This is an optimization exercise on Yosys and OpenROAD, whose aim is small area and a short achievable clock period, not a production implementation.
At most, simulation tests tie the RTL to the original design; equivalence was not proved.
Not every run is shown, and edits may drop behaviour that the tests do not exercise.
No functional check of the RTL was part of runs 2, 3, 6 and 7.

Fig. 1: run 1, met1 routing
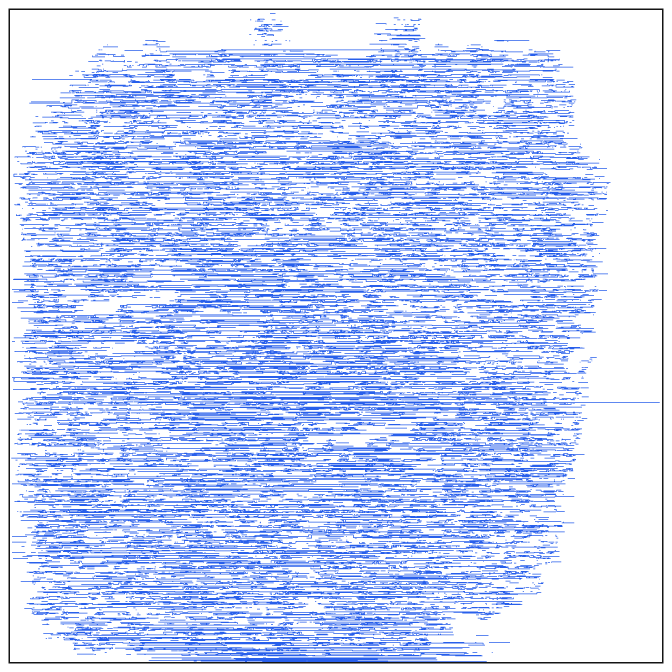
Fig. 2: run 1, met2 routing
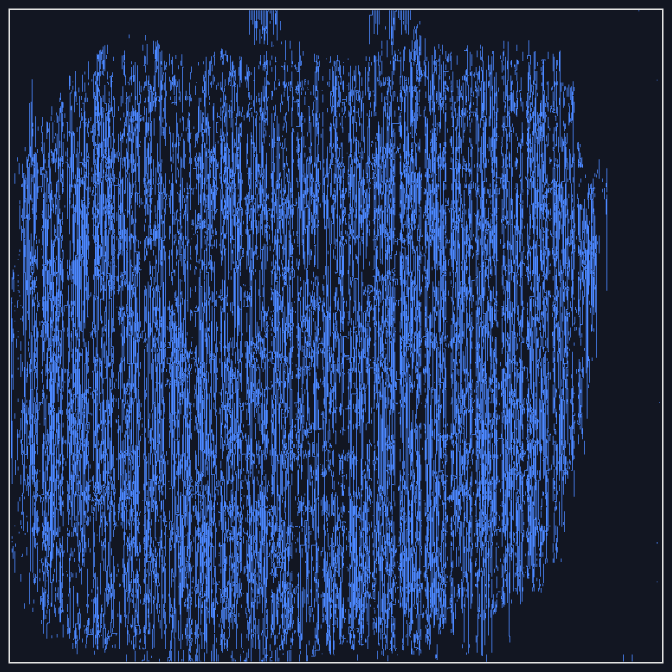
Fig. 3: run 1, M3 wires
Cells faint in the background.
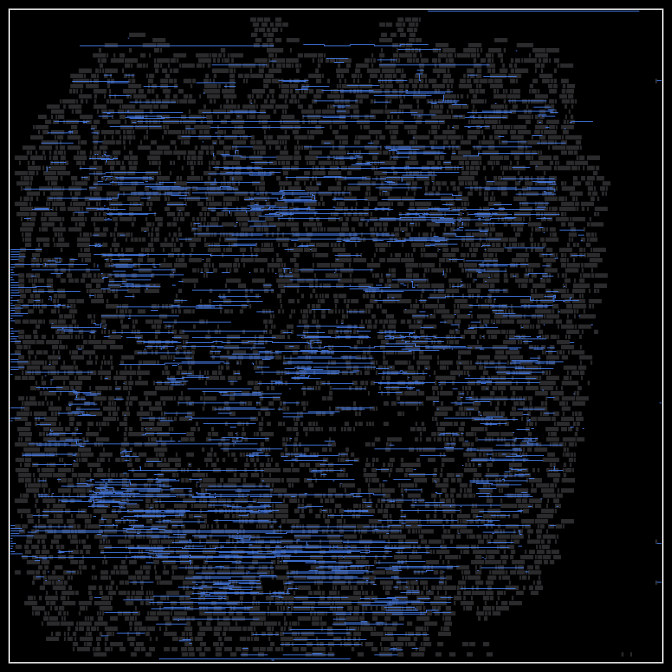
==> design/flow/design.v <==
`timescale 1ns / 1ps
module acc_step_gen(
    input clk,
    input reset,
    input [31:0] dt_val,
    input [31:0] steps_val,
    input load,
    output reg [31:0] steps,
    output reg [31:0] dt,
    output reg stopped,
    output reg step_stb, 	 
    output reg done 		 
    );
reg [31:0] dt_limit;
reg [31:0] steps_limit;
reg [31:0] next_dt;
reg [31:0] next_steps;
reg next_stopped;
always @(posedge clk)
	begin
		if (reset)
			begin
				dt_limit <= 0;
				steps_limit <= 0;
			end
		else if (load)
			begin
				dt_limit <= dt_val;
				steps_limit <= steps_val;
			end
	end
always @(*)
	begin
		if (reset)
			begin
				next_steps <= 0;
				next_dt <= 0;
				next_stopped <= 1;
			end
		else if (load)
			begin
				next_steps <= 0;
				next_dt <= 0;
				next_stopped <= 0;
			end
		else if (stopped)
			begin
				next_steps <= 0;
				next_dt <= 0;
				next_stopped <= 1;
			end
		else
			begin
				next_steps <= steps;
				next_dt <= dt + 1;
				next_stopped <= 0;
				if (dt >= dt_limit - 1)
					begin
						next_dt <= 0;
						next_steps <= steps + 1;
						if (steps >= steps_limit - 1)
							begin
								next_stopped <= 1;
							end
					end
			end
	end
always @(*)
	begin
		if (reset)
			begin
				done <= 0;
				step_stb <= 0;
			end
		else if (stopped)
			begin
				done <= 0;
				step_stb <= 0;
			end
		else
			begin
				done <= 0;
				step_stb <= 0;
				if (dt >= dt_limit - 1)
					begin
						step_stb <= 1;
						if (steps >= steps_limit - 1)
							begin
								done <= 1;
							end
					end
			end
	end
always @(posedge clk)
	begin
		dt <= next_dt;
		steps <= next_steps;
		stopped <= next_stopped;
	end
endmodule
`timescale 1ns / 1ps
module acc_profile_gen(
    input clk,
    input reset,
    input acc_step,
    input load,
    input set_x,
    input set_v,
    input set_a,
    input set_j,
    input signed [63:0] x_val,
    input signed [31:0] v_val,
    input signed [31:0] a_val,
    input signed [31:0] j_val,
    input [5:0] step_bit,
	 output reg signed [63:0] x,
	 output reg signed [31:0] v,
	 output reg signed [31:0] a,
	 output reg signed [31:0] j,
	 output reg step,
	 output reg dir
);
reg signed [31:0] next_v;
reg signed [31:0] next_a;
reg signed [31:0] next_j;
always @(*)
	begin
		next_v <= v;
		next_a <= a;
		next_j <= j;
		if (reset)
			begin
				next_v <= 0;
				next_a <= 0;
				next_j <= 0;
			end
		else if (load)
			begin
				if (set_v)
					next_v <= v_val;
				if (set_a)
					next_a <= a_val;
				if (set_j)
					next_j <= j_val;
			end
		else if (acc_step)
			begin
				next_v <= v + a;
				next_a <= a + j;
			end
	end
reg next_dir;
reg next_step;
reg signed [63:0] next_x;
wire signed [63:0] x_acc;
assign x_acc = x + v;
always @(*)
	begin
		next_x <= x;
		next_dir <= dir;
		next_step <= 0;
		if (reset)
			begin
				next_x <= 0;
				next_dir <= 0;
			end
		else if (load && set_x)
			begin
				next_x <= x_val;
				next_dir <= 0;
			end
		else
			begin
				next_x <= x_acc;
				if (x[step_bit] != x_acc[step_bit])
					begin
						if (v>0)
							next_dir <= 1;
						else
							next_dir <= 0;
						next_step <= 1;
					end
			end
	end
always @(posedge clk)
	begin
		x <= next_x;
		v <= next_v;
		a <= next_a;
		j <= next_j;
		step <= next_step;
		dir <= next_dir;
	end
endmodule
`timescale 1ns / 1ps
module motor_step_gen(
    input clk,
	 input reset,
    input [31:0] pre_n,
    input [31:0] pulse_n,
    input [31:0] post_n,
    input step_stb,
    input step_dir,
    output reg step,
    output reg dir,
    output reg missed
    );
reg [31:0] cnt;
reg [31:0] next_cnt;
reg next_dir;
reg next_step;
reg next_missed;
always @(*)
	begin
		next_cnt <= 0;
		next_dir <= dir;
		next_step <= 0;
		next_missed <= 0;
		if (reset)
			begin
				next_dir <= 0;
			end
		else if (cnt == 0)
			begin
				if (step_stb)
					begin
						next_dir <= step_dir;
						next_cnt <= 1;
					end
			end
		else
			begin
				if (step_stb)
					next_missed <= 1;
				next_cnt <= cnt + 1;
				if (cnt < pre_n)
					next_step <= 0;
				else if (cnt < pulse_n)
					next_step <= 1;
				else if (cnt < post_n)
					next_step <= 0;
				else
					next_cnt <= 0;
			end
	end
always @(posedge clk)
	begin
		cnt <= next_cnt;
		dir <= next_dir;
		step <= next_step;
		missed <= next_missed;
	end
endmodule
module user_logic
(
  S_Dir,
  S_Step,
  S_Enable,
  E_Min,
  E_Max,
  E_Probe,
  A_Step,
  A_Load,
  Bus2IP_Clk,                      
  Bus2IP_Reset,                    
  Bus2IP_Addr,                     
  Bus2IP_CS,                       
  Bus2IP_RNW,                      
  Bus2IP_Data,                     
  Bus2IP_BE,                       
  Bus2IP_RdCE,                     
  Bus2IP_WrCE,                     
  IP2Bus_Data,                     
  IP2Bus_RdAck,                    
  IP2Bus_WrAck,                    
  IP2Bus_Error,                    
  IP2Bus_IntrEvent                 
);  
parameter C_SLV_AWIDTH                   = 32;
parameter C_SLV_DWIDTH                   = 32;
parameter C_NUM_REG                      = 32;
parameter C_NUM_MEM                      = 1;
parameter C_NUM_INTR                     = 4;
output S_Dir;
output S_Step;
output S_Enable;
input  E_Min;
input  E_Max;
input  E_Probe;
input  A_Step;
input  A_Load;
input                                     Bus2IP_Clk;
input                                     Bus2IP_Reset;
input      [0 : C_SLV_AWIDTH-1]           Bus2IP_Addr;
input      [0 : C_NUM_MEM-1]              Bus2IP_CS;
input                                     Bus2IP_RNW;
input      [C_SLV_DWIDTH-1:0]           Bus2IP_Data;
input      [0 : C_SLV_DWIDTH/8-1]         Bus2IP_BE;
input      [0 : C_NUM_REG-1]              Bus2IP_RdCE;
input      [0 : C_NUM_REG-1]              Bus2IP_WrCE;
output  reg   [C_SLV_DWIDTH-1:0]           IP2Bus_Data;
output                                    IP2Bus_RdAck;
output                                    IP2Bus_WrAck;
output                                    IP2Bus_Error;
output     [0 : C_NUM_INTR-1]             IP2Bus_IntrEvent;
  reg        [C_SLV_DWIDTH-1:0]           reg_cmd;					 
  reg        [C_SLV_DWIDTH-1:0]           reg_next_xl;				 
  reg        [C_SLV_DWIDTH-1:0]           reg_next_xh;				 
  reg        [C_SLV_DWIDTH-1:0]           reg_next_v;				 
  reg        [C_SLV_DWIDTH-1:0]           reg_next_a;				 
  reg        [C_SLV_DWIDTH-1:0]           reg_next_j;				 
  reg        [C_SLV_DWIDTH-1:0]           reg_next_dt;				 
  reg        [C_SLV_DWIDTH-1:0]           reg_next_steps;			 
  reg        [C_SLV_DWIDTH-1:0]           reg_pre_n;				 
  reg        [C_SLV_DWIDTH-1:0]           reg_pulse_n;				 
  reg        [C_SLV_DWIDTH-1:0]           reg_post_n;				 
  reg        [C_SLV_DWIDTH-1:0]           reg_step_bit;			 
  wire       [63:0]								  stat_x;					 
  wire       [C_SLV_DWIDTH-1:0]           stat_v;					 
  wire       [C_SLV_DWIDTH-1:0]           stat_a;					 
  wire       [C_SLV_DWIDTH-1:0]           stat_j;					 
  wire       [C_SLV_DWIDTH-1:0]           stat_dt;					 
  wire       [C_SLV_DWIDTH-1:0]           stat_steps;				 
  wire       [C_SLV_DWIDTH-1:0]           stat_status;				 
  wire        [C_SLV_DWIDTH-1:0]           stat_emin_xl;			 
  wire        [C_SLV_DWIDTH-1:0]           stat_emin_xh;			 
  wire        [C_SLV_DWIDTH-1:0]           stat_emax_xl;			 
  wire        [C_SLV_DWIDTH-1:0]           stat_emax_xh;			 
  wire        [C_SLV_DWIDTH-1:0]           stat_eprobe_xl;			 
  wire        [C_SLV_DWIDTH-1:0]           stat_eprobe_xh;			 
  reg        [C_SLV_DWIDTH-1:0]           stat_missed_steps;		 
  reg        [C_SLV_DWIDTH-1:0]           reg_stop_delay;			 
  reg        [C_SLV_DWIDTH-1:0]           reg_probe_delay;		 
  wire        [C_SLV_DWIDTH-1:0]           stat_min_bounce;    	 
  wire        [C_SLV_DWIDTH-1:0]           stat_max_bounce;    	 
  wire        [C_SLV_DWIDTH-1:0]           stat_probe_bounce;  	 
  wire       [0 : 31]                       slv_reg_write_sel;
  wire       [0 : 31]                       slv_reg_read_sel;
  reg        [C_SLV_DWIDTH-1:0]           slv_ip2bus_data;
  wire                                      slv_read_ack;
  wire                                      slv_write_ack;
  integer                                   byte_index, bit_index;
  wire                                      done;
  wire                                      stopped;
  wire													load;
  wire													missed;
  wire													step_dir;
  wire													step_stb;
  wire													acc_step_stb;
  assign
    slv_reg_write_sel = Bus2IP_WrCE[0:31],
    slv_reg_read_sel  = Bus2IP_RdCE[0:31],
    slv_write_ack     = Bus2IP_WrCE[0] || Bus2IP_WrCE[1] || Bus2IP_WrCE[2] || Bus2IP_WrCE[3] || Bus2IP_WrCE[4] || Bus2IP_WrCE[5] || Bus2IP_WrCE[6] || Bus2IP_WrCE[7] || Bus2IP_WrCE[8] || Bus2IP_WrCE[9] || Bus2IP_WrCE[10] || Bus2IP_WrCE[11] || Bus2IP_WrCE[12] || Bus2IP_WrCE[13] || Bus2IP_WrCE[14] || Bus2IP_WrCE[15] || Bus2IP_WrCE[16] || Bus2IP_WrCE[17] || Bus2IP_WrCE[18] || Bus2IP_WrCE[19] || Bus2IP_WrCE[20] || Bus2IP_WrCE[21] || Bus2IP_WrCE[22] || Bus2IP_WrCE[23] || Bus2IP_WrCE[24] || Bus2IP_WrCE[25] || Bus2IP_WrCE[26] || Bus2IP_WrCE[27] || Bus2IP_WrCE[28] || Bus2IP_WrCE[29] || Bus2IP_WrCE[30] || Bus2IP_WrCE[31],
    slv_read_ack      = Bus2IP_RdCE[0] || Bus2IP_RdCE[1] || Bus2IP_RdCE[2] || Bus2IP_RdCE[3] || Bus2IP_RdCE[4] || Bus2IP_RdCE[5] || Bus2IP_RdCE[6] || Bus2IP_RdCE[7] || Bus2IP_RdCE[8] || Bus2IP_RdCE[9] || Bus2IP_RdCE[10] || Bus2IP_RdCE[11] || Bus2IP_RdCE[12] || Bus2IP_RdCE[13] || Bus2IP_RdCE[14] || Bus2IP_RdCE[15] || Bus2IP_RdCE[16] || Bus2IP_RdCE[17] || Bus2IP_RdCE[18] || Bus2IP_RdCE[19] || Bus2IP_RdCE[20] || Bus2IP_RdCE[21] || Bus2IP_RdCE[22] || Bus2IP_RdCE[23] || Bus2IP_RdCE[24] || Bus2IP_RdCE[25] || Bus2IP_RdCE[26] || Bus2IP_RdCE[27] || Bus2IP_RdCE[28] || Bus2IP_RdCE[29] || Bus2IP_RdCE[30] || Bus2IP_RdCE[31];
  always @( posedge Bus2IP_Clk )
    begin: SLAVE_REG_WRITE_PROC
      if ( Bus2IP_Reset == 1 )
        begin
          reg_cmd <= 0;
          reg_next_xl <= 0;
          reg_next_xh <= 0;
          reg_next_v <= 0;
          reg_next_a <= 0;
          reg_next_j <= 0;
          reg_next_dt <= 0;
          reg_next_steps <= 0;
          reg_pre_n <= 0;
          reg_pulse_n <= 0;
          reg_post_n <= 0;
          reg_step_bit <= 0;
          reg_stop_delay <= 0;
          reg_probe_delay <= 0;
        end
      else
       begin
        case ( slv_reg_write_sel )
          32'b10000000000000000000000000000000 :
            for ( byte_index = 0; byte_index <= (C_SLV_DWIDTH/8)-1; byte_index = byte_index+1 )
              if ( Bus2IP_BE[byte_index] == 1 )
                for ( bit_index = byte_index*8; bit_index <= byte_index*8+7; bit_index = bit_index+1 )
                  reg_cmd[bit_index] <= Bus2IP_Data[bit_index];
          32'b01000000000000000000000000000000 :
            for ( byte_index = 0; byte_index <= (C_SLV_DWIDTH/8)-1; byte_index = byte_index+1 )
              if ( Bus2IP_BE[byte_index] == 1 )
                for ( bit_index = byte_index*8; bit_index <= byte_index*8+7; bit_index = bit_index+1 )
                  reg_next_xl[bit_index] <= Bus2IP_Data[bit_index];
          32'b00100000000000000000000000000000 :
            for ( byte_index = 0; byte_index <= (C_SLV_DWIDTH/8)-1; byte_index = byte_index+1 )
              if ( Bus2IP_BE[byte_index] == 1 )
                for ( bit_index = byte_index*8; bit_index <= byte_index*8+7; bit_index = bit_index+1 )
                  reg_next_xh[bit_index] <= Bus2IP_Data[bit_index];
          32'b00010000000000000000000000000000 :
            for ( byte_index = 0; byte_index <= (C_SLV_DWIDTH/8)-1; byte_index = byte_index+1 )
              if ( Bus2IP_BE[byte_index] == 1 )
                for ( bit_index = byte_index*8; bit_index <= byte_index*8+7; bit_index = bit_index+1 )
                  reg_next_v[bit_index] <= Bus2IP_Data[bit_index];
          32'b00001000000000000000000000000000 :
            for ( byte_index = 0; byte_index <= (C_SLV_DWIDTH/8)-1; byte_index = byte_index+1 )
              if ( Bus2IP_BE[byte_index] == 1 )
                for ( bit_index = byte_index*8; bit_index <= byte_index*8+7; bit_index = bit_index+1 )
                  reg_next_a[bit_index] <= Bus2IP_Data[bit_index];
          32'b00000100000000000000000000000000 :
            for ( byte_index = 0; byte_index <= (C_SLV_DWIDTH/8)-1; byte_index = byte_index+1 )
              if ( Bus2IP_BE[byte_index] == 1 )
                for ( bit_index = byte_index*8; bit_index <= byte_index*8+7; bit_index = bit_index+1 )
                  reg_next_j[bit_index] <= Bus2IP_Data[bit_index];
          32'b00000010000000000000000000000000 :
            for ( byte_index = 0; byte_index <= (C_SLV_DWIDTH/8)-1; byte_index = byte_index+1 )
              if ( Bus2IP_BE[byte_index] == 1 )
                for ( bit_index = byte_index*8; bit_index <= byte_index*8+7; bit_index = bit_index+1 )
                  reg_next_dt[bit_index] <= Bus2IP_Data[bit_index];
          32'b00000001000000000000000000000000 :
            for ( byte_index = 0; byte_index <= (C_SLV_DWIDTH/8)-1; byte_index = byte_index+1 )
              if ( Bus2IP_BE[byte_index] == 1 )
                for ( bit_index = byte_index*8; bit_index <= byte_index*8+7; bit_index = bit_index+1 )
                  reg_next_steps[bit_index] <= Bus2IP_Data[bit_index];
          32'b00000000100000000000000000000000 :
            for ( byte_index = 0; byte_index <= (C_SLV_DWIDTH/8)-1; byte_index = byte_index+1 )
              if ( Bus2IP_BE[byte_index] == 1 )
                for ( bit_index = byte_index*8; bit_index <= byte_index*8+7; bit_index = bit_index+1 )
                  reg_pre_n[bit_index] <= Bus2IP_Data[bit_index];
          32'b00000000010000000000000000000000 :
            for ( byte_index = 0; byte_index <= (C_SLV_DWIDTH/8)-1; byte_index = byte_index+1 )
              if ( Bus2IP_BE[byte_index] == 1 )
                for ( bit_index = byte_index*8; bit_index <= byte_index*8+7; bit_index = bit_index+1 )
                  reg_pulse_n[bit_index] <= Bus2IP_Data[bit_index];
          32'b00000000001000000000000000000000 :
            for ( byte_index = 0; byte_index <= (C_SLV_DWIDTH/8)-1; byte_index = byte_index+1 )
              if ( Bus2IP_BE[byte_index] == 1 )
                for ( bit_index = byte_index*8; bit_index <= byte_index*8+7; bit_index = bit_index+1 )
                  reg_post_n[bit_index] <= Bus2IP_Data[bit_index];
          32'b00000000000100000000000000000000 :
            for ( byte_index = 0; byte_index <= (C_SLV_DWIDTH/8)-1; byte_index = byte_index+1 )
              if ( Bus2IP_BE[byte_index] == 1 )
                for ( bit_index = byte_index*8; bit_index <= byte_index*8+7; bit_index = bit_index+1 )
                  reg_step_bit[bit_index] <= Bus2IP_Data[bit_index];
          32'b00000000000000000000000000010000 :
            for ( byte_index = 0; byte_index <= (C_SLV_DWIDTH/8)-1; byte_index = byte_index+1 )
              if ( Bus2IP_BE[byte_index] == 1 )
                for ( bit_index = byte_index*8; bit_index <= byte_index*8+7; bit_index = bit_index+1 )
                  reg_stop_delay[bit_index] <= Bus2IP_Data[bit_index];
          32'b00000000000000000000000000001000 :
            for ( byte_index = 0; byte_index <= (C_SLV_DWIDTH/8)-1; byte_index = byte_index+1 )
              if ( Bus2IP_BE[byte_index] == 1 )
                for ( bit_index = byte_index*8; bit_index <= byte_index*8+7; bit_index = bit_index+1 )
                  reg_probe_delay[bit_index] <= Bus2IP_Data[bit_index];
          default : ;
        endcase
        if ((slv_reg_write_sel != 32'b10000000000000000000000000000000) && (reg_cmd[0]) && (done || stopped))
          reg_cmd <= 0;
       end
    end  
  always @(*)
    begin: SLAVE_REG_READ_PROC
      case ( slv_reg_read_sel )
        32'b10000000000000000000000000000000 : slv_ip2bus_data <= reg_cmd;
        32'b01000000000000000000000000000000 : slv_ip2bus_data <= reg_next_xl;
        32'b00100000000000000000000000000000 : slv_ip2bus_data <= reg_next_xh;
        32'b00010000000000000000000000000000 : slv_ip2bus_data <= reg_next_v;
        32'b00001000000000000000000000000000 : slv_ip2bus_data <= reg_next_a;
        32'b00000100000000000000000000000000 : slv_ip2bus_data <= reg_next_j;
        32'b00000010000000000000000000000000 : slv_ip2bus_data <= reg_next_dt;
        32'b00000001000000000000000000000000 : slv_ip2bus_data <= reg_next_steps;
        32'b00000000100000000000000000000000 : slv_ip2bus_data <= reg_pre_n;
        32'b00000000010000000000000000000000 : slv_ip2bus_data <= reg_pulse_n;
        32'b00000000001000000000000000000000 : slv_ip2bus_data <= reg_post_n;
        32'b00000000000100000000000000000000 : slv_ip2bus_data <= reg_step_bit;
        32'b00000000000010000000000000000000 : slv_ip2bus_data <= stat_x[31:0];
        32'b00000000000001000000000000000000 : slv_ip2bus_data <= stat_x[63:32];
        32'b00000000000000100000000000000000 : slv_ip2bus_data <= stat_v;
        32'b00000000000000010000000000000000 : slv_ip2bus_data <= stat_a;
        32'b00000000000000001000000000000000 : slv_ip2bus_data <= stat_j;
        32'b00000000000000000100000000000000 : slv_ip2bus_data <= stat_dt;
        32'b00000000000000000010000000000000 : slv_ip2bus_data <= stat_steps;
        32'b00000000000000000001000000000000 : slv_ip2bus_data <= stat_status;
        32'b00000000000000000000100000000000 : slv_ip2bus_data <= stat_emin_xl;
        32'b00000000000000000000010000000000 : slv_ip2bus_data <= stat_emin_xh;
        32'b00000000000000000000001000000000 : slv_ip2bus_data <= stat_emax_xl;
        32'b00000000000000000000000100000000 : slv_ip2bus_data <= stat_emax_xh;
        32'b00000000000000000000000010000000 : slv_ip2bus_data <= stat_eprobe_xl;
        32'b00000000000000000000000001000000 : slv_ip2bus_data <= stat_eprobe_xh;
        32'b00000000000000000000000000100000 : slv_ip2bus_data <= stat_missed_steps;
        32'b00000000000000000000000000010000 : slv_ip2bus_data <= reg_stop_delay;
        32'b00000000000000000000000000001000 : slv_ip2bus_data <= reg_probe_delay;
        32'b00000000000000000000000000000100 : slv_ip2bus_data <= stat_min_bounce;
        32'b00000000000000000000000000000010 : slv_ip2bus_data <= stat_max_bounce;
        32'b00000000000000000000000000000001 : slv_ip2bus_data <= stat_probe_bounce;
        default : slv_ip2bus_data <= 0;
      endcase
    end  
  always @(*)
    for ( bit_index = 0; bit_index < C_SLV_DWIDTH; bit_index = bit_index+1 )
	    IP2Bus_Data[bit_index] <= slv_ip2bus_data[bit_index];
  assign IP2Bus_WrAck   = slv_write_ack;
  assign IP2Bus_RdAck   = slv_read_ack;
  assign IP2Bus_Error   = 0;
  assign IP2Bus_IntrEvent = 0;
  assign stat_emin_xl = 0;
  assign stat_emin_xh = 0;
  assign stat_emax_xl = 0;
  assign stat_emax_xh = 0;
  assign stat_eprobe_xl = 0;
  assign stat_eprobe_xh = 0;
  assign stat_min_bounce = 0;
  assign stat_max_bounce = 0;
  assign stat_probe_bounce = 0;
	acc_step_gen acc_step_gen (
    .clk(Bus2IP_Clk), 
    .reset(Bus2IP_Reset), 
    .dt_val(reg_next_dt), 
    .steps_val(reg_next_steps), 
    .load(load), 
    .steps(stat_steps), 
    .dt(stat_dt), 
    .stopped(stopped), 
    .step_stb(acc_step_stb), 
    .done(done)
    );
  assign stat_status[0] = stopped;
  assign stat_status[31:1] = 0;
  assign load = reg_cmd[0] && (done || stopped);
  assign S_Enable = ~reg_step_bit[31];
  acc_profile_gen acc_profile_gen (
    .clk(Bus2IP_Clk), 
    .reset(Bus2IP_Reset),
    .acc_step(acc_step_stb), 
    .load(load), 
    .set_x(reg_cmd[1]), 
    .set_v(reg_cmd[2]), 
    .set_a(reg_cmd[3]), 
    .set_j(reg_cmd[4]), 
    .x_val({reg_next_xh, reg_next_xl}), 
    .v_val(reg_next_v), 
    .a_val(reg_next_a), 
    .j_val(reg_next_j), 
    .step_bit(reg_step_bit[5:0]), 
    .x(stat_x), 
    .v(stat_v), 
    .a(stat_a), 
    .j(stat_j), 
    .step(step_stb), 
    .dir(step_dir)
    );
	motor_step_gen motor_step_gen (
    .clk(Bus2IP_Clk), 
    .reset(Bus2IP_Reset), 
    .pre_n(reg_pre_n), 
    .pulse_n(reg_pulse_n), 
    .post_n(reg_post_n), 
    .step_stb(step_stb), 
    .step_dir(step_dir), 
    .step(S_Step), 
    .dir(S_Dir), 
    .missed(missed)
    );
  always @(posedge Bus2IP_Clk)
	begin
		if (Bus2IP_Reset)
			stat_missed_steps <= 0;
		else if (slv_reg_write_sel == 32'b00000000000000000000000000100000)
			stat_missed_steps <= 0;
		else if (missed)
			stat_missed_steps <= stat_missed_steps + 1;
	end
endmodule
==> design/flow/run.sh <==
#!/bin/bash
# synth_recipe.tcl (not shown) runs the flow's synth.tcl, then flattens the netlist and writes it again
# the make line also repeats each setting of config.mk as NAME=value (left out here)
make -C /OpenROAD-flow-scripts/flow DESIGN_CONFIG=/design/flow/config.mk WORK_HOME=/design/flow/orfs CLKGATE_MAP_FILE= SYNTH_SCRIPT=/design/flow/synth_recipe.tcl finish
==> design/flow/config.mk <==
export PLATFORM = sky130hd
export DESIGN_NAME = user_logic
export DESIGN_NICKNAME = user_logic
export VERILOG_FILES = /design/flow/design.v
export SDC_FILE = /design/flow/constraint.sdc
export NUM_CORES = 4
export LEC_CHECK = 0
export CAP_MARGIN = 20
export CORE_MARGIN = 2
export CORE_UTILIZATION = 40
export SLEW_MARGIN = 20
==> design/flow/constraint.sdc <==
create_clock -name core_clock -period 10.0 [get_ports {Bus2IP_Clk}]
set_input_delay 2.0000 -clock core_clock [delete_from_list [all_inputs] [get_ports {Bus2IP_Clk}]]
set_output_delay 2.0000 -clock core_clock [all_outputs]
set_load 0.01 [all_outputs]
==> flow_summary.yaml, run 1 <==
synthesis:
  synthSimpleGateAreaFrac_pct: 20.9
  synthXorXnorAreaFrac_pct: 5.23
  synthCells: 5738
  yosysWarnings: 4
  ys.flop_type: "dfxtp_1"
  syn_area_um2: 46900
  synth_edf_count: 0
  synth_area_leaders: "dfxtp_1 34%, mux2i_1 8.5%, ha_1 7.7%"
  netlist.area_leader.share_pct: 34.4
  yosys.area.top_type: "dfxtp_1"
  synth_top_family_by_area: "simple AND/OR/NAND/NOR gates"
  synth.area.mux_share_pct: 9.69
  yosysUniqueCellTypes: 85
  avgSynthCellArea_um2: 8.17
  synth.most_common_cell: "dfxtp_1"
clocking:
  ctsHtreeMaxLevel: 3
  cts_tree: "built"
  holdBufCountCts: 0
  clock_sinks: 806
  cts-buffers-inserted: 92
  post-cts-setup-buffer-count: 0
  cts_buffer_depth: 3
  insertion_delay_ns: 0.69
  cts.clk_slew.worst_paths_ns: 0.06
worst_setup_path:
  cp_max_fo: 11
  required_ns: 8.00
  critPathCapture: "IP2Bus_Data[0]"
  cp-start-kind: "primary input"
  reg2regPathDepth: 22
  arrival_ns: 7.20
  end_kind: "output port"
floorplan:
  die_w_um: 346
  io_pins: 183
  placementRows: 125
global_route:
  gr-usage-all-layers_pct: 32.6
  grt_pass1_wl_um: 291000
  grt-ovfl-total: 0
  grt_max_degree: 143
final_layout:
  final_common_cell: "dfxtp_1"
  area_growth_pct: 12.8
  final_layout_size_suffix_gt1_share_pct: 5.35
  multi_input_area_um2: 29100
  final_cells: 7323
  largest_reg_flops: 64
  fill_cells: 11500
  final_cell_mix: "804 x dfxtp_1, 775 x nor2_1, 706 x nand2_1, 429 x a21oi_1, 399 x mux2i_1"
  largest_register: "acc_profile_gen.x"
detailed_routing:
  remaining_drc_errors: 0
  drt_first_pass_iters: 9
  vias_per_cell: 6.17
  ant_nets: 0
  wire_per_inst_um: 27.7
sta:
  tightest_slew_ns: 1.22
  timing.fmax_mhz: 109
  slew-limit-headroom_pct: 18.7
  fin_crit_ns: 9.20
  hold_ws_ns: 0.458
  skew_ns: 0.0175
  setup-violations-final: 0
placement:
  dp_cells: 7152
  place_area_um2: 49800
  place_congestion: 0.981
  port_buffers: 138
worst_hold_path:
  holdPathStages: 2
run:
  maxCapViolations: 0
run_status:
  outcome: "timing/DRC/antenna clean"
Notes on Fig. 1 above:
wire length on this layer: 84.0 mm
share of all routed wire: 41%
main direction: horizontal
nets with wire on the layer: 5790
longest straight run: 121 um
final wirelength: 203000 um
GR Util met1: 43.1%
Vias: 45200

Notes on Fig. 2 above:
main direction: vertical
wire length on this layer: 86.6 mm
share of all routed wire: 43%
nets with wire on the layer: 4903
grt met2 use: 49.4%

Notes on Fig. 3 above:
share of all routed wire: 8.3%
main direction: horizontal
met3 Use GR: 5.05%

==> run 1: area by class of cell <==
type	instances	share of cell area, %
Antenna cell	5	0.0237
Sequential cell	806	30.5
Inverter	164	1.16
Clock buffer	134	5.11
Clock inverter	32	0.684
Timing Repair Buffer	217	3.98
Multi-Input combinational cell	4441	54.9
Tap cell	1524	3.60
==> run 1: routing by layer <==
| layer | vias up | GRT usage (%) | wire, um |
|---|---|---|---|
| li1 | 20600 | - | - |
| met1 | 21700 | 43.1 | 84000 |
| met2 | 2323 | 49.4 | 86600 |
| met3 | 551 | 5.05 | 16800 |
| met4 | 10 | 21.1 | 15100 |
| met5 | - | 0 | 65 |
==> run 1: worst max-delay path, stage by stage <==
cell and delay (ns):
clkdlybuf4s50_1 0.47, nor4_1 0.46, and2_1 0.55, nand3_1 0.47, or2_2 0.48, nor4_1 0.23, and3b_1 0.73, a221oi_1 0.34
and4_1 0.31, nand4_1 0.44, clkdlybuf4s50_1 0.69
==> run 2: a larger rewrite; changed files in full <==
==> design/flow/design.v <==
module acc_step_gen(
    input clk,
    input reset,
    input [31:0] dt_val,
    input [31:0] steps_val,
    input load,
    output reg [31:0] steps,
    output reg [31:0] dt,
    output reg stopped,
    output step_stb,
    output done,
    output last
    );
reg [31:0] dt_limit;
reg [31:0] steps_limit;
always @(posedge clk)
	if (load)
		begin
			dt_limit <= dt_val;
			steps_limit <= steps_val;
		end
wire [31:0] dt_inc = dt + 32'd1;
wire [31:0] steps_inc = steps + 32'd1;
wire dt_hit = (dt_inc == dt_limit);
wire steps_hit = (steps_inc == steps_limit);
assign step_stb = ~stopped & dt_hit;
assign last = dt_hit & steps_hit;
assign done = step_stb & steps_hit;
always @(posedge clk)
	begin
		if (reset | load | stopped)
			begin
				dt <= 0;
				steps <= 0;
			end
		else if (dt_hit)
			begin
				dt <= 0;
				steps <= steps_inc;
			end
		else
			dt <= dt_inc;
		stopped <= reset | (~load & (stopped | last));
	end
endmodule
module acc_profile_gen(
    input clk,
    input reset,
    input acc_step,
    input load,
    input set_x,
    input set_v,
    input set_a,
    input set_j,
    input [63:0] x_val,
    input [31:0] v_val,
    input [31:0] a_val,
    input [31:0] j_val,
    input [5:0] step_bit,
    output reg [63:0] x,
    output reg [31:0] v,
    output reg [31:0] a,
    output reg [31:0] j,
    output reg step,
    output reg dir
);
wire [63:0] x_acc = x + {{32{v[31]}}, v};
wire [63:0] x_chg = x ^ x_acc;
wire chg = x_chg[step_bit];
wire ld_x = load & set_x;
wire v_pos = ~v[31] & (|v[30:0]);
always @(posedge clk)
	begin
		if (reset)
			x <= 0;
		else if (ld_x)
			x <= x_val;
		else
			x <= x_acc;
		if (reset)
			v <= 0;
		else if (load)
			begin
				if (set_v)
					v <= v_val;
			end
		else if (acc_step)
			v <= v + a;
		if (reset)
			a <= 0;
		else if (load)
			begin
				if (set_a)
					a <= a_val;
			end
		else if (acc_step)
			a <= a + j;
		if (reset)
			j <= 0;
		else if (load & set_j)
			j <= j_val;
		step <= ~reset & ~ld_x & chg;
		if (reset | ld_x)
			dir <= 0;
		else if (chg)
			dir <= v_pos;
	end
endmodule
module motor_step_gen(
    input clk,
    input reset,
    input [31:0] pre_n,
    input [31:0] pulse_n,
    input [31:0] post_n,
    input step_stb,
    input step_dir,
    output reg step,
    output reg dir,
    output reg missed
    );
reg [31:0] cnt;
wire idle = (cnt == 0);
wire lt_pre = cnt < pre_n;
wire lt_pulse = cnt < pulse_n;
wire lt_post = cnt < post_n;
always @(posedge clk)
	begin
		if (reset)
			cnt <= 0;
		else if (idle)
			cnt <= {31'd0, step_stb};
		else if (lt_pre | lt_pulse | lt_post)
			cnt <= cnt + 32'd1;
		else
			cnt <= 0;
		if (reset)
			dir <= 0;
		else if (idle & step_stb)
			dir <= step_dir;
		step <= ~reset & ~idle & ~lt_pre & lt_pulse;
		missed <= ~reset & ~idle & step_stb;
	end
endmodule
module bus_reg(
    input clk,
    input [3:0] en,
    input [31:0] wd,
    output reg [31:0] q
    );
always @(posedge clk)
	begin
		if (en[0]) q[7:0] <= wd[7:0];
		if (en[1]) q[15:8] <= wd[15:8];
		if (en[2]) q[23:16] <= wd[23:16];
		if (en[3]) q[31:24] <= wd[31:24];
	end
endmodule
module user_logic
(
  S_Dir,
  S_Step,
  S_Enable,
  E_Min,
  E_Max,
  E_Probe,
  A_Step,
  A_Load,
  Bus2IP_Clk,
  Bus2IP_Reset,
  Bus2IP_Addr,
  Bus2IP_CS,
  Bus2IP_RNW,
  Bus2IP_Data,
  Bus2IP_BE,
  Bus2IP_RdCE,
  Bus2IP_WrCE,
  IP2Bus_Data,
  IP2Bus_RdAck,
  IP2Bus_WrAck,
  IP2Bus_Error,
  IP2Bus_IntrEvent
);
parameter C_SLV_AWIDTH                   = 32;
parameter C_SLV_DWIDTH                   = 32;
parameter C_NUM_REG                      = 32;
parameter C_NUM_MEM                      = 1;
parameter C_NUM_INTR                     = 4;
output S_Dir;
output S_Step;
output S_Enable;
input  E_Min;
input  E_Max;
input  E_Probe;
input  A_Step;
input  A_Load;
input                                     Bus2IP_Clk;
input                                     Bus2IP_Reset;
input      [0 : C_SLV_AWIDTH-1]           Bus2IP_Addr;
input      [0 : C_NUM_MEM-1]              Bus2IP_CS;
input                                     Bus2IP_RNW;
input      [C_SLV_DWIDTH-1:0]             Bus2IP_Data;
input      [0 : C_SLV_DWIDTH/8-1]         Bus2IP_BE;
input      [0 : C_NUM_REG-1]              Bus2IP_RdCE;
input      [0 : C_NUM_REG-1]              Bus2IP_WrCE;
output reg [C_SLV_DWIDTH-1:0]             IP2Bus_Data;
output                                    IP2Bus_RdAck;
output                                    IP2Bus_WrAck;
output                                    IP2Bus_Error;
output     [0 : C_NUM_INTR-1]             IP2Bus_IntrEvent;
  wire clk = Bus2IP_Clk;
  wire rst = Bus2IP_Reset;
  wire [31:0] wd = rst ? 32'd0 : Bus2IP_Data;
  wire [3:0]  be = {Bus2IP_BE[3], Bus2IP_BE[2], Bus2IP_BE[1], Bus2IP_BE[0]};
  wire [3:0]  rst4 = {4{rst}};
  wire [31:0] reg_cmd;
  wire [31:0] reg_next_xl, reg_next_xh, reg_next_v, reg_next_a, reg_next_j;
  wire [31:0] reg_next_dt, reg_next_steps;
  wire [31:0] reg_pre_n, reg_pulse_n, reg_post_n, reg_step_bit;
  wire [31:0] reg_stop_delay, reg_probe_delay;
  reg  [31:0] stat_missed_steps;
  wire [63:0] stat_x;
  wire [31:0] stat_v, stat_a, stat_j, stat_dt, stat_steps;
  wire        stopped, done, last, acc_step_stb, load;
  wire        step_stb, step_dir, missed;
  wire        wr_cmd = Bus2IP_WrCE[0];
  wire [31:0] wd_cmd = (rst | ~wr_cmd) ? 32'd0 : Bus2IP_Data;
  wire [3:0]  en_cmd = rst4 | ({4{wr_cmd}} & be) | {4{~wr_cmd & load}};
  bus_reg r_cmd   (.clk(clk), .en(en_cmd), .wd(wd_cmd), .q(reg_cmd));
  bus_reg r_xl    (.clk(clk), .en(rst4 | ({4{Bus2IP_WrCE[1]}}  & be)), .wd(wd), .q(reg_next_xl));
  bus_reg r_xh    (.clk(clk), .en(rst4 | ({4{Bus2IP_WrCE[2]}}  & be)), .wd(wd), .q(reg_next_xh));
  bus_reg r_v     (.clk(clk), .en(rst4 | ({4{Bus2IP_WrCE[3]}}  & be)), .wd(wd), .q(reg_next_v));
  bus_reg r_a     (.clk(clk), .en(rst4 | ({4{Bus2IP_WrCE[4]}}  & be)), .wd(wd), .q(reg_next_a));
  bus_reg r_j     (.clk(clk), .en(rst4 | ({4{Bus2IP_WrCE[5]}}  & be)), .wd(wd), .q(reg_next_j));
  bus_reg r_dt    (.clk(clk), .en(rst4 | ({4{Bus2IP_WrCE[6]}}  & be)), .wd(wd), .q(reg_next_dt));
  bus_reg r_steps (.clk(clk), .en(rst4 | ({4{Bus2IP_WrCE[7]}}  & be)), .wd(wd), .q(reg_next_steps));
  bus_reg r_pre   (.clk(clk), .en(rst4 | ({4{Bus2IP_WrCE[8]}}  & be)), .wd(wd), .q(reg_pre_n));
  bus_reg r_pulse (.clk(clk), .en(rst4 | ({4{Bus2IP_WrCE[9]}}  & be)), .wd(wd), .q(reg_pulse_n));
  bus_reg r_post  (.clk(clk), .en(rst4 | ({4{Bus2IP_WrCE[10]}} & be)), .wd(wd), .q(reg_post_n));
  bus_reg r_sbit  (.clk(clk), .en(rst4 | ({4{Bus2IP_WrCE[11]}} & be)), .wd(wd), .q(reg_step_bit));
  bus_reg r_stopd (.clk(clk), .en(rst4 | ({4{Bus2IP_WrCE[27]}} & be)), .wd(wd), .q(reg_stop_delay));
  bus_reg r_probd (.clk(clk), .en(rst4 | ({4{Bus2IP_WrCE[28]}} & be)), .wd(wd), .q(reg_probe_delay));
  always @(posedge clk)
    if (rst | Bus2IP_WrCE[26])
      stat_missed_steps <= 0;
    else if (missed)
      stat_missed_steps <= stat_missed_steps + 32'd1;
  wire [0:31] rd = Bus2IP_RdCE;
  always @(*)
    IP2Bus_Data = ({32{rd[0]}}  & reg_cmd)
                | ({32{rd[1]}}  & reg_next_xl)
                | ({32{rd[2]}}  & reg_next_xh)
                | ({32{rd[3]}}  & reg_next_v)
                | ({32{rd[4]}}  & reg_next_a)
                | ({32{rd[5]}}  & reg_next_j)
                | ({32{rd[6]}}  & reg_next_dt)
                | ({32{rd[7]}}  & reg_next_steps)
                | ({32{rd[8]}}  & reg_pre_n)
                | ({32{rd[9]}}  & reg_pulse_n)
                | ({32{rd[10]}} & reg_post_n)
                | ({32{rd[11]}} & reg_step_bit)
                | ({32{rd[12]}} & stat_x[31:0])
                | ({32{rd[13]}} & stat_x[63:32])
                | ({32{rd[14]}} & stat_v)
                | ({32{rd[15]}} & stat_a)
                | ({32{rd[16]}} & stat_j)
                | ({32{rd[17]}} & stat_dt)
                | ({32{rd[18]}} & stat_steps)
                | {31'd0, rd[19] & stopped}
                | ({32{rd[26]}} & stat_missed_steps)
                | ({32{rd[27]}} & reg_stop_delay)
                | ({32{rd[28]}} & reg_probe_delay);
  assign IP2Bus_WrAck = |Bus2IP_WrCE;
  assign IP2Bus_RdAck = |Bus2IP_RdCE;
  assign IP2Bus_Error = 1'b0;
  assign IP2Bus_IntrEvent = 4'd0;
  assign load = reg_cmd[0] & (stopped | last);
  assign S_Enable = ~reg_step_bit[31];
  acc_step_gen acc_step_gen (
    .clk(clk),
    .reset(rst),
    .dt_val(reg_next_dt),
    .steps_val(reg_next_steps),
    .load(load),
    .steps(stat_steps),
    .dt(stat_dt),
    .stopped(stopped),
    .step_stb(acc_step_stb),
    .done(done),
    .last(last)
    );
  acc_profile_gen acc_profile_gen (
    .clk(clk),
    .reset(rst),
    .acc_step(acc_step_stb),
    .load(load),
    .set_x(reg_cmd[1]),
    .set_v(reg_cmd[2]),
    .set_a(reg_cmd[3]),
    .set_j(reg_cmd[4]),
    .x_val({reg_next_xh, reg_next_xl}),
    .v_val(reg_next_v),
    .a_val(reg_next_a),
    .j_val(reg_next_j),
    .step_bit(reg_step_bit[5:0]),
    .x(stat_x),
    .v(stat_v),
    .a(stat_a),
    .j(stat_j),
    .step(step_stb),
    .dir(step_dir)
    );
  motor_step_gen motor_step_gen (
    .clk(clk),
    .reset(rst),
    .pre_n(reg_pre_n),
    .pulse_n(reg_pulse_n),
    .post_n(reg_post_n),
    .step_stb(step_stb),
    .step_dir(step_dir),
    .step(S_Step),
    .dir(S_Dir),
    .missed(missed)
    );
endmodule
==> design/flow/config.mk <==
export PLATFORM = sky130hd
export DESIGN_NAME = user_logic
export DESIGN_NICKNAME = user_logic
export VERILOG_FILES = /design/flow/design.v
export SDC_FILE = /design/flow/constraint.sdc
export NUM_CORES = 4
export LEC_CHECK = 0
export CAP_MARGIN = 20
export CORE_MARGIN = 2
export CORE_UTILIZATION = 40
export SETUP_SLACK_MARGIN = 4.5
export SLEW_MARGIN = 20
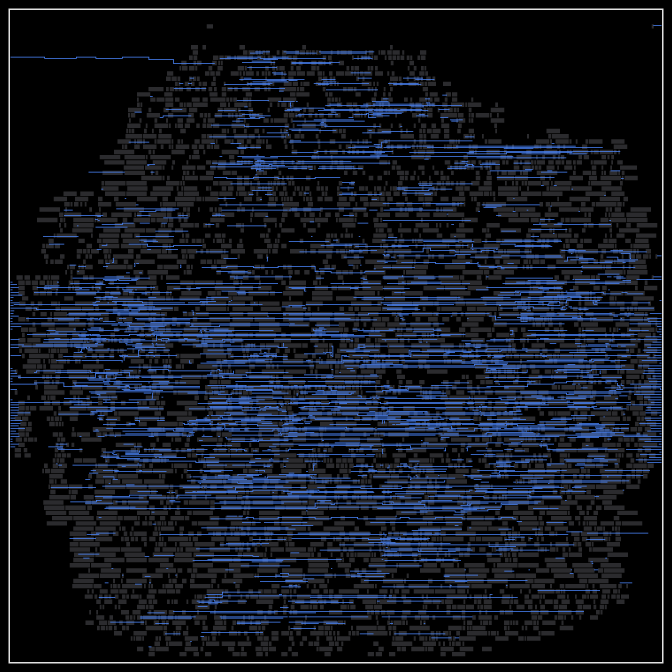
Fig. 4. M3 wires (run 2).
Cells faint in the background.
share of all routed wire: 12%
main direction: horizontal
longest straight run: 213 um
nets with wire on the layer: 903
wire length on this layer: 25.2 mm
met3 Use GR: 9.04%
final wirelength: 205000 um
Vias: 39800

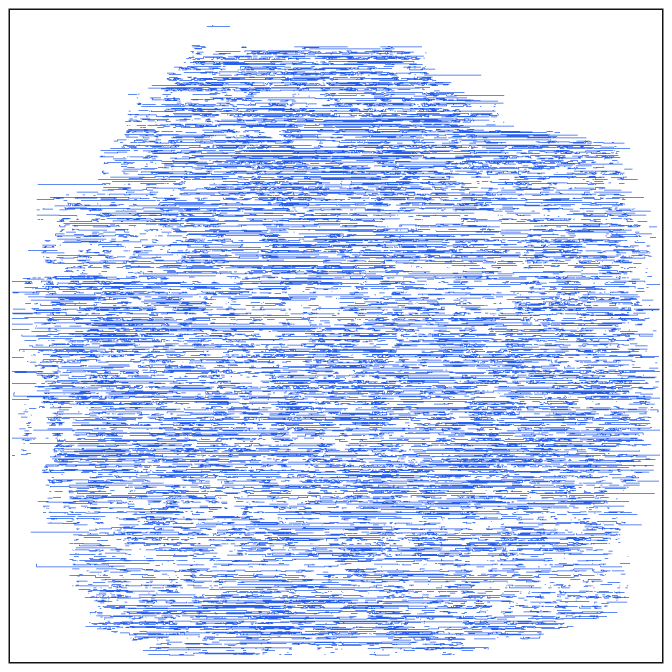
Fig. 5. Met1 routing (run 2).
longest straight run: 89.2 um
nets with wire on the layer: 4674
main direction: horizontal
wire length on this layer: 77.9 mm
GR Util met1: 44.0%

==> run 2 against run 1 <==
Compared with the run above: still clean; via count is 12% lower; sequential cell count stayed put; register-to-register slack better by 3.0 ns; sequential share of layout area is 9.4 points higher; setup slack better by 3.5 ns; wire length is 1.2% higher; cell count is 15% lower.
==> flow_summary.yaml, run 2 <==
sta:
  fin_crit_sh_pct: 57.4
  timing.fmax_mhz: 174
  finalHoldViolCount: 0
  setup-violations-final: 0
  rsz0062_at_grt: "true"
  fin_crit_ns: 5.74
  skew_ns: 0.0214
  hold_ws_ns: 0.455
  slew-limit-headroom_pct: 17.2
  slew_violations: 0
  setup_tns_ns: 0
  tightest_slew_ns: 1.24
  layout_setup_ws_ns: 4.26
clocking:
  cts.clk_slew.worst_paths_ns: 0.06
  holdBufCountCts: 0
  clock_sinks: 806
  post_cts_resized: 366
  cts_tree: "built"
  cts_buffer_depth: 3
  cts-buffers-inserted: 89
  insertion_delay_ns: 0.68
  ctsHtreeMaxLevel: 3
  cts-root-buf: "clkbuf_16"
  post-cts-setup-buffer-count: 50
global_route:
  busiest_layer: "met2"
  grt_max_degree: 75
  gr-usage-met2_pct: 48.6
  antenna_found_initial: 10
  gr-usage-all-layers_pct: 33.9
  grt_pass1_vias: 36000
  grt_pass1_wl_um: 276000
  grt-ovfl-total: 0
detailed_routing:
  vias_per_cell: 6.43
  ant_nets: 0
  wire_per_inst_um: 33.1
  initialDrtViolationCount: 6312
  remaining_drc_errors: 0
  drt_first_pass_iters: 7
floorplan:
  core-area_um2: 111000
  die_w_um: 339
  start_util_pct: 40.4
  die_h_um: 339
  die_area_um2: 115000
  io_pins: 183
  placementRows: 122
worst_setup_path:
  path_class: "primary input to output port"
  r2r_slack_ns: 4.52
  max_stage_delay_ns: 0.35
  crit_slowest_cell: "a221oi_2"
  r2r_end: "acc_profile_gen.dir"
  r2r_start: "acc_profile_gen.v[0]"
  critPathCapture: "IP2Bus_Data[19]"
  reg2regPathDepth: 16
  end_kind: "output port"
  critPathLaunch: "Bus2IP_RdCE[18]"
  cp-start-kind: "primary input"
  required_ns: 8.00
  crit_top_cell: "buf_2"
  crit_chain: "buf_2 > buf_8 > a221oi_2 > nand3_2 > nor2_1 > nand4_1 > buf_2"
  cp_max_fo: 27
  arrival_ns: 3.74
synthesis:
  yosys.area.top_type: "edfxtp_1"
  synth_edf_count: 512
  synthCells: 4458
  netlist.area_leader.share_pct: 34.3
  synth_common_cells: "512 x edfxtp_1, 421 x nor2_1, 343 x nand2_1"
  async_reset_ff_share_pct: 0
  ys.flop_type: "edfxtp_1"
  syn_area_um2: 44900
  synth_area_leaders: "edfxtp_1 34%, dfxtp_1 13%, ha_1 6.2%"
  avgSynthCellArea_um2: 10.1
  synth.most_common_cell: "edfxtp_1"
  yosysWarnings: 5
  ys_seq_area_share_pct: 47.4
  ys_ff_latch: 806
  yosysUniqueCellTypes: 100
placement:
  dp_cells: 5905
  port_buffers: 138
  place_ws_ns: 3.24
  dp_hpwl_um: 141000
  place_area_um2: 47500
  place_congestion: 0.998
final_layout:
  postLayoutCoreUtil_pct: 48.1
  largest_reg_flops: 64
  area_growth_pct: 18.8
  final_common_cell: "edfxtp_1"
  stdcell_area_um2: 53300
  final_layout_size_suffix_gt1_share_pct: 12.4
  final_cells: 6191
  largest_register: "acc_profile_gen.x"
  fin_nets: 4993
  final_cell_mix: "512 x edfxtp_1, 414 x nor2_1, 336 x nand2_1, 293 x dfxtp_1, 275 x a21oi_1"
worst_hold_path:
  worstHoldStart: "r_steps.q[12]"
  holdPathStages: 0
  min_path_type: "flop to flop"
  min_to: "acc_step_gen.steps_limit[12]"
run_status:
  outcome: "timing/DRC/antenna clean"
run:
  maxCapViolations: 0
## run 2: area by class of cell
type	instances	area, um^2
Sequential cell	806	21300
Clock buffer	120	2500
Multi-Input combinational cell	3259	23000
Tap cell	1488	1860
Fill cell	10200	57600
Inverter	152	578
Antenna cell	3	7.51
Timing Repair Buffer	318	3710
Clock inverter	45	415
## run 2: kinds of logic (layout without fill, tap and decap cells)
| group | count (synthesis) | after routing | synth area share [%] |
|---|---|---|---|
| AOI/OAI and AO/OA | 1194 | 1194 | 18.5 |
| and+or+nand+nor | 1428 | 1428 | 15.5 |
| DFF | 806 | 806 | 47.4 |
| muxes | 51 | 51 | 1.26 |
| xor gates and xnor gates | 355 | 355 | 7.37 |
| other | 1 | 8 | 0.00835 |
| adders and majority gates | 226 | 226 | 6.35 |
| buffers and inverters | 397 | 635 | 3.60 |
## run 2: routing by layer
metal | vias up | share of wire (%)
met5 | - | 0.026
met4 | 8 | 8.7
met3 | 681 | 12
met2 | 2821 | 41
met1 | 19300 | 38
li1 | 17000 | -
## run 2: critical path, delay by kind of cell
family	cells	cell delay [ns]
buffers and inverters	3	0.71
AND/OR/NAND/NOR	3	0.61
AO/OA/AOI/OAI	1	0.35
==> run 3: changes to the inputs <==
--- a/design/flow/config.mk
+++ b/design/flow/config.mk
@@ -8,5 +8,5 @@
 export CAP_MARGIN = 20
 export CORE_MARGIN = 2
 export CORE_UTILIZATION = 40
-export SETUP_SLACK_MARGIN = 4.5
+export SETUP_SLACK_MARGIN = 3.5
 export SLEW_MARGIN = 20
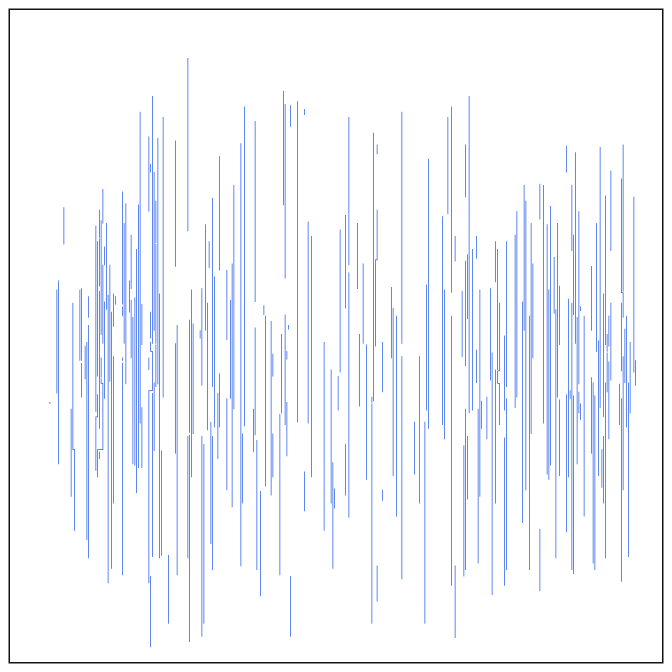
Fig. 6. M4 wires (run 3).
main direction: vertical
share of all routed wire: 8.4%
longest straight run: 220 um
nets with wire on the layer: 206
final wirelength: 190000 um
Vias: 38500

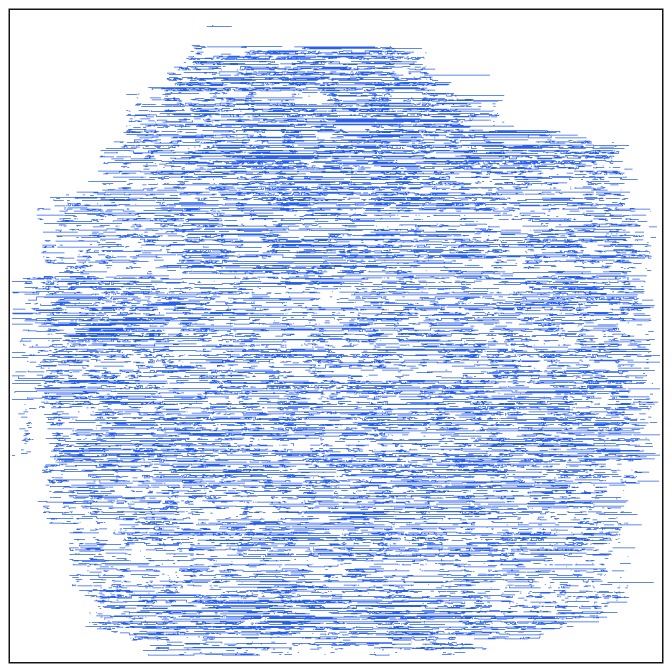
Fig. 7. Met1 routing (run 3).
main direction: horizontal
longest straight run: 111 um
nets with wire on the layer: 4561
wire length on this layer: 74.6 mm
share of all routed wire: 39%
GR Util met1: 41.8%

==> run 3 against run 2 <==
Compared with the run above: global-route usage shrank 2.0 points; sequential share of layout area rose by 2.2 points; register-to-register slack lost 0.84 ns; sequential cell count did not move; critical path type unchanged; highest routed layer unchanged.
==> flow_summary.yaml, run 3 <==
sta:
  finalHoldViolCount: 0
  fin_crit_sh_pct: 65.2
  setup_tns_ns: 0
  layout_setup_ws_ns: 3.48
  timing.fmax_mhz: 153
  slew-limit-headroom_pct: 19.9
  setup-violations-final: 0
  tightest_slew_ns: 1.20
worst_setup_path:
  r2r_start: "acc_step_gen.dt[0]"
  end_kind: "output port"
  cp_max_fo: 33
  arrival_ns: 4.52
final_layout:
  regArea_um2: 21300
  final_cell_mix: "512 x edfxtp_1, 421 x nor2_1, 341 x nand2_1, 293 x dfxtp_1, 275 x a21oi_1"
  postLayoutCoreUtil_pct: 45.6
  layout.non_clock_buffers: 201
  clock_cell_area_share_pct: 5.76
  fin_nets: 4876
  sh_seq_area_pct: 42.1
  final_common_cell: "edfxtp_1"
  nMultiInputCombCells: 3259
synthesis:
  ys_seq_area_share_pct: 47.4
  syn_area_um2: 44900
  synthCells: 4458
  synth_common_cells: "512 x edfxtp_1, 421 x nor2_1, 343 x nand2_1"
  synth.area.mux_share_pct: 1.26
  ys.flop_type: "edfxtp_1"
  yosysUniqueCellTypes: 100
  netlist.area_leader.share_pct: 34.3
  synth.most_common_cell: "edfxtp_1"
  ys_ff_latch: 806
  async_reset_ff_share_pct: 0
  avgSynthCellArea_um2: 10.1
placement:
  port_buffers: 138
  dp_hpwl_um: 141000
  place_congestion: 0.998
detailed_routing:
  top_layer: "met5"
  wl_met2_um: 80600
  ant_nets: 0
  wire_per_inst_um: 31.2
  drt_first_pass_iters: 8
  wl_met1_um: 74600
  routed-wl-met3_um: 18400
  remaining_drc_errors: 0
clocking:
  cts_tree: "built"
  cts_buffer_depth: 3
  cts-root-buf: "clkbuf_16"
  holdBufCountCts: 0
  cts-buffers-inserted: 89
  clock_sinks: 806
floorplan:
  placementRows: 122
  die_area_um2: 115000
  taps: 1488
  die_w_um: 339
global_route:
  antenna_found_initial: 5
  gr-usage-all-layers_pct: 31.9
  grt_pass1_wl_um: 263000
  busiest_layer: "met2"
  grt.met3_usage_pct: 6.12
  grt-ovfl-total: 0
run_status:
  outcome: "timing/DRC/antenna clean"
[run 3: cell counts after synthesis]
No cell type changed its count.
[run 3: timing repair]
| item | CTS | global route |
|---|---|---|
| pin swaps | 0 | 0 |
| gates resized for setup | 6 | 11 |
| setup endpoints to repair | 90 | 137 |
[run 3: critical path, cell delays in order]
cell	delay [ns]
clkdlybuf4s50_1	0.45
buf_12	0.19
a22o_1	0.29
a221oi_1	0.48
nand3_1	0.15
nor2_1	0.14
nand4_1	0.19
clkdlybuf4s50_1	0.54
[run 3: path summary, 6_finish.rpt]
kind | endpoint | slack (ns) | cells past startpoint
worst max-delay path | IP2Bus_Data[31] | 3.48 | 8
worst min-delay path | acc_step_gen.dt_limit[6] | 0.45 | 0
worst max register to register | acc_profile_gen.j[23] | 3.68 | 14
worst min register to register | acc_step_gen.dt_limit[6] | 0.45 | 0
[run 3: stage by stage]
step / cells / area, um^2
after floorplan: 4462 / 44900
after global placement: 5905 / 47500
after detailed placement: 5905 / 47500
after CTS: 6070 / 50500
after global routing: 6071 / 50600
final: 6072 / 50600
==> run 4: changes to the inputs <==
--- a/design/flow/design.v
+++ b/design/flow/design.v
@@ -19,8 +19,9 @@
 			dt_limit <= dt_val;
 			steps_limit <= steps_val;
 		end
-wire [31:0] dt_inc = dt + 32'd1;
-wire [31:0] steps_inc = steps + 32'd1;
+wire [31:0] dt_inc, steps_inc;
+inc_fast i_dt (.a(dt), .s(dt_inc));
+inc_fast i_steps (.a(steps), .s(steps_inc));
 wire dt_hit = (dt_inc == dt_limit);
 wire steps_hit = (steps_inc == steps_limit);
 assign step_stb = ~stopped & dt_hit;
@@ -43,6 +44,21 @@
 		stopped <= reset | (~load & (stopped | last));
 	end
 endmodule
+module inc_fast (
+    input [31:0] a,
+    output [31:0] s
+    );
+genvar i;
+generate
+	for (i = 0; i < 32; i = i + 1)
+		begin: g
+			if (i == 0)
+				assign s[i] = ~a[0];
+			else
+				assign s[i] = a[i] ^ (&a[i-1:0]);
+		end
+endgenerate
+endmodule
 module acc_profile_gen(
     input clk,
     input reset,
@@ -64,9 +80,33 @@
     output reg step,
     output reg dir
 );
-wire [63:0] x_acc = x + {{32{v[31]}}, v};
-wire [63:0] x_chg = x ^ x_acc;
-wire chg = x_chg[step_bit];
+wire [31:0] xl_sum;
+wire        c32;
+add_bk #(.N(32)) add_x (.a(x[31:0]), .b(v), .s(xl_sum), .co(c32));
+wire [31:0] xh = x[63:32];
+wire        inc = c32 & ~v[31];
+wire        dec = ~c32 & v[31];
+reg  [31:0] ones, zeros;	 
+integer i;
+always @(*)
+	for (i = 0; i < 32; i = i + 1)
+		begin
+			ones[i] = &(xh | ({32{1'b1}} << i));
+			zeros[i] = ~|(xh & ~({32{1'b1}} << i));
+		end
+wire [31:0] xh_inc = xh ^ ones;
+wire [31:0] xh_dec = xh ^ zeros;
+wire [31:0] xh_acc = inc ? xh_inc : (dec ? xh_dec : xh);
+wire [63:0] x_acc = {xh_acc, xl_sum};
+wire [4:0] sb = step_bit[4:0];
+wire chg_lo = (x[31:0] ^ xl_sum) >> sb;
+wire one_sb = ones[sb];
+wire zero_sb = zeros[sb];
+wire chg_hi = (inc & one_sb) | (dec & zero_sb);
+wire chg = step_bit[5] ? chg_hi : chg_lo;
+wire [31:0] va_sum, aj_sum;
+add_bk #(.N(32)) add_v (.a(v), .b(a), .s(va_sum), .co());
+add_bk #(.N(32)) add_a (.a(a), .b(j), .s(aj_sum), .co());
 wire ld_x = load & set_x;
 wire v_pos = ~v[31] & (|v[30:0]);
 always @(posedge clk)
@@ -85,7 +125,7 @@
 					v <= v_val;
 			end
 		else if (acc_step)
-			v <= v + a;
+			v <= va_sum;
 		if (reset)
 			a <= 0;
 		else if (load)
@@ -94,7 +134,7 @@
 					a <= a_val;
 			end
 		else if (acc_step)
-			a <= a + j;
+			a <= aj_sum;
 		if (reset)
 			j <= 0;
 		else if (load & set_j)
@@ -106,6 +146,35 @@
 			dir <= v_pos;
 	end
 endmodule
+module add_bk #(parameter N = 32) (
+    input [N-1:0] a,
+    input [N-1:0] b,
+    output [N-1:0] s,
+    output co
+    );
+wire [N-1:0] p = a ^ b;
+reg [N-1:0] G, P;
+integer lv, k, d;
+always @(*)
+	begin
+		G = a & b;
+		P = p;
+		for (d = 1; d < N; d = d * 2)
+			for (k = 2*d - 1; k < N; k = k + 2*d)
+				begin
+					G[k] = G[k] | (P[k] & G[k-d]);
+					P[k] = P[k] & P[k-d];
+				end
+		for (d = N/4; d >= 1; d = d / 2)
+			for (k = 3*d - 1; k < N; k = k + 2*d)
+				begin
+					G[k] = G[k] | (P[k] & G[k-d]);
+					P[k] = P[k] & P[k-d];
+				end
+	end
+assign s = p ^ {G[N-2:0], 1'b0};
+assign co = G[N-1];
+endmodule
 module motor_step_gen(
     input clk,
     input reset,
@@ -120,9 +189,12 @@
     );
 reg [31:0] cnt;
 wire idle = (cnt == 0);
-wire lt_pre = cnt < pre_n;
-wire lt_pulse = cnt < pulse_n;
-wire lt_post = cnt < post_n;
+wire lt_pre, lt_pulse, lt_post;
+lt_cmp c_pre (.a(cnt), .b(pre_n), .lt(lt_pre));
+lt_cmp c_pulse (.a(cnt), .b(pulse_n), .lt(lt_pulse));
+lt_cmp c_post (.a(cnt), .b(post_n), .lt(lt_post));
+wire [31:0] cnt_inc;
+inc_split c_inc (.a(cnt), .s(cnt_inc));
 always @(posedge clk)
 	begin
 		if (reset)
@@ -130,7 +202,7 @@
 		else if (idle)
 			cnt <= {31'd0, step_stb};
 		else if (lt_pre | lt_pulse | lt_post)
-			cnt <= cnt + 32'd1;
+			cnt <= cnt_inc;
 		else
 			cnt <= 0;
 		if (reset)
@@ -141,6 +213,35 @@
 		missed <= ~reset & ~idle & step_stb;
 	end
 endmodule
+module lt_cmp (
+    input [31:0] a,
+    input [31:0] b,
+    output lt
+    );
+reg c;
+integer i;
+always @(*)
+	begin
+		c = 1'b0;
+		for (i = 0; i < 32; i = i + 1)
+			c = (~a[i] & b[i]) | (~a[i] & c) | (b[i] & c);
+	end
+assign lt = c;
+endmodule
+module inc_split (
+    input [31:0] a,
+    output [31:0] s
+    );
+reg [32:0] c;
+integer i;
+always @(*)
+	begin
+		c[0] = 1'b1;
+		for (i = 0; i < 32; i = i + 1)
+			c[i+1] = (i == 15) ? &a[15:0] : (a[i] & c[i]);
+	end
+assign s = a ^ c[31:0];
+endmodule
 module bus_reg(
     input clk,
     input [3:0] en,
@@ -239,11 +340,13 @@
   bus_reg r_sbit  (.clk(clk), .en(rst4 | ({4{Bus2IP_WrCE[11]}} & be)), .wd(wd), .q(reg_step_bit));
   bus_reg r_stopd (.clk(clk), .en(rst4 | ({4{Bus2IP_WrCE[27]}} & be)), .wd(wd), .q(reg_stop_delay));
   bus_reg r_probd (.clk(clk), .en(rst4 | ({4{Bus2IP_WrCE[28]}} & be)), .wd(wd), .q(reg_probe_delay));
+  wire [31:0] missed_inc;
+  inc_split i_missed (.a(stat_missed_steps), .s(missed_inc));
   always @(posedge clk)
     if (rst | Bus2IP_WrCE[26])
       stat_missed_steps <= 0;
     else if (missed)
-      stat_missed_steps <= stat_missed_steps + 32'd1;
+      stat_missed_steps <= missed_inc;
   wire [0:31] rd = Bus2IP_RdCE;
   always @(*)
     IP2Bus_Data = ({32{rd[0]}}  & reg_cmd)
--- a/design/flow/config.mk
+++ b/design/flow/config.mk
@@ -8,5 +8,5 @@
 export CAP_MARGIN = 20
 export CORE_MARGIN = 2
 export CORE_UTILIZATION = 40
-export SETUP_SLACK_MARGIN = 3.5
+export SETUP_SLACK_MARGIN = 4.5
 export SLEW_MARGIN = 20
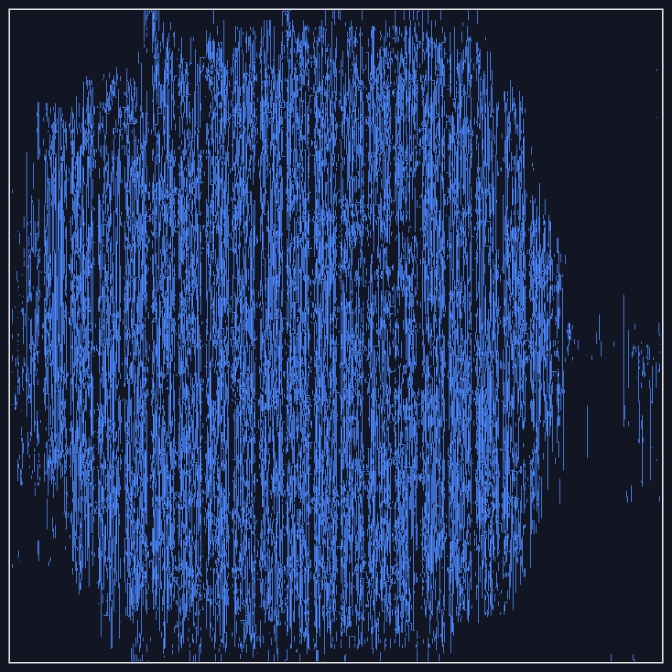
Fig. 8. Met2 routing (run 4).
wire length on this layer: 78.9 mm
main direction: vertical
share of all routed wire: 42%
grt met2 use: 49.9%
Vias: 36700
final wirelength: 189000 um

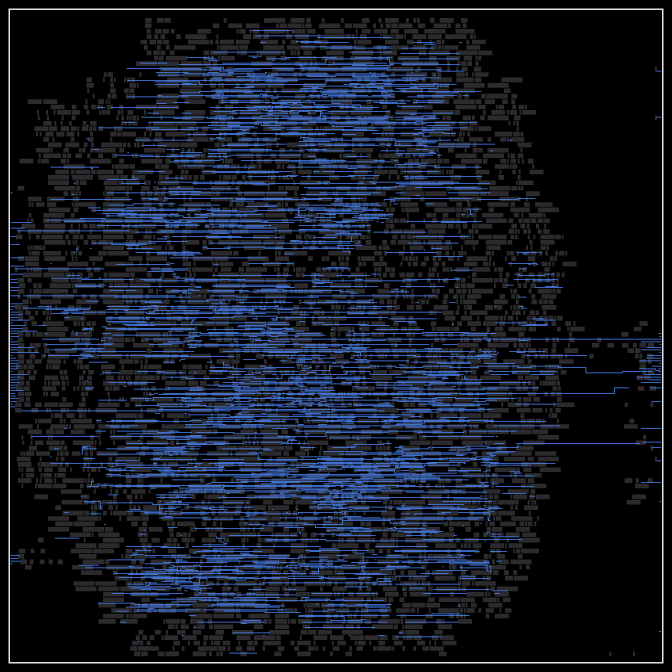
Fig. 9. M3 wires (run 4).
Cells faint in the background.
nets with wire on the layer: 753
share of all routed wire: 15%
main direction: horizontal

==> run 4 against run 3 <==
Compared with the run above: core utilization grew 2.8 points; critical path type unchanged; critical endpoint is now IP2Bus_Data[15]; global-route usage grew 1.8 points; fmax grew 13%; synthesized cell count shrank 12%; area after synthesis shrank 6.7%; still clean on timing, DRC and antenna.
==> flow_summary.yaml, run 4 <==
run_status:
  outcome: "timing/DRC/antenna clean"
clocking:
  clock_sinks: 806
  cts.clk_slew.worst_paths_ns: 0.06
  cts-root-buf: "clkbuf_16"
  insertion_delay_ns: 0.68
synthesis:
  yosysUniqueCellTypes: 90
  yosys.area.top_type: "edfxtp_1"
  synthCells: 3916
  ys.flop_type: "edfxtp_1"
  synth.most_common_cell: "edfxtp_1"
  synth_edf_count: 512
  netlist.area_leader.share_pct: 36.7
  synth_compound_area_share_pct: 16.2
  synth_top_family_by_area: "compound AO/OA/AOI/OAI gates"
  synth.area.mux_share_pct: 2.59
  ys_seq_area_share_pct: 50.8
sta:
  slew_violations: 0
  slew-limit-headroom_pct: 16.4
  setup_tns_ns: 0
  setup-violations-final: 0
  rsz0062_at_grt: "true"
  timing.fmax_mhz: 174
  skew_ns: 0.0279
  fin_crit_ns: 5.75
final_layout:
  final_common_cell: "edfxtp_1"
  stdcell_area_um2: 50100
  final_layout_size_suffix_gt1_share_pct: 14.2
  fill_cells: 9503
  largest_reg_flops: 64
worst_setup_path:
  critPathCapture: "IP2Bus_Data[15]"
  end_kind: "output port"
  r2r_start: "acc_profile_gen.a[0]"
  r2r_slack_ns: 4.47
  reg2regPathDepth: 18
  arrival_ns: 3.75
  r2r_end: "acc_profile_gen.a[30]"
  cp-start-kind: "primary input"
  cp_max_fo: 33
detailed_routing:
  drt_first_pass_iters: 6
  remaining_drc_errors: 0
  top_layer: "met5"
worst_hold_path:
  min_path_type: "flop to flop"
  worstHoldStart: "r_dt.q[28]"
  holdPathStages: 0
  min_to: "acc_step_gen.dt_limit[28]"
global_route:
  grt.met3_usage_pct: 9.21
  busiest_layer: "met2"
  antenna_found_initial: 19
  grt_pass1_wl_um: 256000
floorplan:
  die_h_um: 328
  die_area_um2: 107000
  io_pins: 183
placement:
  place_ws_ns: 3.34
  dp_hpwl_um: 122000
==> run 4: area by class of cell <==
type                            instances  share of cell area, %
Timing Repair Buffer                  322                   7.12
Multi-Input combinational cell       2745                   39.9
Clock inverter                         50                   1.09
Clock buffer                          118                   5.01
Antenna cell                            4                 0.0200
Tap cell                             1380                   3.45
Sequential cell                       806                   42.5
Inverter                              127                  0.961
==> run 4: stage by stage <==
| stage | std cells | util, % |
|---|---|---|
| floorplan | 3920 | - |
| global placement | 5264 | 42.9 |
| detailed placement | 5266 | 42.9 |
| CTS | 5507 | 47.6 |
| global route | 5549 | 48.3 |
| finish | 5552 | 48.3 |
==> run 4: worst max-delay path, cell delays in order <==
cell	delay, ns
buf_2	0.10
buf_6	0.26
a221oi_2	0.35
nand3_1	0.12
nor2_2	0.15
nand4_1	0.40
buf_2	0.31
==> run 5: changes to the inputs <==
--- a/design/flow/config.mk
+++ b/design/flow/config.mk
@@ -10,3 +10,4 @@
 export CORE_UTILIZATION = 40
 export SETUP_SLACK_MARGIN = 4.5
 export SLEW_MARGIN = 20
+export TNS_END_PERCENT = 0
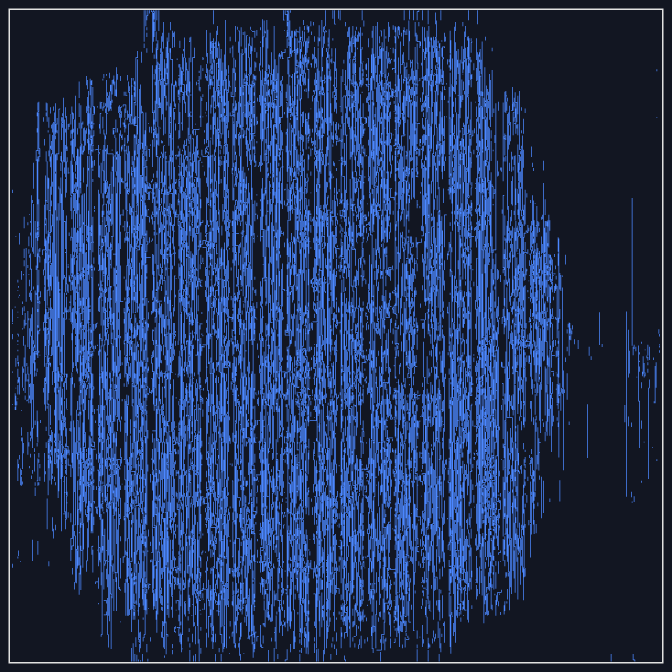
Fig. 10. Met2 routing (run 5).
nets with wire on the layer: 3596
share of all routed wire: 43%
longest straight run: 133 um

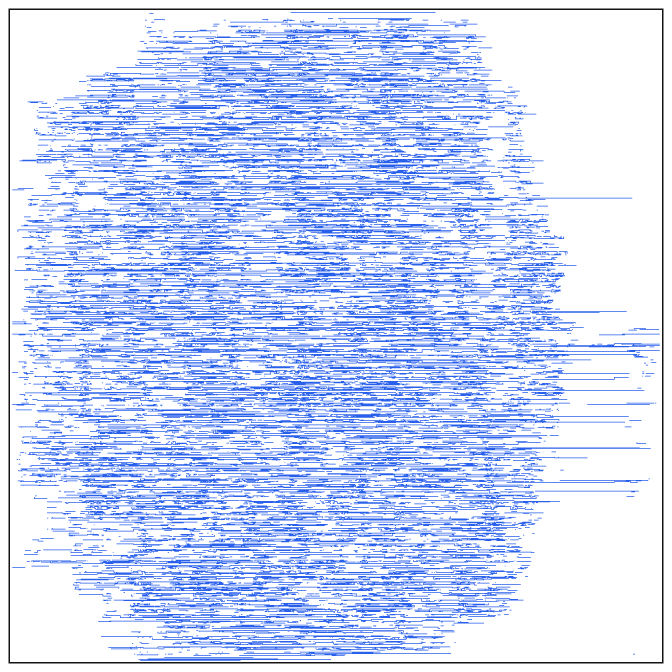
Fig. 11. Met1 routing (run 5).
longest straight run: 98.0 um
main direction: horizontal
share of all routed wire: 38%
nets with wire on the layer: 4067
wire length on this layer: 68.8 mm

==> run 5 against run 4 <==
Compared with the run above: cell count decreased by 1.5%; via count down 3.1%; global-route usage decreased by 1.3 points; clock skew about the same; largest cell class unchanged; highest routed layer unchanged.
==> flow_summary.yaml, run 5 <==
final_layout:
  postLayoutCoreUtil_pct: 46.7
  clock_cell_area_share_pct: 6.32
  fill_cells: 9666
  multi_input_area_um2: 19500
  clock_buffers: 118
  largest_cell_class: "flip-flops and latches"
  signal_buffer_area_fraction_pct: 4.82
  final_layout_size_suffix_gt1_share_pct: 10.4
  area_growth_pct: 15.6
  layout.non_clock_buffers: 242
  inverters: 127
  stdcell_area_um2: 48400
  seq_cells: 806
  nMultiInputCombCells: 2745
  multi_input_area_share_pct: 40.3
  sh_seq_area_pct: 44.0
  fin_nets: 4358
  antenna_cells: 2
  largest_register: "acc_profile_gen.x"
  largest_reg_flops: 64
  final_cells: 5470
  final_cell_mix: "512 x edfxtp_1, 302 x nand2_1, 297 x nor2_1, 289 x dfxtp_1, 237 x a22oi_1"
worst_setup_path:
  r2r_start: "acc_profile_gen.v[0]"
  cp-start-kind: "primary input"
  r2r_end: "acc_profile_gen.dir"
  arrival_ns: 3.78
  r2r_slack_ns: 4.36
  required_ns: 8.00
  cp_max_fo: 33
  path_class: "primary input to output port"
  critPathLaunch: "Bus2IP_RdCE[13]"
  end_kind: "output port"
  critPathCapture: "IP2Bus_Data[12]"
sta:
  tightest_slew_ns: 1.17
  slew_violations: 0
  timing.fmax_mhz: 173
  slew-limit-headroom_pct: 22.1
  layout_setup_ws_ns: 4.22
  setup-violations-final: 0
  skew_ns: 0.0276
  hold_ws_ns: 0.460
  rsz0062_at_grt: "true"
  fin_crit_ns: 5.78
  fin_crit_sh_pct: 57.8
placement:
  dp_cells: 5266
  dp_hpwl_um: 122000
  place_area_um2: 44500
  place_ws_ns: 3.34
  port_buffers: 138
global_route:
  grt_max_degree: 114
  grt-ovfl-total: 0
  grt_pass1_vias: 32900
  antenna_found_initial: 18
  grt_pass1_wl_um: 247000
synthesis:
  synth.most_common_cell: "edfxtp_1"
  async_reset_ff_share_pct: 0
  synthCells: 3916
  netlist.area_leader.share_pct: 36.7
  synth_edf_count: 512
  yosysWarnings: 8
  yosys.area.top_type: "edfxtp_1"
  synth_area_leaders: "edfxtp_1 37%, dfxtp_1 14%, ha_1 4.7%"
  ys_ff_latch: 806
  avgSynthCellArea_um2: 10.7
  synth_common_cells: "512 x edfxtp_1, 309 x nand2_1, 303 x nor2_1"
  ys_seq_area_share_pct: 50.8
  yosysUniqueCellTypes: 90
worst_hold_path:
  worstHoldStart: "r_dt.q[28]"
  holdPathStages: 0
  min_path_type: "flop to flop"
  min_to: "acc_step_gen.dt_limit[28]"
detailed_routing:
  initialDrtViolationCount: 5564
  drt_first_pass_iters: 8
  vias: 35600
  ant_nets: 0
  wire_per_inst_um: 32.8
  remaining_drc_errors: 0
  vias_per_cell: 6.51
  routed_wl_um: 179000
clocking:
  cts_tree: "built"
  ctsHtreeMaxLevel: 3
  insertion_delay_ns: 0.68
  cts-buffers-inserted: 89
  cts-root-buf: "clkbuf_16"
  post-cts-setup-buffer-count: 19
  cts.clk_slew.worst_paths_ns: 0.06
  post_cts_resized: 187
  clock_sinks: 806
  holdBufCountCts: 0
floorplan:
  io_pins: 183
  die_h_um: 328
  die_area_um2: 107000
  placementRows: 118
  taps: 1380
  start_util_pct: 40.4
  die_w_um: 328
  core-area_um2: 104000
run:
  maxCapViolations: 0
run_status:
  outcome: "timing/DRC/antenna clean"
==> run 5: cell counts after synthesis <==
No cell type changed its count.
==> run 5: layer usage <==
layer,vias up,GRT usage (%),wire length [um]
met5,-,0,99
met4,14,14.9,9310
met3,456,8.70,24000
met2,2561,48.8,77000
met1,17600,43.6,68800
li1,15000,-,-
==> run 5: kinds of logic (layout without fill, tap and decap cells) <==
logic type	count (synthesis)	after routing	share of synthesized area, %
AOI/OAI and AO/OA	945	946	16.2
xor gates and xnor gates	205	205	4.39
adders and majority gates	224	224	7.45
buffers and inverters	370	537	3.52
DFF	806	806	50.8
muxes	93	93	2.59
other	1	7	0.00896
and+or+nand+nor	1272	1272	15.1
==> run 5: critical path, stage by stage <==
cell,delay (ns)
buf_2,0.12
buf_12,0.21
a22o_1,0.28
a221oi_1,0.21
nand3_1,0.22
nor2_1,0.15
nand4_1,0.29
buf_2,0.26
==> run 6: changes to the inputs <==
--- a/design/flow/design.v
+++ b/design/flow/design.v
@@ -11,22 +11,43 @@
     output done,
     output last
     );
-reg [31:0] dt_limit;
-reg [31:0] steps_limit;
-always @(posedge clk)
-	if (load)
-		begin
-			dt_limit <= dt_val;
-			steps_limit <= steps_val;
-		end
+reg [31:0] dt_lim1;
+reg [31:0] st_lim1;
+reg        dt_one;		 
+reg        dt_hit;		 
+reg        st_hit;		 
+wire [31:0] dt_val_m1, steps_val_m1;
+dec_split d_dt (.a(dt_val), .s(dt_val_m1));
+dec_split d_steps (.a(steps_val), .s(steps_val_m1));
+wire dt_val_one = (dt_val == 32'd1);
+wire steps_val_one = (steps_val == 32'd1);
 wire [31:0] dt_inc, steps_inc;
 inc_fast i_dt (.a(dt), .s(dt_inc));
 inc_fast i_steps (.a(steps), .s(steps_inc));
-wire dt_hit = (dt_inc == dt_limit);
-wire steps_hit = (steps_inc == steps_limit);
+always @(posedge clk)
+	begin
+		if (load)
+			begin
+				dt_lim1 <= dt_val_m1;
+				st_lim1 <= steps_val_m1;
+				dt_one <= dt_val_one;
+			end
+		if (load)
+			begin
+				dt_hit <= dt_val_one;
+				st_hit <= steps_val_one;
+			end
+		else if (dt_hit)
+			begin
+				dt_hit <= dt_one;
+				st_hit <= (steps_inc == st_lim1);
+			end
+		else
+			dt_hit <= (dt_inc == dt_lim1);
+	end
 assign step_stb = ~stopped & dt_hit;
-assign last = dt_hit & steps_hit;
-assign done = step_stb & steps_hit;
+assign last = dt_hit & st_hit;
+assign done = step_stb & st_hit;
 always @(posedge clk)
 	begin
 		if (reset | load | stopped)
@@ -59,6 +80,20 @@
 		end
 endgenerate
 endmodule
+module dec_split (
+    input [31:0] a,
+    output [31:0] s
+    );
+reg [32:0] b;
+integer i;
+always @(*)
+	begin
+		b[0] = 1'b1;
+		for (i = 0; i < 32; i = i + 1)
+			b[i+1] = (i == 15) ? ~|a[15:0] : (~a[i] & b[i]);
+	end
+assign s = a ^ b[31:0];
+endmodule
 module acc_profile_gen(
     input clk,
     input reset,
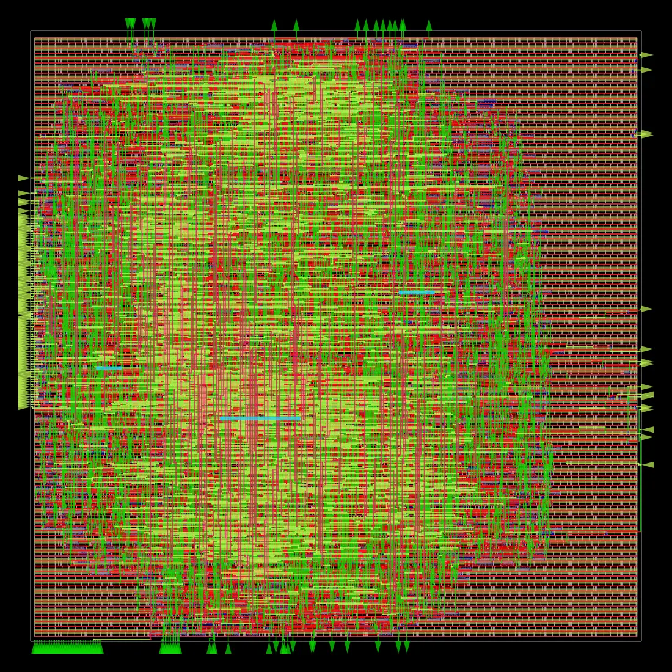
Fig. 12. The routed nets (run 6).
WL met1: 69100 um
GR Util All Layers: 33.9%
DR WL met2: 76700 um
wire per inst: 33.4 um

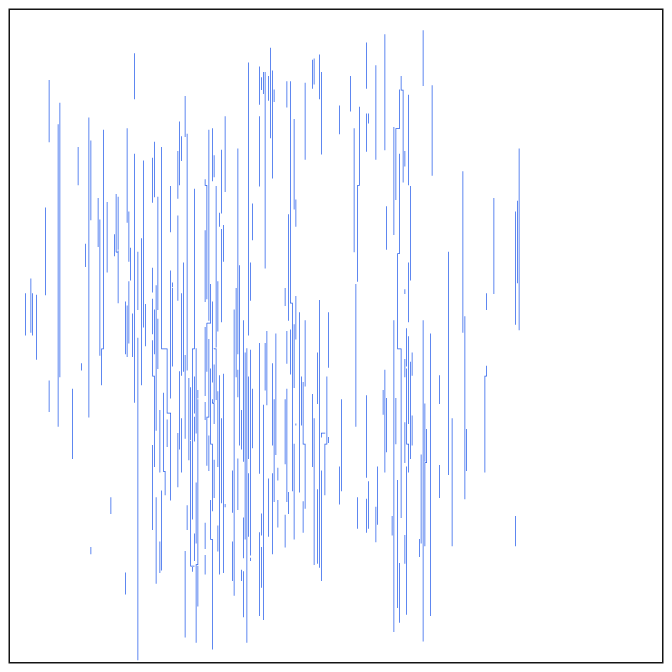
Fig. 13. M4 wires (run 6).
main direction: vertical
wire length on this layer: 11600 um
longest straight run: 163 um
share of all routed wire: 6.2%
nets with wire on the layer: 174
Vias: 36700
final wirelength: 188000 um

==> run 6 against run 5 <==
Compared with the run above: non-clock buffer count increased by 15; synthesized cell count up 3.3%; first-iteration DRC count up 3.7%; core utilization is 0.55 points higher; area after synthesis up 1.8%; register-to-register slack lost 0.12 ns; largest cell class unchanged; highest routed layer unchanged.
==> flow_summary.yaml, run 6 <==
sta:
  rsz0062_at_grt: "true"
  slew_violations: 0
  timing.fmax_mhz: 171
  fin_crit_sh_pct: 58.5
  tightest_slew_ns: 1.34
  slew-limit-headroom_pct: 10.3
  setup-violations-final: 0
  setup_tns_ns: 0
clocking:
  insertion_delay_ns: 0.69
  cts-buffers-inserted: 88
  cts_buffer_depth: 3
  cts_tree: "built"
  cts.clk_slew.worst_paths_ns: 0.06
final_layout:
  multi_input_area_um2: 19900
  seq_cells: 809
  inverters: 248
  final_common_cell: "edfxtp_1"
  largest_cell_class: "flip-flops and latches"
  fin_nets: 4572
  clock_buffers: 124
  multi_input_area_share_pct: 40.0
  largest_reg_flops: 64
  final_cell_mix: "514 x edfxtp_1, 451 x nand2_1, 294 x dfxtp_1, 245 x inv_1, 245 x nor2_1"
  regArea_um2: 21300
  final_layout_size_suffix_gt1_share_pct: 10.0
  sh_seq_area_pct: 42.9
  clock_cell_area_share_pct: 5.84
  fill_cells: 9834
worst_setup_path:
  crit_slowest_cell: "nand4_1"
  crit_top_cell: "buf_12"
  max_stage_delay_ns: 0.53
  cp_num_buf_inv: 3
  crit_chain: "buf_12 > buf_12 > a22o_1 > a221oi_4 > nand3_1 > nor2_1 > nand4_1 > buf_2"
  crit_family: "simple AND/OR/NAND/NOR gates"
  end_kind: "output port"
  cp_max_fo: 5
  cp-start-kind: "primary input"
  arrival_ns: 3.85
floorplan:
  placementRows: 119
  core-area_um2: 105000
synthesis:
  async_reset_ff_share_pct: 0
  yosys.area.top_type: "edfxtp_1"
  synth_compound_area_share_pct: 15.8
  synth_top_family_by_area: "compound AO/OA/AOI/OAI gates"
  avgSynthCellArea_um2: 10.5
  synthSimpleGateAreaFrac_pct: 14.4
  yosysUniqueCellTypes: 95
  ys_ff_latch: 809
  yosysWarnings: 9
  synthXorXnorAreaFrac_pct: 4.77
  netlist.area_leader.share_pct: 36.2
  synth.area.mux_share_pct: 1.66
  synth_area_leaders: "edfxtp_1 36%, dfxtp_1 14%, ha_1 6.4%"
  syn_area_um2: 42600
  synthCells: 4046
  ys.flop_type: "edfxtp_1"
global_route:
  grt_max_degree: 65
  use_met1_pct: 44.6
  gr-usage-met2_pct: 48.1
  grt-ovfl-total: 0
  busiest_layer: "met2"
detailed_routing:
  drt_first_pass_iters: 6
  top_layer: "met5"
  ant_nets: 0
run_status:
  outcome: "timing/DRC/antenna clean"
worst_hold_path:
  min_path_type: "flop to flop"
placement:
  port_buffers: 138
## run 6: timing repair
action,4_1_cts,5_1_grt
gates cloned,16,0
resized for setup,272,12
setup endpoints to repair,36,37
setup buffers,31,2
pin swaps,28,11
## run 6: path summary, 6_finish.rpt
check | start | to | slack [ns]
min | acc_profile_gen.step | motor_step_gen.missed | 0.45
min reg2reg | acc_profile_gen.step | motor_step_gen.missed | 0.45
max reg2reg | acc_profile_gen.v[0] | acc_profile_gen.step | 4.24
max | Bus2IP_RdCE[2] | IP2Bus_Data[1] | 4.15
## run 6: worst min-delay path: stages, from the launching register on
cell and delay, ns:
dfxtp_1 0.33, inv_1 0.05, nor2_1 0.03
## run 6: metrics by stage
step | util, % | hold slack, ns | cell area, um^2
after global placement | 43.0 | 0.445 | 45300
after floorplan | - | 0.409 | 42600
after global routing | 47.2 | 0.475 | 49800
final | 47.2 | 0.446 | 49800
after detailed placement | 43.0 | 0.428 | 45300
after CTS | 47.1 | 0.443 | 49700
==> run 7: changes to the inputs <==
--- a/design/flow/config.mk
+++ b/design/flow/config.mk
@@ -7,7 +7,7 @@
 export LEC_CHECK = 0
 export CAP_MARGIN = 20
 export CORE_MARGIN = 2
-export CORE_UTILIZATION = 40
+export CORE_UTILIZATION = 65
 export SETUP_SLACK_MARGIN = 4.5
 export SLEW_MARGIN = 20
 export TNS_END_PERCENT = 0
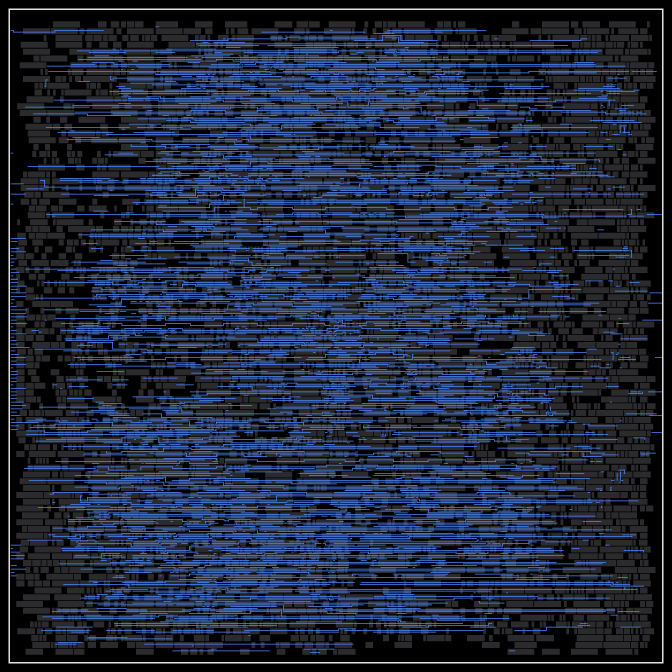
Fig. 14. M3 wires (run 7).
Cells faint in the background.
main direction: horizontal
wire length on this layer: 37.6 mm
share of all routed wire: 21%
longest straight run: 167 um
Vias: 39000
met3 Use GR: 29.0%
final wirelength: 183000 um

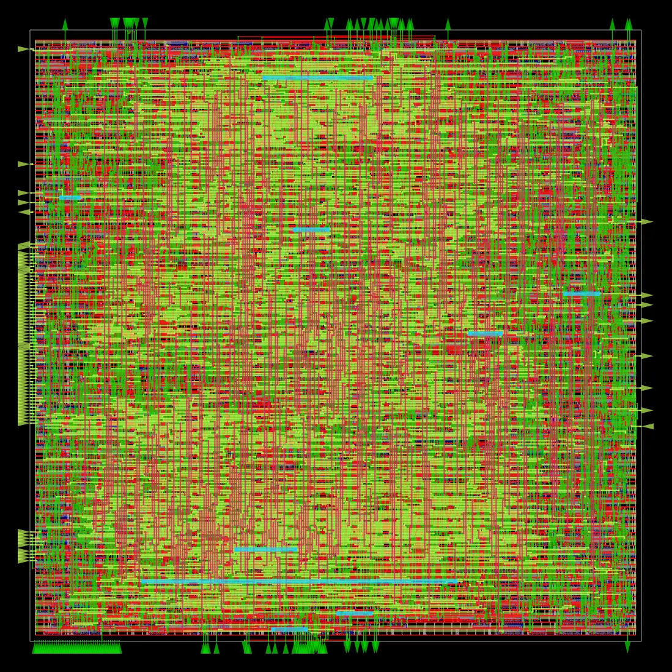
Fig. 15. The routed nets (run 7).
DR WL met2: 70300 um
top layer reached by signal wires: met5
WL met1: 58600 um

==> run 7 against run 6 <==
Compared with the run above: still clean on timing, DRC and antenna; setup slack worse by 0.026 ns; cell count is 9.6% lower; clock-buffer cell count down 2; wire length shrank 2.7%; area after synthesis stayed put; sequential share of layout area up 0.78 points; critical path type is now flop to flop.
==> flow_summary.yaml, run 7 <==
worst_setup_path:
  crit_chain: "ha_1 > nand3_2 > or4_1 > nor4_4 > and2_1 > ha_1 > xor2_1 > xnor2_1 > nand4_1 > nor3_1 > o21ai_0 > nor4_2 > nand4_1 > a211o_1 > o22ai_1"
  crit_family: "simple AND/OR/NAND/NOR gates"
  max_stage_delay_ns: 0.81
  crit_slowest_cell: "or4_1"
  arrival_ns: 6.27
  cp_num_buf_inv: 0
  cp-start-kind: "flop"
  cp_max_fo: 5
  end_kind: "flop"
  path_class: "flop to flop"
  required_ns: 10.39
clocking:
  cts.clk_slew.worst_paths_ns: 0.07
  insertion_delay_ns: 0.66
  ctsHtreeMaxLevel: 3
  post-cts-setup-buffer-count: 13
  cts-buffers-inserted: 86
  holdBufCountCts: 0
  post_cts_resized: 238
  cts_tree: "built"
  clock_sinks: 809
  cts_buffer_depth: 3
  cts-root-buf: "clkbuf_16"
worst_hold_path:
  min_path_type: "flop to flop"
run_status:
  outcome: "timing/DRC/antenna clean"
sta:
  finalHoldViolCount: 0
  fin_crit_ns: 5.88
  setup-violations-final: 0
  slew_violations: 0
  timing.fmax_mhz: 170
  skew_ns: 0.0323
  hold_ws_ns: 0.417
  tightest_slew_ns: 1.37
  layout_setup_ws_ns: 4.12
  setup_tns_ns: 0
  slew-limit-headroom_pct: 8.63
  rsz0062_at_grt: "true"
  fin_crit_sh_pct: 58.8
synthesis:
  synth_common_cells: "514 x edfxtp_1, 452 x nand2_1, 295 x dfxtp_1"
  async_reset_ff_share_pct: 0
  avgSynthCellArea_um2: 10.5
  synth_edf_count: 514
  synth_area_leaders: "edfxtp_1 36%, dfxtp_1 14%, ha_1 6.4%"
  yosysUniqueCellTypes: 95
  ys_seq_area_share_pct: 50.1
  netlist.area_leader.share_pct: 36.2
  yosys.area.top_type: "edfxtp_1"
  syn_area_um2: 42600
  yosysWarnings: 9
  ys.flop_type: "edfxtp_1"
  synthCells: 4046
  ys_ff_latch: 809
  synth.most_common_cell: "edfxtp_1"
final_layout:
  largest_reg_flops: 64
  stdcell_area_um2: 48900
  area_growth_pct: 14.8
  final_cells: 5095
  fill_cells: 4164
  fin_nets: 4560
  final_cell_mix: "514 x edfxtp_1, 451 x nand2_1, 294 x dfxtp_1, 247 x nor2_1, 245 x inv_1"
  postLayoutCoreUtil_pct: 75.7
  largest_register: "acc_profile_gen.x"
  final_layout_size_suffix_gt1_share_pct: 10.0
floorplan:
  start_util_pct: 66.0
  core-area_um2: 64600
  placementRows: 93
  die_area_um2: 67600
  io_pins: 183
  die_h_um: 260
  die_w_um: 260
placement:
  place_area_um2: 44700
  place_congestion: 1.03
  dp_hpwl_um: 122000
  dp_cells: 4876
  port_buffers: 138
  place_ws_ns: 3.06
detailed_routing:
  drt_first_pass_iters: 13
  routed-wl-met3_um: 37600
  vias_per_cell: 7.65
  remaining_drc_errors: 0
  wire_per_inst_um: 36.0
  initialDrtViolationCount: 8049
  ant_nets: 0
run:
  maxCapViolations: 0
global_route:
  grt_pass1_vias: 36300
  busiest_layer: "met2"
  grt_pass1_wl_um: 253000
  use_met1_pct: 65.2
  gr-usage-all-layers_pct: 53.0
  antenna_found_initial: 13
  grt_max_degree: 68
[run 7: cell counts after synthesis]
No cell type changed its count.
[run 7: kinds of logic (layout without fill, tap and decap cells)]
family                   after synthesis  in the layout  synth area share, %
flip-flops                           809            809                 50.1
buffers and inverters                480            655                 4.30
adder cells (fa/ha/maj)              278            278                 8.94
other                                  1             20              0.00880
AO/OA/AOI/OAI                        934            934                 15.8
multiplexers                          58             58                 1.66
AND/OR/NAND/NOR                     1259           1259                 14.4
XOR/XNOR                             227            227                 4.77
[run 7: final cells by class]
type,instances,area (um^2),area share [%]
Multi-Input combinational cell,2761,20000,40.8
Inverter,248,933,1.91
Tap cell,855,1070,2.19
Sequential cell,809,21300,43.6
Clock inverter,38,400,0.819
Timing Repair Buffer,247,2670,5.47
Antenna cell,15,37.5,0.0767
Clock buffer,122,2490,5.09
[run 7: worst paths after layout]
kind / to / startpoint / slack (ns) / cells past startpoint
min: motor_step_gen.missed / acc_profile_gen.step / 0.42 / 2
max reg2reg: acc_step_gen.st_hit / acc_step_gen.steps[0] / 4.12 / 15
max: acc_step_gen.st_hit / acc_step_gen.steps[0] / 4.12 / 15
min reg2reg: motor_step_gen.missed / acc_profile_gen.step / 0.42 / 2
==> run 8: changes to the inputs <==
--- a/design/flow/design.v
+++ b/design/flow/design.v
@@ -11,25 +11,27 @@
     output done,
     output last
     );
-reg [31:0] dt_lim1;
-reg [31:0] st_lim1;
+reg [31:0] dt_limit;
+reg [31:0] steps_limit;
 reg        dt_one;		 
 reg        dt_hit;		 
 reg        st_hit;		 
-wire [31:0] dt_val_m1, steps_val_m1;
-dec_split d_dt (.a(dt_val), .s(dt_val_m1));
-dec_split d_steps (.a(steps_val), .s(steps_val_m1));
 wire dt_val_one = (dt_val == 32'd1);
 wire steps_val_one = (steps_val == 32'd1);
 wire [31:0] dt_inc, steps_inc;
-inc_fast i_dt (.a(dt), .s(dt_inc));
-inc_fast i_steps (.a(steps), .s(steps_inc));
+inc_split i_dt (.a(dt), .s(dt_inc));
+inc_split i_steps (.a(steps), .s(steps_inc));
+wire [30:0] dt_h, steps_h;
+inc31_split i_dt2 (.a(dt[31:1]), .s(dt_h));
+inc31_split i_steps2 (.a(steps[31:1]), .s(steps_h));
+wire [31:0] dt_inc2 = {dt_h, dt[0]};
+wire [31:0] steps_inc2 = {steps_h, steps[0]};
 always @(posedge clk)
 	begin
 		if (load)
 			begin
-				dt_lim1 <= dt_val_m1;
-				st_lim1 <= steps_val_m1;
+				dt_limit <= dt_val;
+				steps_limit <= steps_val;
 				dt_one <= dt_val_one;
 			end
 		if (load)
@@ -40,10 +42,10 @@
 		else if (dt_hit)
 			begin
 				dt_hit <= dt_one;
-				st_hit <= (steps_inc == st_lim1);
+				st_hit <= (steps_inc2 == steps_limit);
 			end
 		else
-			dt_hit <= (dt_inc == dt_lim1);
+			dt_hit <= (dt_inc2 == dt_limit);
 	end
 assign step_stb = ~stopped & dt_hit;
 assign last = dt_hit & st_hit;
@@ -65,34 +67,19 @@
 		stopped <= reset | (~load & (stopped | last));
 	end
 endmodule
-module inc_fast (
-    input [31:0] a,
-    output [31:0] s
+module inc31_split (
+    input [30:0] a,
+    output [30:0] s
     );
-genvar i;
-generate
-	for (i = 0; i < 32; i = i + 1)
-		begin: g
-			if (i == 0)
-				assign s[i] = ~a[0];
-			else
-				assign s[i] = a[i] ^ (&a[i-1:0]);
-		end
-endgenerate
-endmodule
-module dec_split (
-    input [31:0] a,
-    output [31:0] s
-    );
-reg [32:0] b;
+reg [31:0] c;
 integer i;
 always @(*)
 	begin
-		b[0] = 1'b1;
-		for (i = 0; i < 32; i = i + 1)
-			b[i+1] = (i == 15) ? ~|a[15:0] : (~a[i] & b[i]);
+		c[0] = 1'b1;
+		for (i = 0; i < 31; i = i + 1)
+			c[i+1] = (i == 15) ? &a[15:0] : (a[i] & c[i]);
 	end
-assign s = a ^ b[31:0];
+assign s = a ^ c[30:0];
 endmodule
 module acc_profile_gen(
     input clk,
@@ -116,8 +103,9 @@
     output reg dir
 );
 wire [31:0] xl_sum;
+wire [31:0] xl_c;	 
 wire        c32;
-add_bk #(.N(32)) add_x (.a(x[31:0]), .b(v), .s(xl_sum), .co(c32));
+add_bk #(.N(32)) add_x (.a(x[31:0]), .b(v), .s(xl_sum), .c(xl_c), .co(c32));
 wire [31:0] xh = x[63:32];
 wire        inc = c32 & ~v[31];
 wire        dec = ~c32 & v[31];
@@ -134,14 +122,16 @@
 wire [31:0] xh_acc = inc ? xh_inc : (dec ? xh_dec : xh);
 wire [63:0] x_acc = {xh_acc, xl_sum};
 wire [4:0] sb = step_bit[4:0];
-wire chg_lo = (x[31:0] ^ xl_sum) >> sb;
+wire v_sb = v[sb];
+wire c_sb = xl_c[sb];
+wire chg_lo = v_sb ^ c_sb;
 wire one_sb = ones[sb];
 wire zero_sb = zeros[sb];
 wire chg_hi = (inc & one_sb) | (dec & zero_sb);
 wire chg = step_bit[5] ? chg_hi : chg_lo;
 wire [31:0] va_sum, aj_sum;
-add_bk #(.N(32)) add_v (.a(v), .b(a), .s(va_sum), .co());
-add_bk #(.N(32)) add_a (.a(a), .b(j), .s(aj_sum), .co());
+add_bk #(.N(32)) add_v (.a(v), .b(a), .s(va_sum), .c(), .co());
+add_bk #(.N(32)) add_a (.a(a), .b(j), .s(aj_sum), .c(), .co());
 wire ld_x = load & set_x;
 wire v_pos = ~v[31] & (|v[30:0]);
 always @(posedge clk)
@@ -185,6 +175,7 @@
     input [N-1:0] a,
     input [N-1:0] b,
     output [N-1:0] s,
+    output [N-1:0] c,
     output co
     );
 wire [N-1:0] p = a ^ b;
@@ -207,7 +198,8 @@
 					P[k] = P[k] & P[k-d];
 				end
 	end
-assign s = p ^ {G[N-2:0], 1'b0};
+assign c = {G[N-2:0], 1'b0};
+assign s = p ^ c;
 assign co = G[N-1];
 endmodule
 module motor_step_gen(
--- a/design/flow/config.mk
+++ b/design/flow/config.mk
@@ -7,7 +7,10 @@
 export LEC_CHECK = 0
 export CAP_MARGIN = 20
 export CORE_MARGIN = 2
-export CORE_UTILIZATION = 65
+export CORE_UTILIZATION = 40
+export CTS_BUF_LIST = sky130_fd_sc_hd__clkbuf_16
+export CTS_CLUSTER_DIAMETER = 80
+export CTS_CLUSTER_SIZE = 20
 export SETUP_SLACK_MARGIN = 4.5
 export SLEW_MARGIN = 20
 export TNS_END_PERCENT = 0
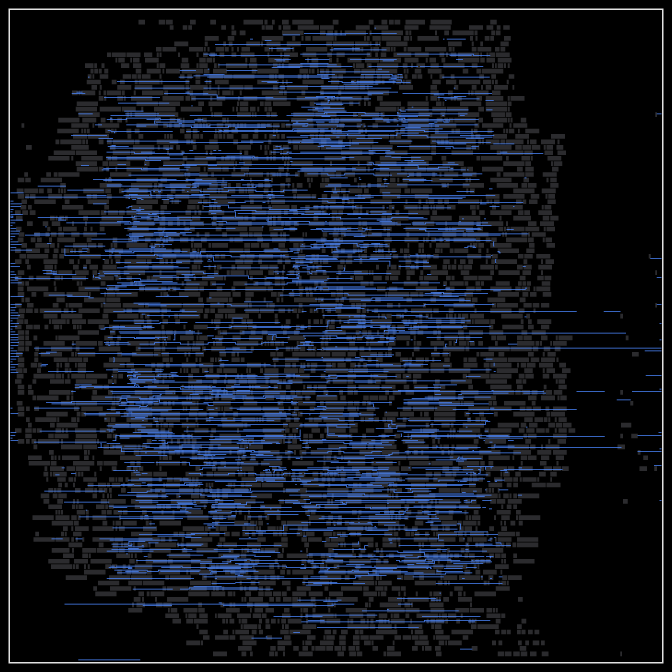
Fig. 16. M3 wires (run 8).
Cells faint in the background.
main direction: horizontal
wire length on this layer: 24.9 mm
nets with wire on the layer: 671

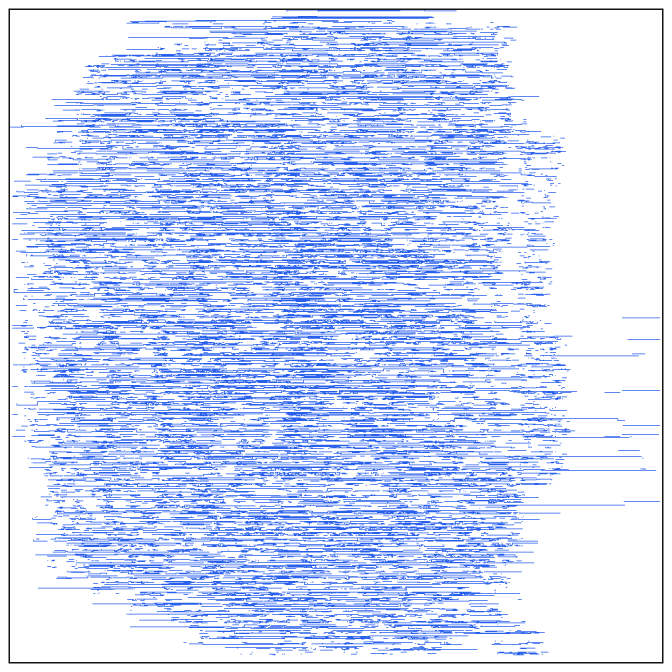
Fig. 17. Met1 routing (run 8).
main direction: horizontal
wire length on this layer: 67.3 mm
nets with wire on the layer: 3965

==> run 8 against run 7 <==
Compared with the run above: area after synthesis shrank 2.9%; worst hold slack gained 0.066 ns; clock skew decreased by 0.00065 ns; die area grew 57%; highest routed layer unchanged; still clean; core utilization decreased by 30 points; via count fell by 12%; critical path depth is 10 lower.
==> flow_summary.yaml, run 8 <==
run_status:
  outcome: "timing/DRC/antenna clean"
floorplan:
  die_area_um2: 106000
  die_h_um: 326
  start_util_pct: 40.5
  die_w_um: 326
worst_setup_path:
  r2r_slack_ns: 4.37
  critPathCapture: "IP2Bus_Data[16]"
  crit_family: "buffers and inverters"
  end_kind: "output port"
  cp-start-kind: "primary input"
  path_class: "primary input to output port"
  r2r_end: "acc_profile_gen.a[31]"
  crit_chain: "buf_4 > buf_12 > a22oi_1 > nand4_1 > buf_2"
  r2r_start: "acc_profile_gen.a[2]"
global_route:
  grt-ovfl-total: 0
  antenna_found_initial: 20
  grt_max_degree: 161
  gr-usage-met2_pct: 48.9
  busiest_layer: "met2"
  grt_pass1_wl_um: 249000
  gr-usage-all-layers_pct: 33.1
  use_met1_pct: 43.1
final_layout:
  final_cell_mix: "514 x edfxtp_1, 375 x nand2_1, 293 x dfxtp_1, 262 x ha_1, 240 x nor2_1"
  final_layout_size_suffix_gt1_share_pct: 7.60
  regArea_um2: 21300
  final_cells: 5245
  area_growth_pct: 12.9
  largest_reg_flops: 64
  fill_cells: 9647
  postLayoutCoreUtil_pct: 45.7
  largest_register: "acc_profile_gen.x"
synthesis:
  avgSynthCellArea_um2: 11.0
  synth_area_leaders: "edfxtp_1 37%, dfxtp_1 14%, ha_1 7.9%"
  synth_edf_count: 514
  netlist.area_leader.share_pct: 37.3
  synthCells: 3745
  yosysWarnings: 9
  async_reset_ff_share_pct: 0
  syn_area_um2: 41400
sta:
  slew-limit-headroom_pct: 20.4
  fin_crit_ns: 5.95
  timing.fmax_mhz: 168
  slew_violations: 0
  fin_crit_sh_pct: 59.5
  tightest_slew_ns: 1.19
  setup-violations-final: 0
  layout_setup_ws_ns: 4.05
  rsz0062_at_grt: "true"
  hold_ws_ns: 0.482
  finalHoldViolCount: 0
worst_hold_path:
  min_path_type: "flop to flop"
  worstHoldStart: "acc_profile_gen.j[9]"
  min_to: "acc_profile_gen.j[9]"
  holdPathStages: 2
clocking:
  ctsHtreeMaxLevel: 2
  post-cts-setup-buffer-count: 42
  cts-buffers-inserted: 49
  clock_sinks: 809
detailed_routing:
  routed_wl_um: 181000
  vias_per_cell: 6.55
  wl_met1_um: 67300
  ant_nets: 0
  wl_met2_um: 76300
  initialDrtViolationCount: 5512
  remaining_drc_errors: 0
  drt_first_pass_iters: 7
  top_layer: "met5"
placement:
  port_buffers: 138
  dp_hpwl_um: 122000
run:
  maxCapViolations: 0
## run 8: changes by cell type in the layout (fill, tap and decap cells not counted), sizes merged, moves of 19 or more
cell | previous run | this run
inv | 252 | 111
clkbuf | 139 | 54
nand2 | 452 | 376
xor2 | 91 | 15
ha | 218 | 262
a21o | 45 | 86
nand3 | 122 | 89
buf | 126 | 154
nor3b | 33 | 9
mux2i | 45 | 67
clkinv | 26 | 5
and2 | 50 | 69
dlygate4sd2 | 15 | 34
## run 8: final cells by class
cell class	instances	share of cell area [%]
Sequential cell	809	45.7
Antenna cell	9	0.0482
Inverter	80	0.648
Clock buffer	52	2.79
Multi-Input combinational cell	2622	40.8
Tap cell	1368	3.67
Clock inverter	38	0.421
Timing Repair Buffer	267	5.90
## run 8: cell families (layout without fill, tap and decap cells)
kind of cell             after synthesis  count (layout)  synth area share (%)
XOR/XNOR                             146             146                  3.09
AND/OR/NAND/NOR                     1111            1111                  12.8
buffers and inverters                318             437                  2.97
adder cells (fa/ha/maj)              334             334                  10.8
other                                  1              14               0.00906
multiplexers                          78              78                  2.22
AO/OA/AOI/OAI                        948             948                  16.5
flip-flops                           809             809                  51.6
==> run 9: changes to the inputs <==
==> design/flow/flow/run.sh (new file) <==
#!/bin/bash
# Standard layout, with the read path's ports constrained to one edge before
# pin placement.
set -euo pipefail
echo "export PRE_IO_PLACEMENT_TCL = $PWD/flow/io.tcl" >> config.mk
bash standard.sh > standard_flow.log 2>&1
==> design/flow/flow/io.tcl (new file) <==
# Keep the read path's ports (RdCE in, data and RdAck out) together on the top edge.
set grp {}
foreach p [get_ports {IP2Bus_Data* Bus2IP_RdCE* IP2Bus_RdAck}] { lappend grp [get_full_name $p] }
set_io_pin_constraint -pin_names $grp -region top:*
==> design/flow/standard.sh (new file) <==
#!/bin/bash
# synth_recipe.tcl (not shown) runs the flow's synth.tcl, then flattens the netlist and writes it again
# the make line also repeats each setting of config.mk as NAME=value (left out here)
make -C /OpenROAD-flow-scripts/flow DESIGN_CONFIG=/design/flow/config.mk WORK_HOME=/design/flow/orfs CLKGATE_MAP_FILE= SYNTH_SCRIPT=/design/flow/synth_recipe.tcl "${@:-finish}"
--- a/design/flow/config.mk
+++ b/design/flow/config.mk
@@ -14,3 +14,4 @@
 export SETUP_SLACK_MARGIN = 4.5
 export SLEW_MARGIN = 20
 export TNS_END_PERCENT = 0
+export PRE_IO_PLACEMENT_TCL = /design/flow/flow/io.tcl
removed: design/flow/run.sh
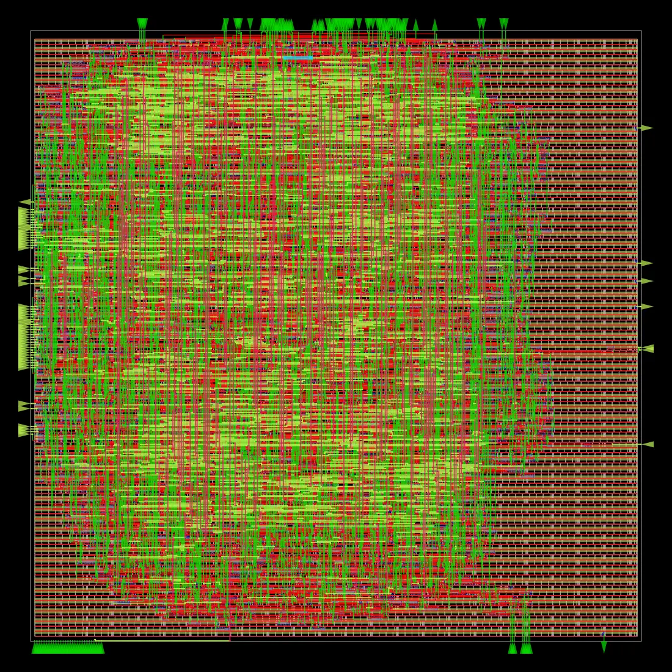
Fig. 18. The routed nets (run 9).
Vias: 34100
WL met1: 65800 um

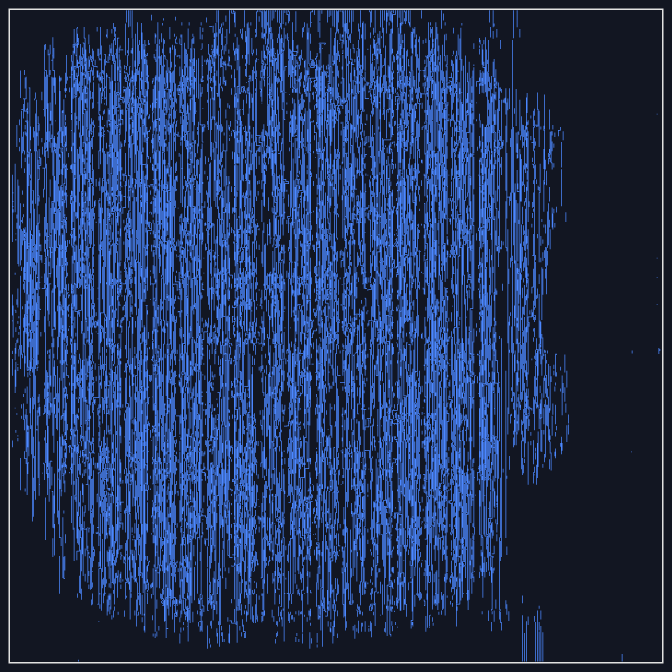
Fig. 19. Met2 routing (run 9).
main direction: vertical
nets with wire on the layer: 3462
share of all routed wire: 42%
longest straight run: 152 um

==> run 9 against run 8 <==
Compared with the run above: worst hold slack improved by 0.0024 ns; die area unchanged; cell count decreased by 0.71%; clock skew decreased by 0.0020 ns; highest routed layer unchanged.
==> flow_summary.yaml, run 9 <==
run_status:
  outcome: "timing/DRC/antenna clean"
final_layout:
  largest_register: "acc_profile_gen.x"
  postLayoutCoreUtil_pct: 45.4
  largest_reg_flops: 64
  final_cell_mix: "514 x edfxtp_1, 374 x nand2_1, 293 x dfxtp_1, 262 x ha_1, 239 x nor2_1"
  final_layout_size_suffix_gt1_share_pct: 7.62
  fin_nets: 4247
  final_common_cell: "edfxtp_1"
  stdcell_area_um2: 46400
  area_growth_pct: 12.1
  final_cells: 5208
worst_setup_path:
  required_ns: 8.00
  arrival_ns: 3.90
  r2r_slack_ns: 4.36
  cp_max_fo: 11
  path_class: "primary input to output port"
  reg2regPathDepth: 18
  cp-start-kind: "primary input"
  cp.depth: 8
  r2r_start: "acc_profile_gen.a[2]"
  cp_num_buf_inv: 3
  end_kind: "output port"
  critPathLaunch: "Bus2IP_RdCE[4]"
  crit_family: "buffers and inverters"
  crit_chain: "buf_6 > buf_12 > a22o_1 > a221oi_4 > nand3_1 > nor2_1 > nand4_1 > buf_2"
  max_stage_delay_ns: 0.39
  critPathCapture: "IP2Bus_Data[0]"
  r2r_end: "acc_profile_gen.a[31]"
  crit_slowest_cell: "nand4_1"
synthesis:
  synthSimpleGateAreaFrac_pct: 12.8
  synthCells: 3745
  synth_edf_count: 514
  synth_top_family_by_area: "compound AO/OA/AOI/OAI gates"
  synth_area_leaders: "edfxtp_1 37%, dfxtp_1 14%, ha_1 7.9%"
  yosysUniqueCellTypes: 76
  yosys.area_share.adder_pct: 10.8
  ys_ff_latch: 809
  avgSynthCellArea_um2: 11.0
  yosysWarnings: 9
  synth_common_cells: "514 x edfxtp_1, 376 x nand2_1, 295 x dfxtp_1"
  synthXorXnorAreaFrac_pct: 3.09
  synth.area.mux_share_pct: 2.22
  yosys.area.top_type: "edfxtp_1"
  async_reset_ff_share_pct: 0
  synth_compound_area_share_pct: 16.5
  ys.flop_type: "edfxtp_1"
  netlist.area_leader.share_pct: 37.3
  synth.most_common_cell: "edfxtp_1"
  syn_area_um2: 41400
  ys_seq_area_share_pct: 51.6
sta:
  rsz0062_at_grt: "true"
  fin_crit_sh_pct: 59.0
  setup-violations-final: 0
  layout_setup_ws_ns: 4.10
  finalHoldViolCount: 0
  slew_violations: 0
  slew-limit-headroom_pct: 18.1
  timing.fmax_mhz: 170
  setup_tns_ns: 0
  tightest_slew_ns: 1.23
  fin_crit_ns: 5.90
  skew_ns: 0.0297
  hold_ws_ns: 0.485
detailed_routing:
  wire_per_inst_um: 34.7
  ant_nets: 0
  drt_first_pass_iters: 7
  routed_wl_um: 181000
  remaining_drc_errors: 0
  initialDrtViolationCount: 5352
  vias_per_cell: 6.55
global_route:
  antenna_found_initial: 8
  grt_pass1_wl_um: 249000
  grt_max_degree: 138
  grt-ovfl-total: 0
  gr-usage-all-layers_pct: 33.2
  grt_pass1_vias: 32100
clocking:
  insertion_delay_ns: 0.65
  cts-buffers-inserted: 48
  clock_sinks: 809
  ctsHtreeMaxLevel: 2
  cts-root-buf: "clkbuf_16"
  cts.clk_slew.worst_paths_ns: 0.08
  holdBufCountCts: 0
  cts_tree: "built"
  cts_buffer_depth: 3
floorplan:
  die_area_um2: 106000
  die_h_um: 326
  start_util_pct: 40.5
  io_pins: 183
  die_w_um: 326
  placementRows: 117
  core-area_um2: 102000
placement:
  port_buffers: 138
  dp_cells: 5095
  dp_hpwl_um: 128000
  place_ws_ns: 3.39
  place_area_um2: 44100
  place_congestion: 1.01
worst_hold_path:
  worstHoldStart: "acc_profile_gen.j[23]"
  min_to: "acc_profile_gen.j[23]"
  holdPathStages: 2
  min_path_type: "flop to flop"
run:
  maxCapViolations: 0
-- run 9: changes by cell type in the layout (fill, tap and decap cells not counted), sizes merged, moves of 2 or more --
cell | previous run | this run
clkdlybuf4s15 | 2 | 7
buf | 154 | 135
dlygate4sd2 | 34 | 11
clkinv | 5 | 7
clkinvlp | 2 | 0
dlymetal6s2s | 0 | 2
diode | 9 | 7
-- run 9: timing repair --
| action | CTS | global route |
|---|---|---|
| buffers inserted | 11 | 0 |
| pin swaps | 29 | 6 |
| cloned | 8 | 0 |
| setup endpoints to repair | 39 | 58 |
| gates resized for setup | 240 | 32 |
-- run 9: cell type report --
type                            instances  area [um^2]
Multi-Input combinational cell       2622        19100
Timing Repair Buffer                  235         2440
Antenna cell                            7         17.5
Inverter                               80          303
Sequential cell                       809        21300
Clock inverter                         38          194
Fill cell                            9712        55800
Clock buffer                           49         1230
Tap cell                             1368         1710
-- run 9: metal layers --
metal / global-route usage [%] / vias up / wire, um
met4: 22.3 / 2 / 15000
met5: 0 / - / 13
met3: 8.91 / 534 / 23100
met1: 42.2 / 16800 / 65800
met2: 49.4 / 2485 / 76600
li1: - / 14300 / -

==> screenshots <==
Met1 routing.
(a)
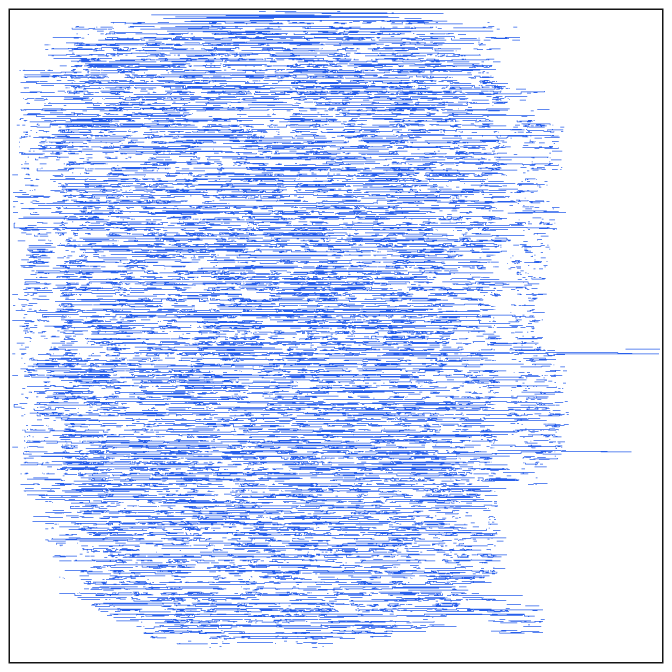
(b)
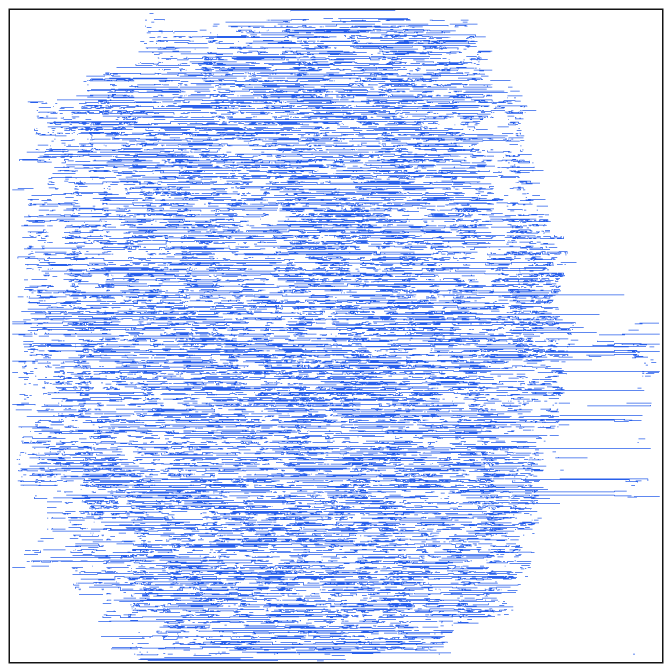
(c)
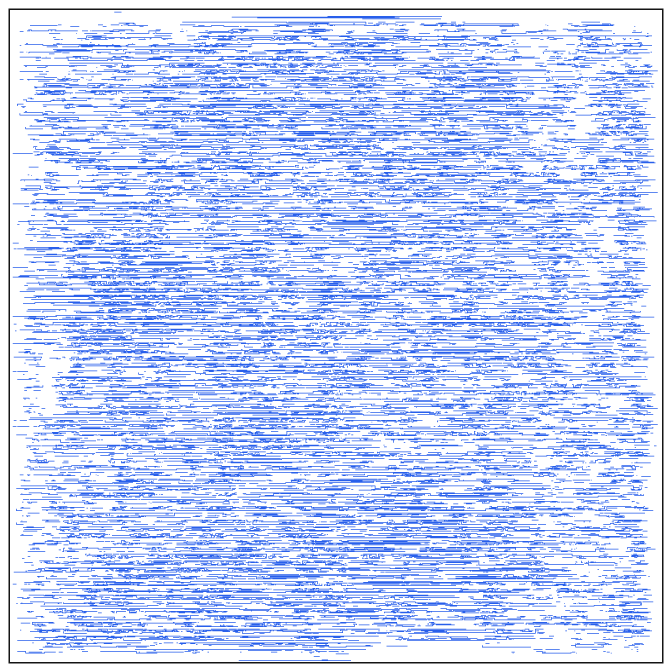
| from | picture |
|---|---|
| run 7 | (c) |
| run 4 | (b) |
| run 9 | (a) |

Key to (b):
longest straight run: 115 um
main direction: horizontal
share of all routed wire: 37%
nets with wire on the layer: 4161
wire length on this layer: 69.2 mm


==> gallery <==
M3 wires.
Cells faint in the background.
panel A
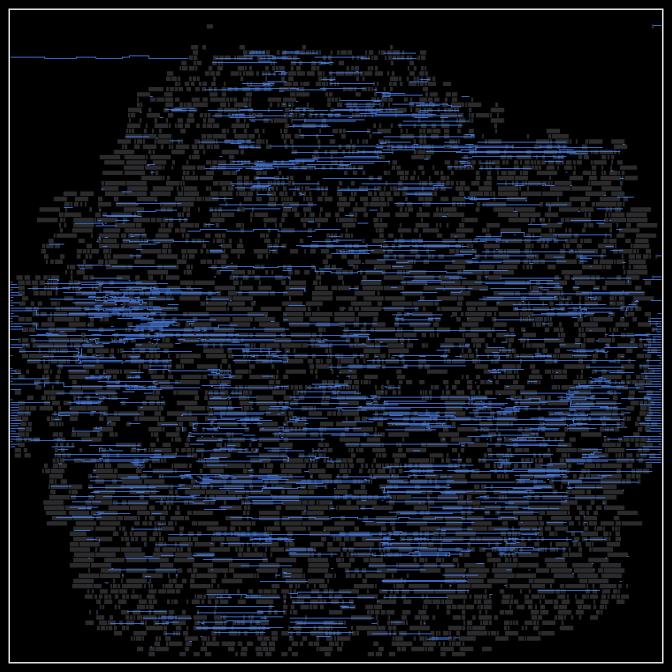
panel B
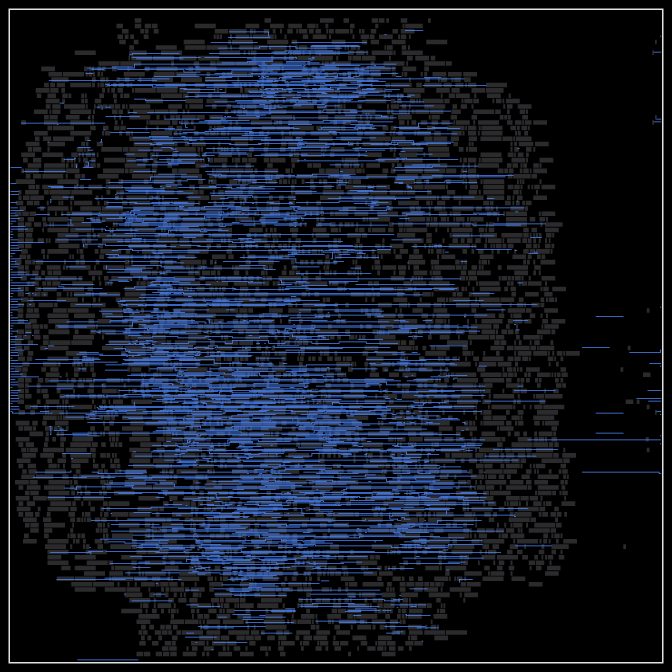
panel C
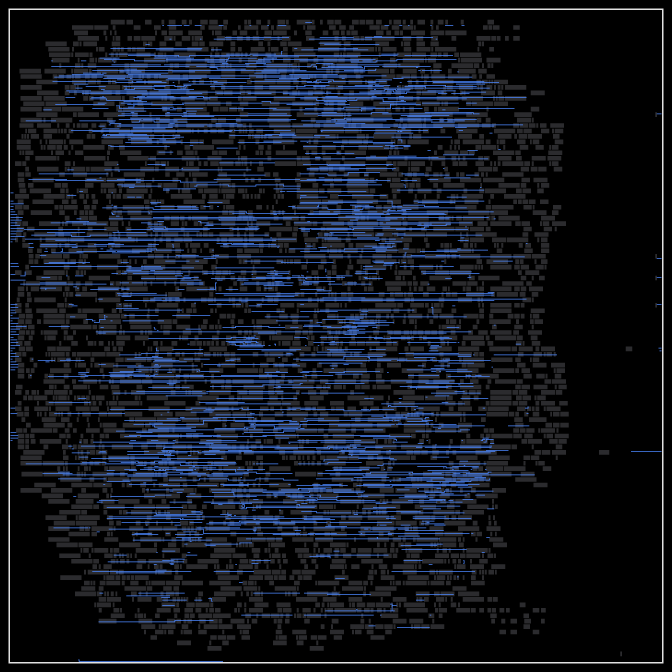
run 6 -> panel B
run 3 -> panel A
run 9 -> panel C

Key to panel A:
wire length on this layer: 18400 um
nets with wire on the layer: 790
main direction: horizontal
share of all routed wire: 9.7%

## re-timing with driven ports
The results above use ideal ports. As a check the final layouts listed here were re-extracted and re-timed, cells and wires unchanged.
Step 1, drivers: a clkbuf_16 drives Bus2IP_Clk and a buf_2 each remaining input, both assumed.
Step 2 also shifts input and output timing later by t, the mid clock arrival at the registers, as if the neighbouring blocks saw the same clock.
a / b / c = ideal / step 1 / step 2; a / b = the first two.
| run | t (ns) | setup slack, ns | clock arrival spread, ns | slew at the worst register clock pin (ns) | cell pins on the clock port's net |
|---|---|---|---|---|---|
| run 1 | 0.756 | 0.803 / 0.780 / 0.780 | 0.018 / 0.018 | 0.06 / 0.06 | 1 |
| run 2 | 0.746 | 4.258 / 4.167 / 4.167 | 0.021 / 0.021 | 0.07 / 0.07 | 1 |
| run 3 | 0.740 | 3.481 / 3.444 / 3.444 | 0.020 / 0.019 | 0.07 / 0.07 | 1 |
| run 4 | 0.742 | 4.254 / 4.212 / 4.212 | 0.028 / 0.028 | 0.07 / 0.07 | 1 |
| run 5 | 0.744 | 4.217 / 4.192 / 4.192 | 0.028 / 0.028 | 0.07 / 0.07 | 1 |
| run 6 | 0.743 | 4.151 / 4.074 / 4.074 | 0.038 / 0.038 | 0.07 / 0.07 | 1 |
| run 7 | 0.712 | 4.125 / 4.123 / 4.123 | 0.034 / 0.034 | 0.07 / 0.07 | 1 |
| run 8 | 0.719 | 4.053 / 4.031 / 4.031 | 0.033 / 0.032 | 0.10 / 0.10 | 1 |
| run 9 | 0.701 | 4.101 / 4.066 / 4.066 | 0.029 / 0.029 | 0.10 / 0.10 | 1 |
After both steps every run listed still meets setup and hold. The setup slack of run 2, which loses most, moves by -0.091 ns with the drivers and by -0.091 ns with both steps.
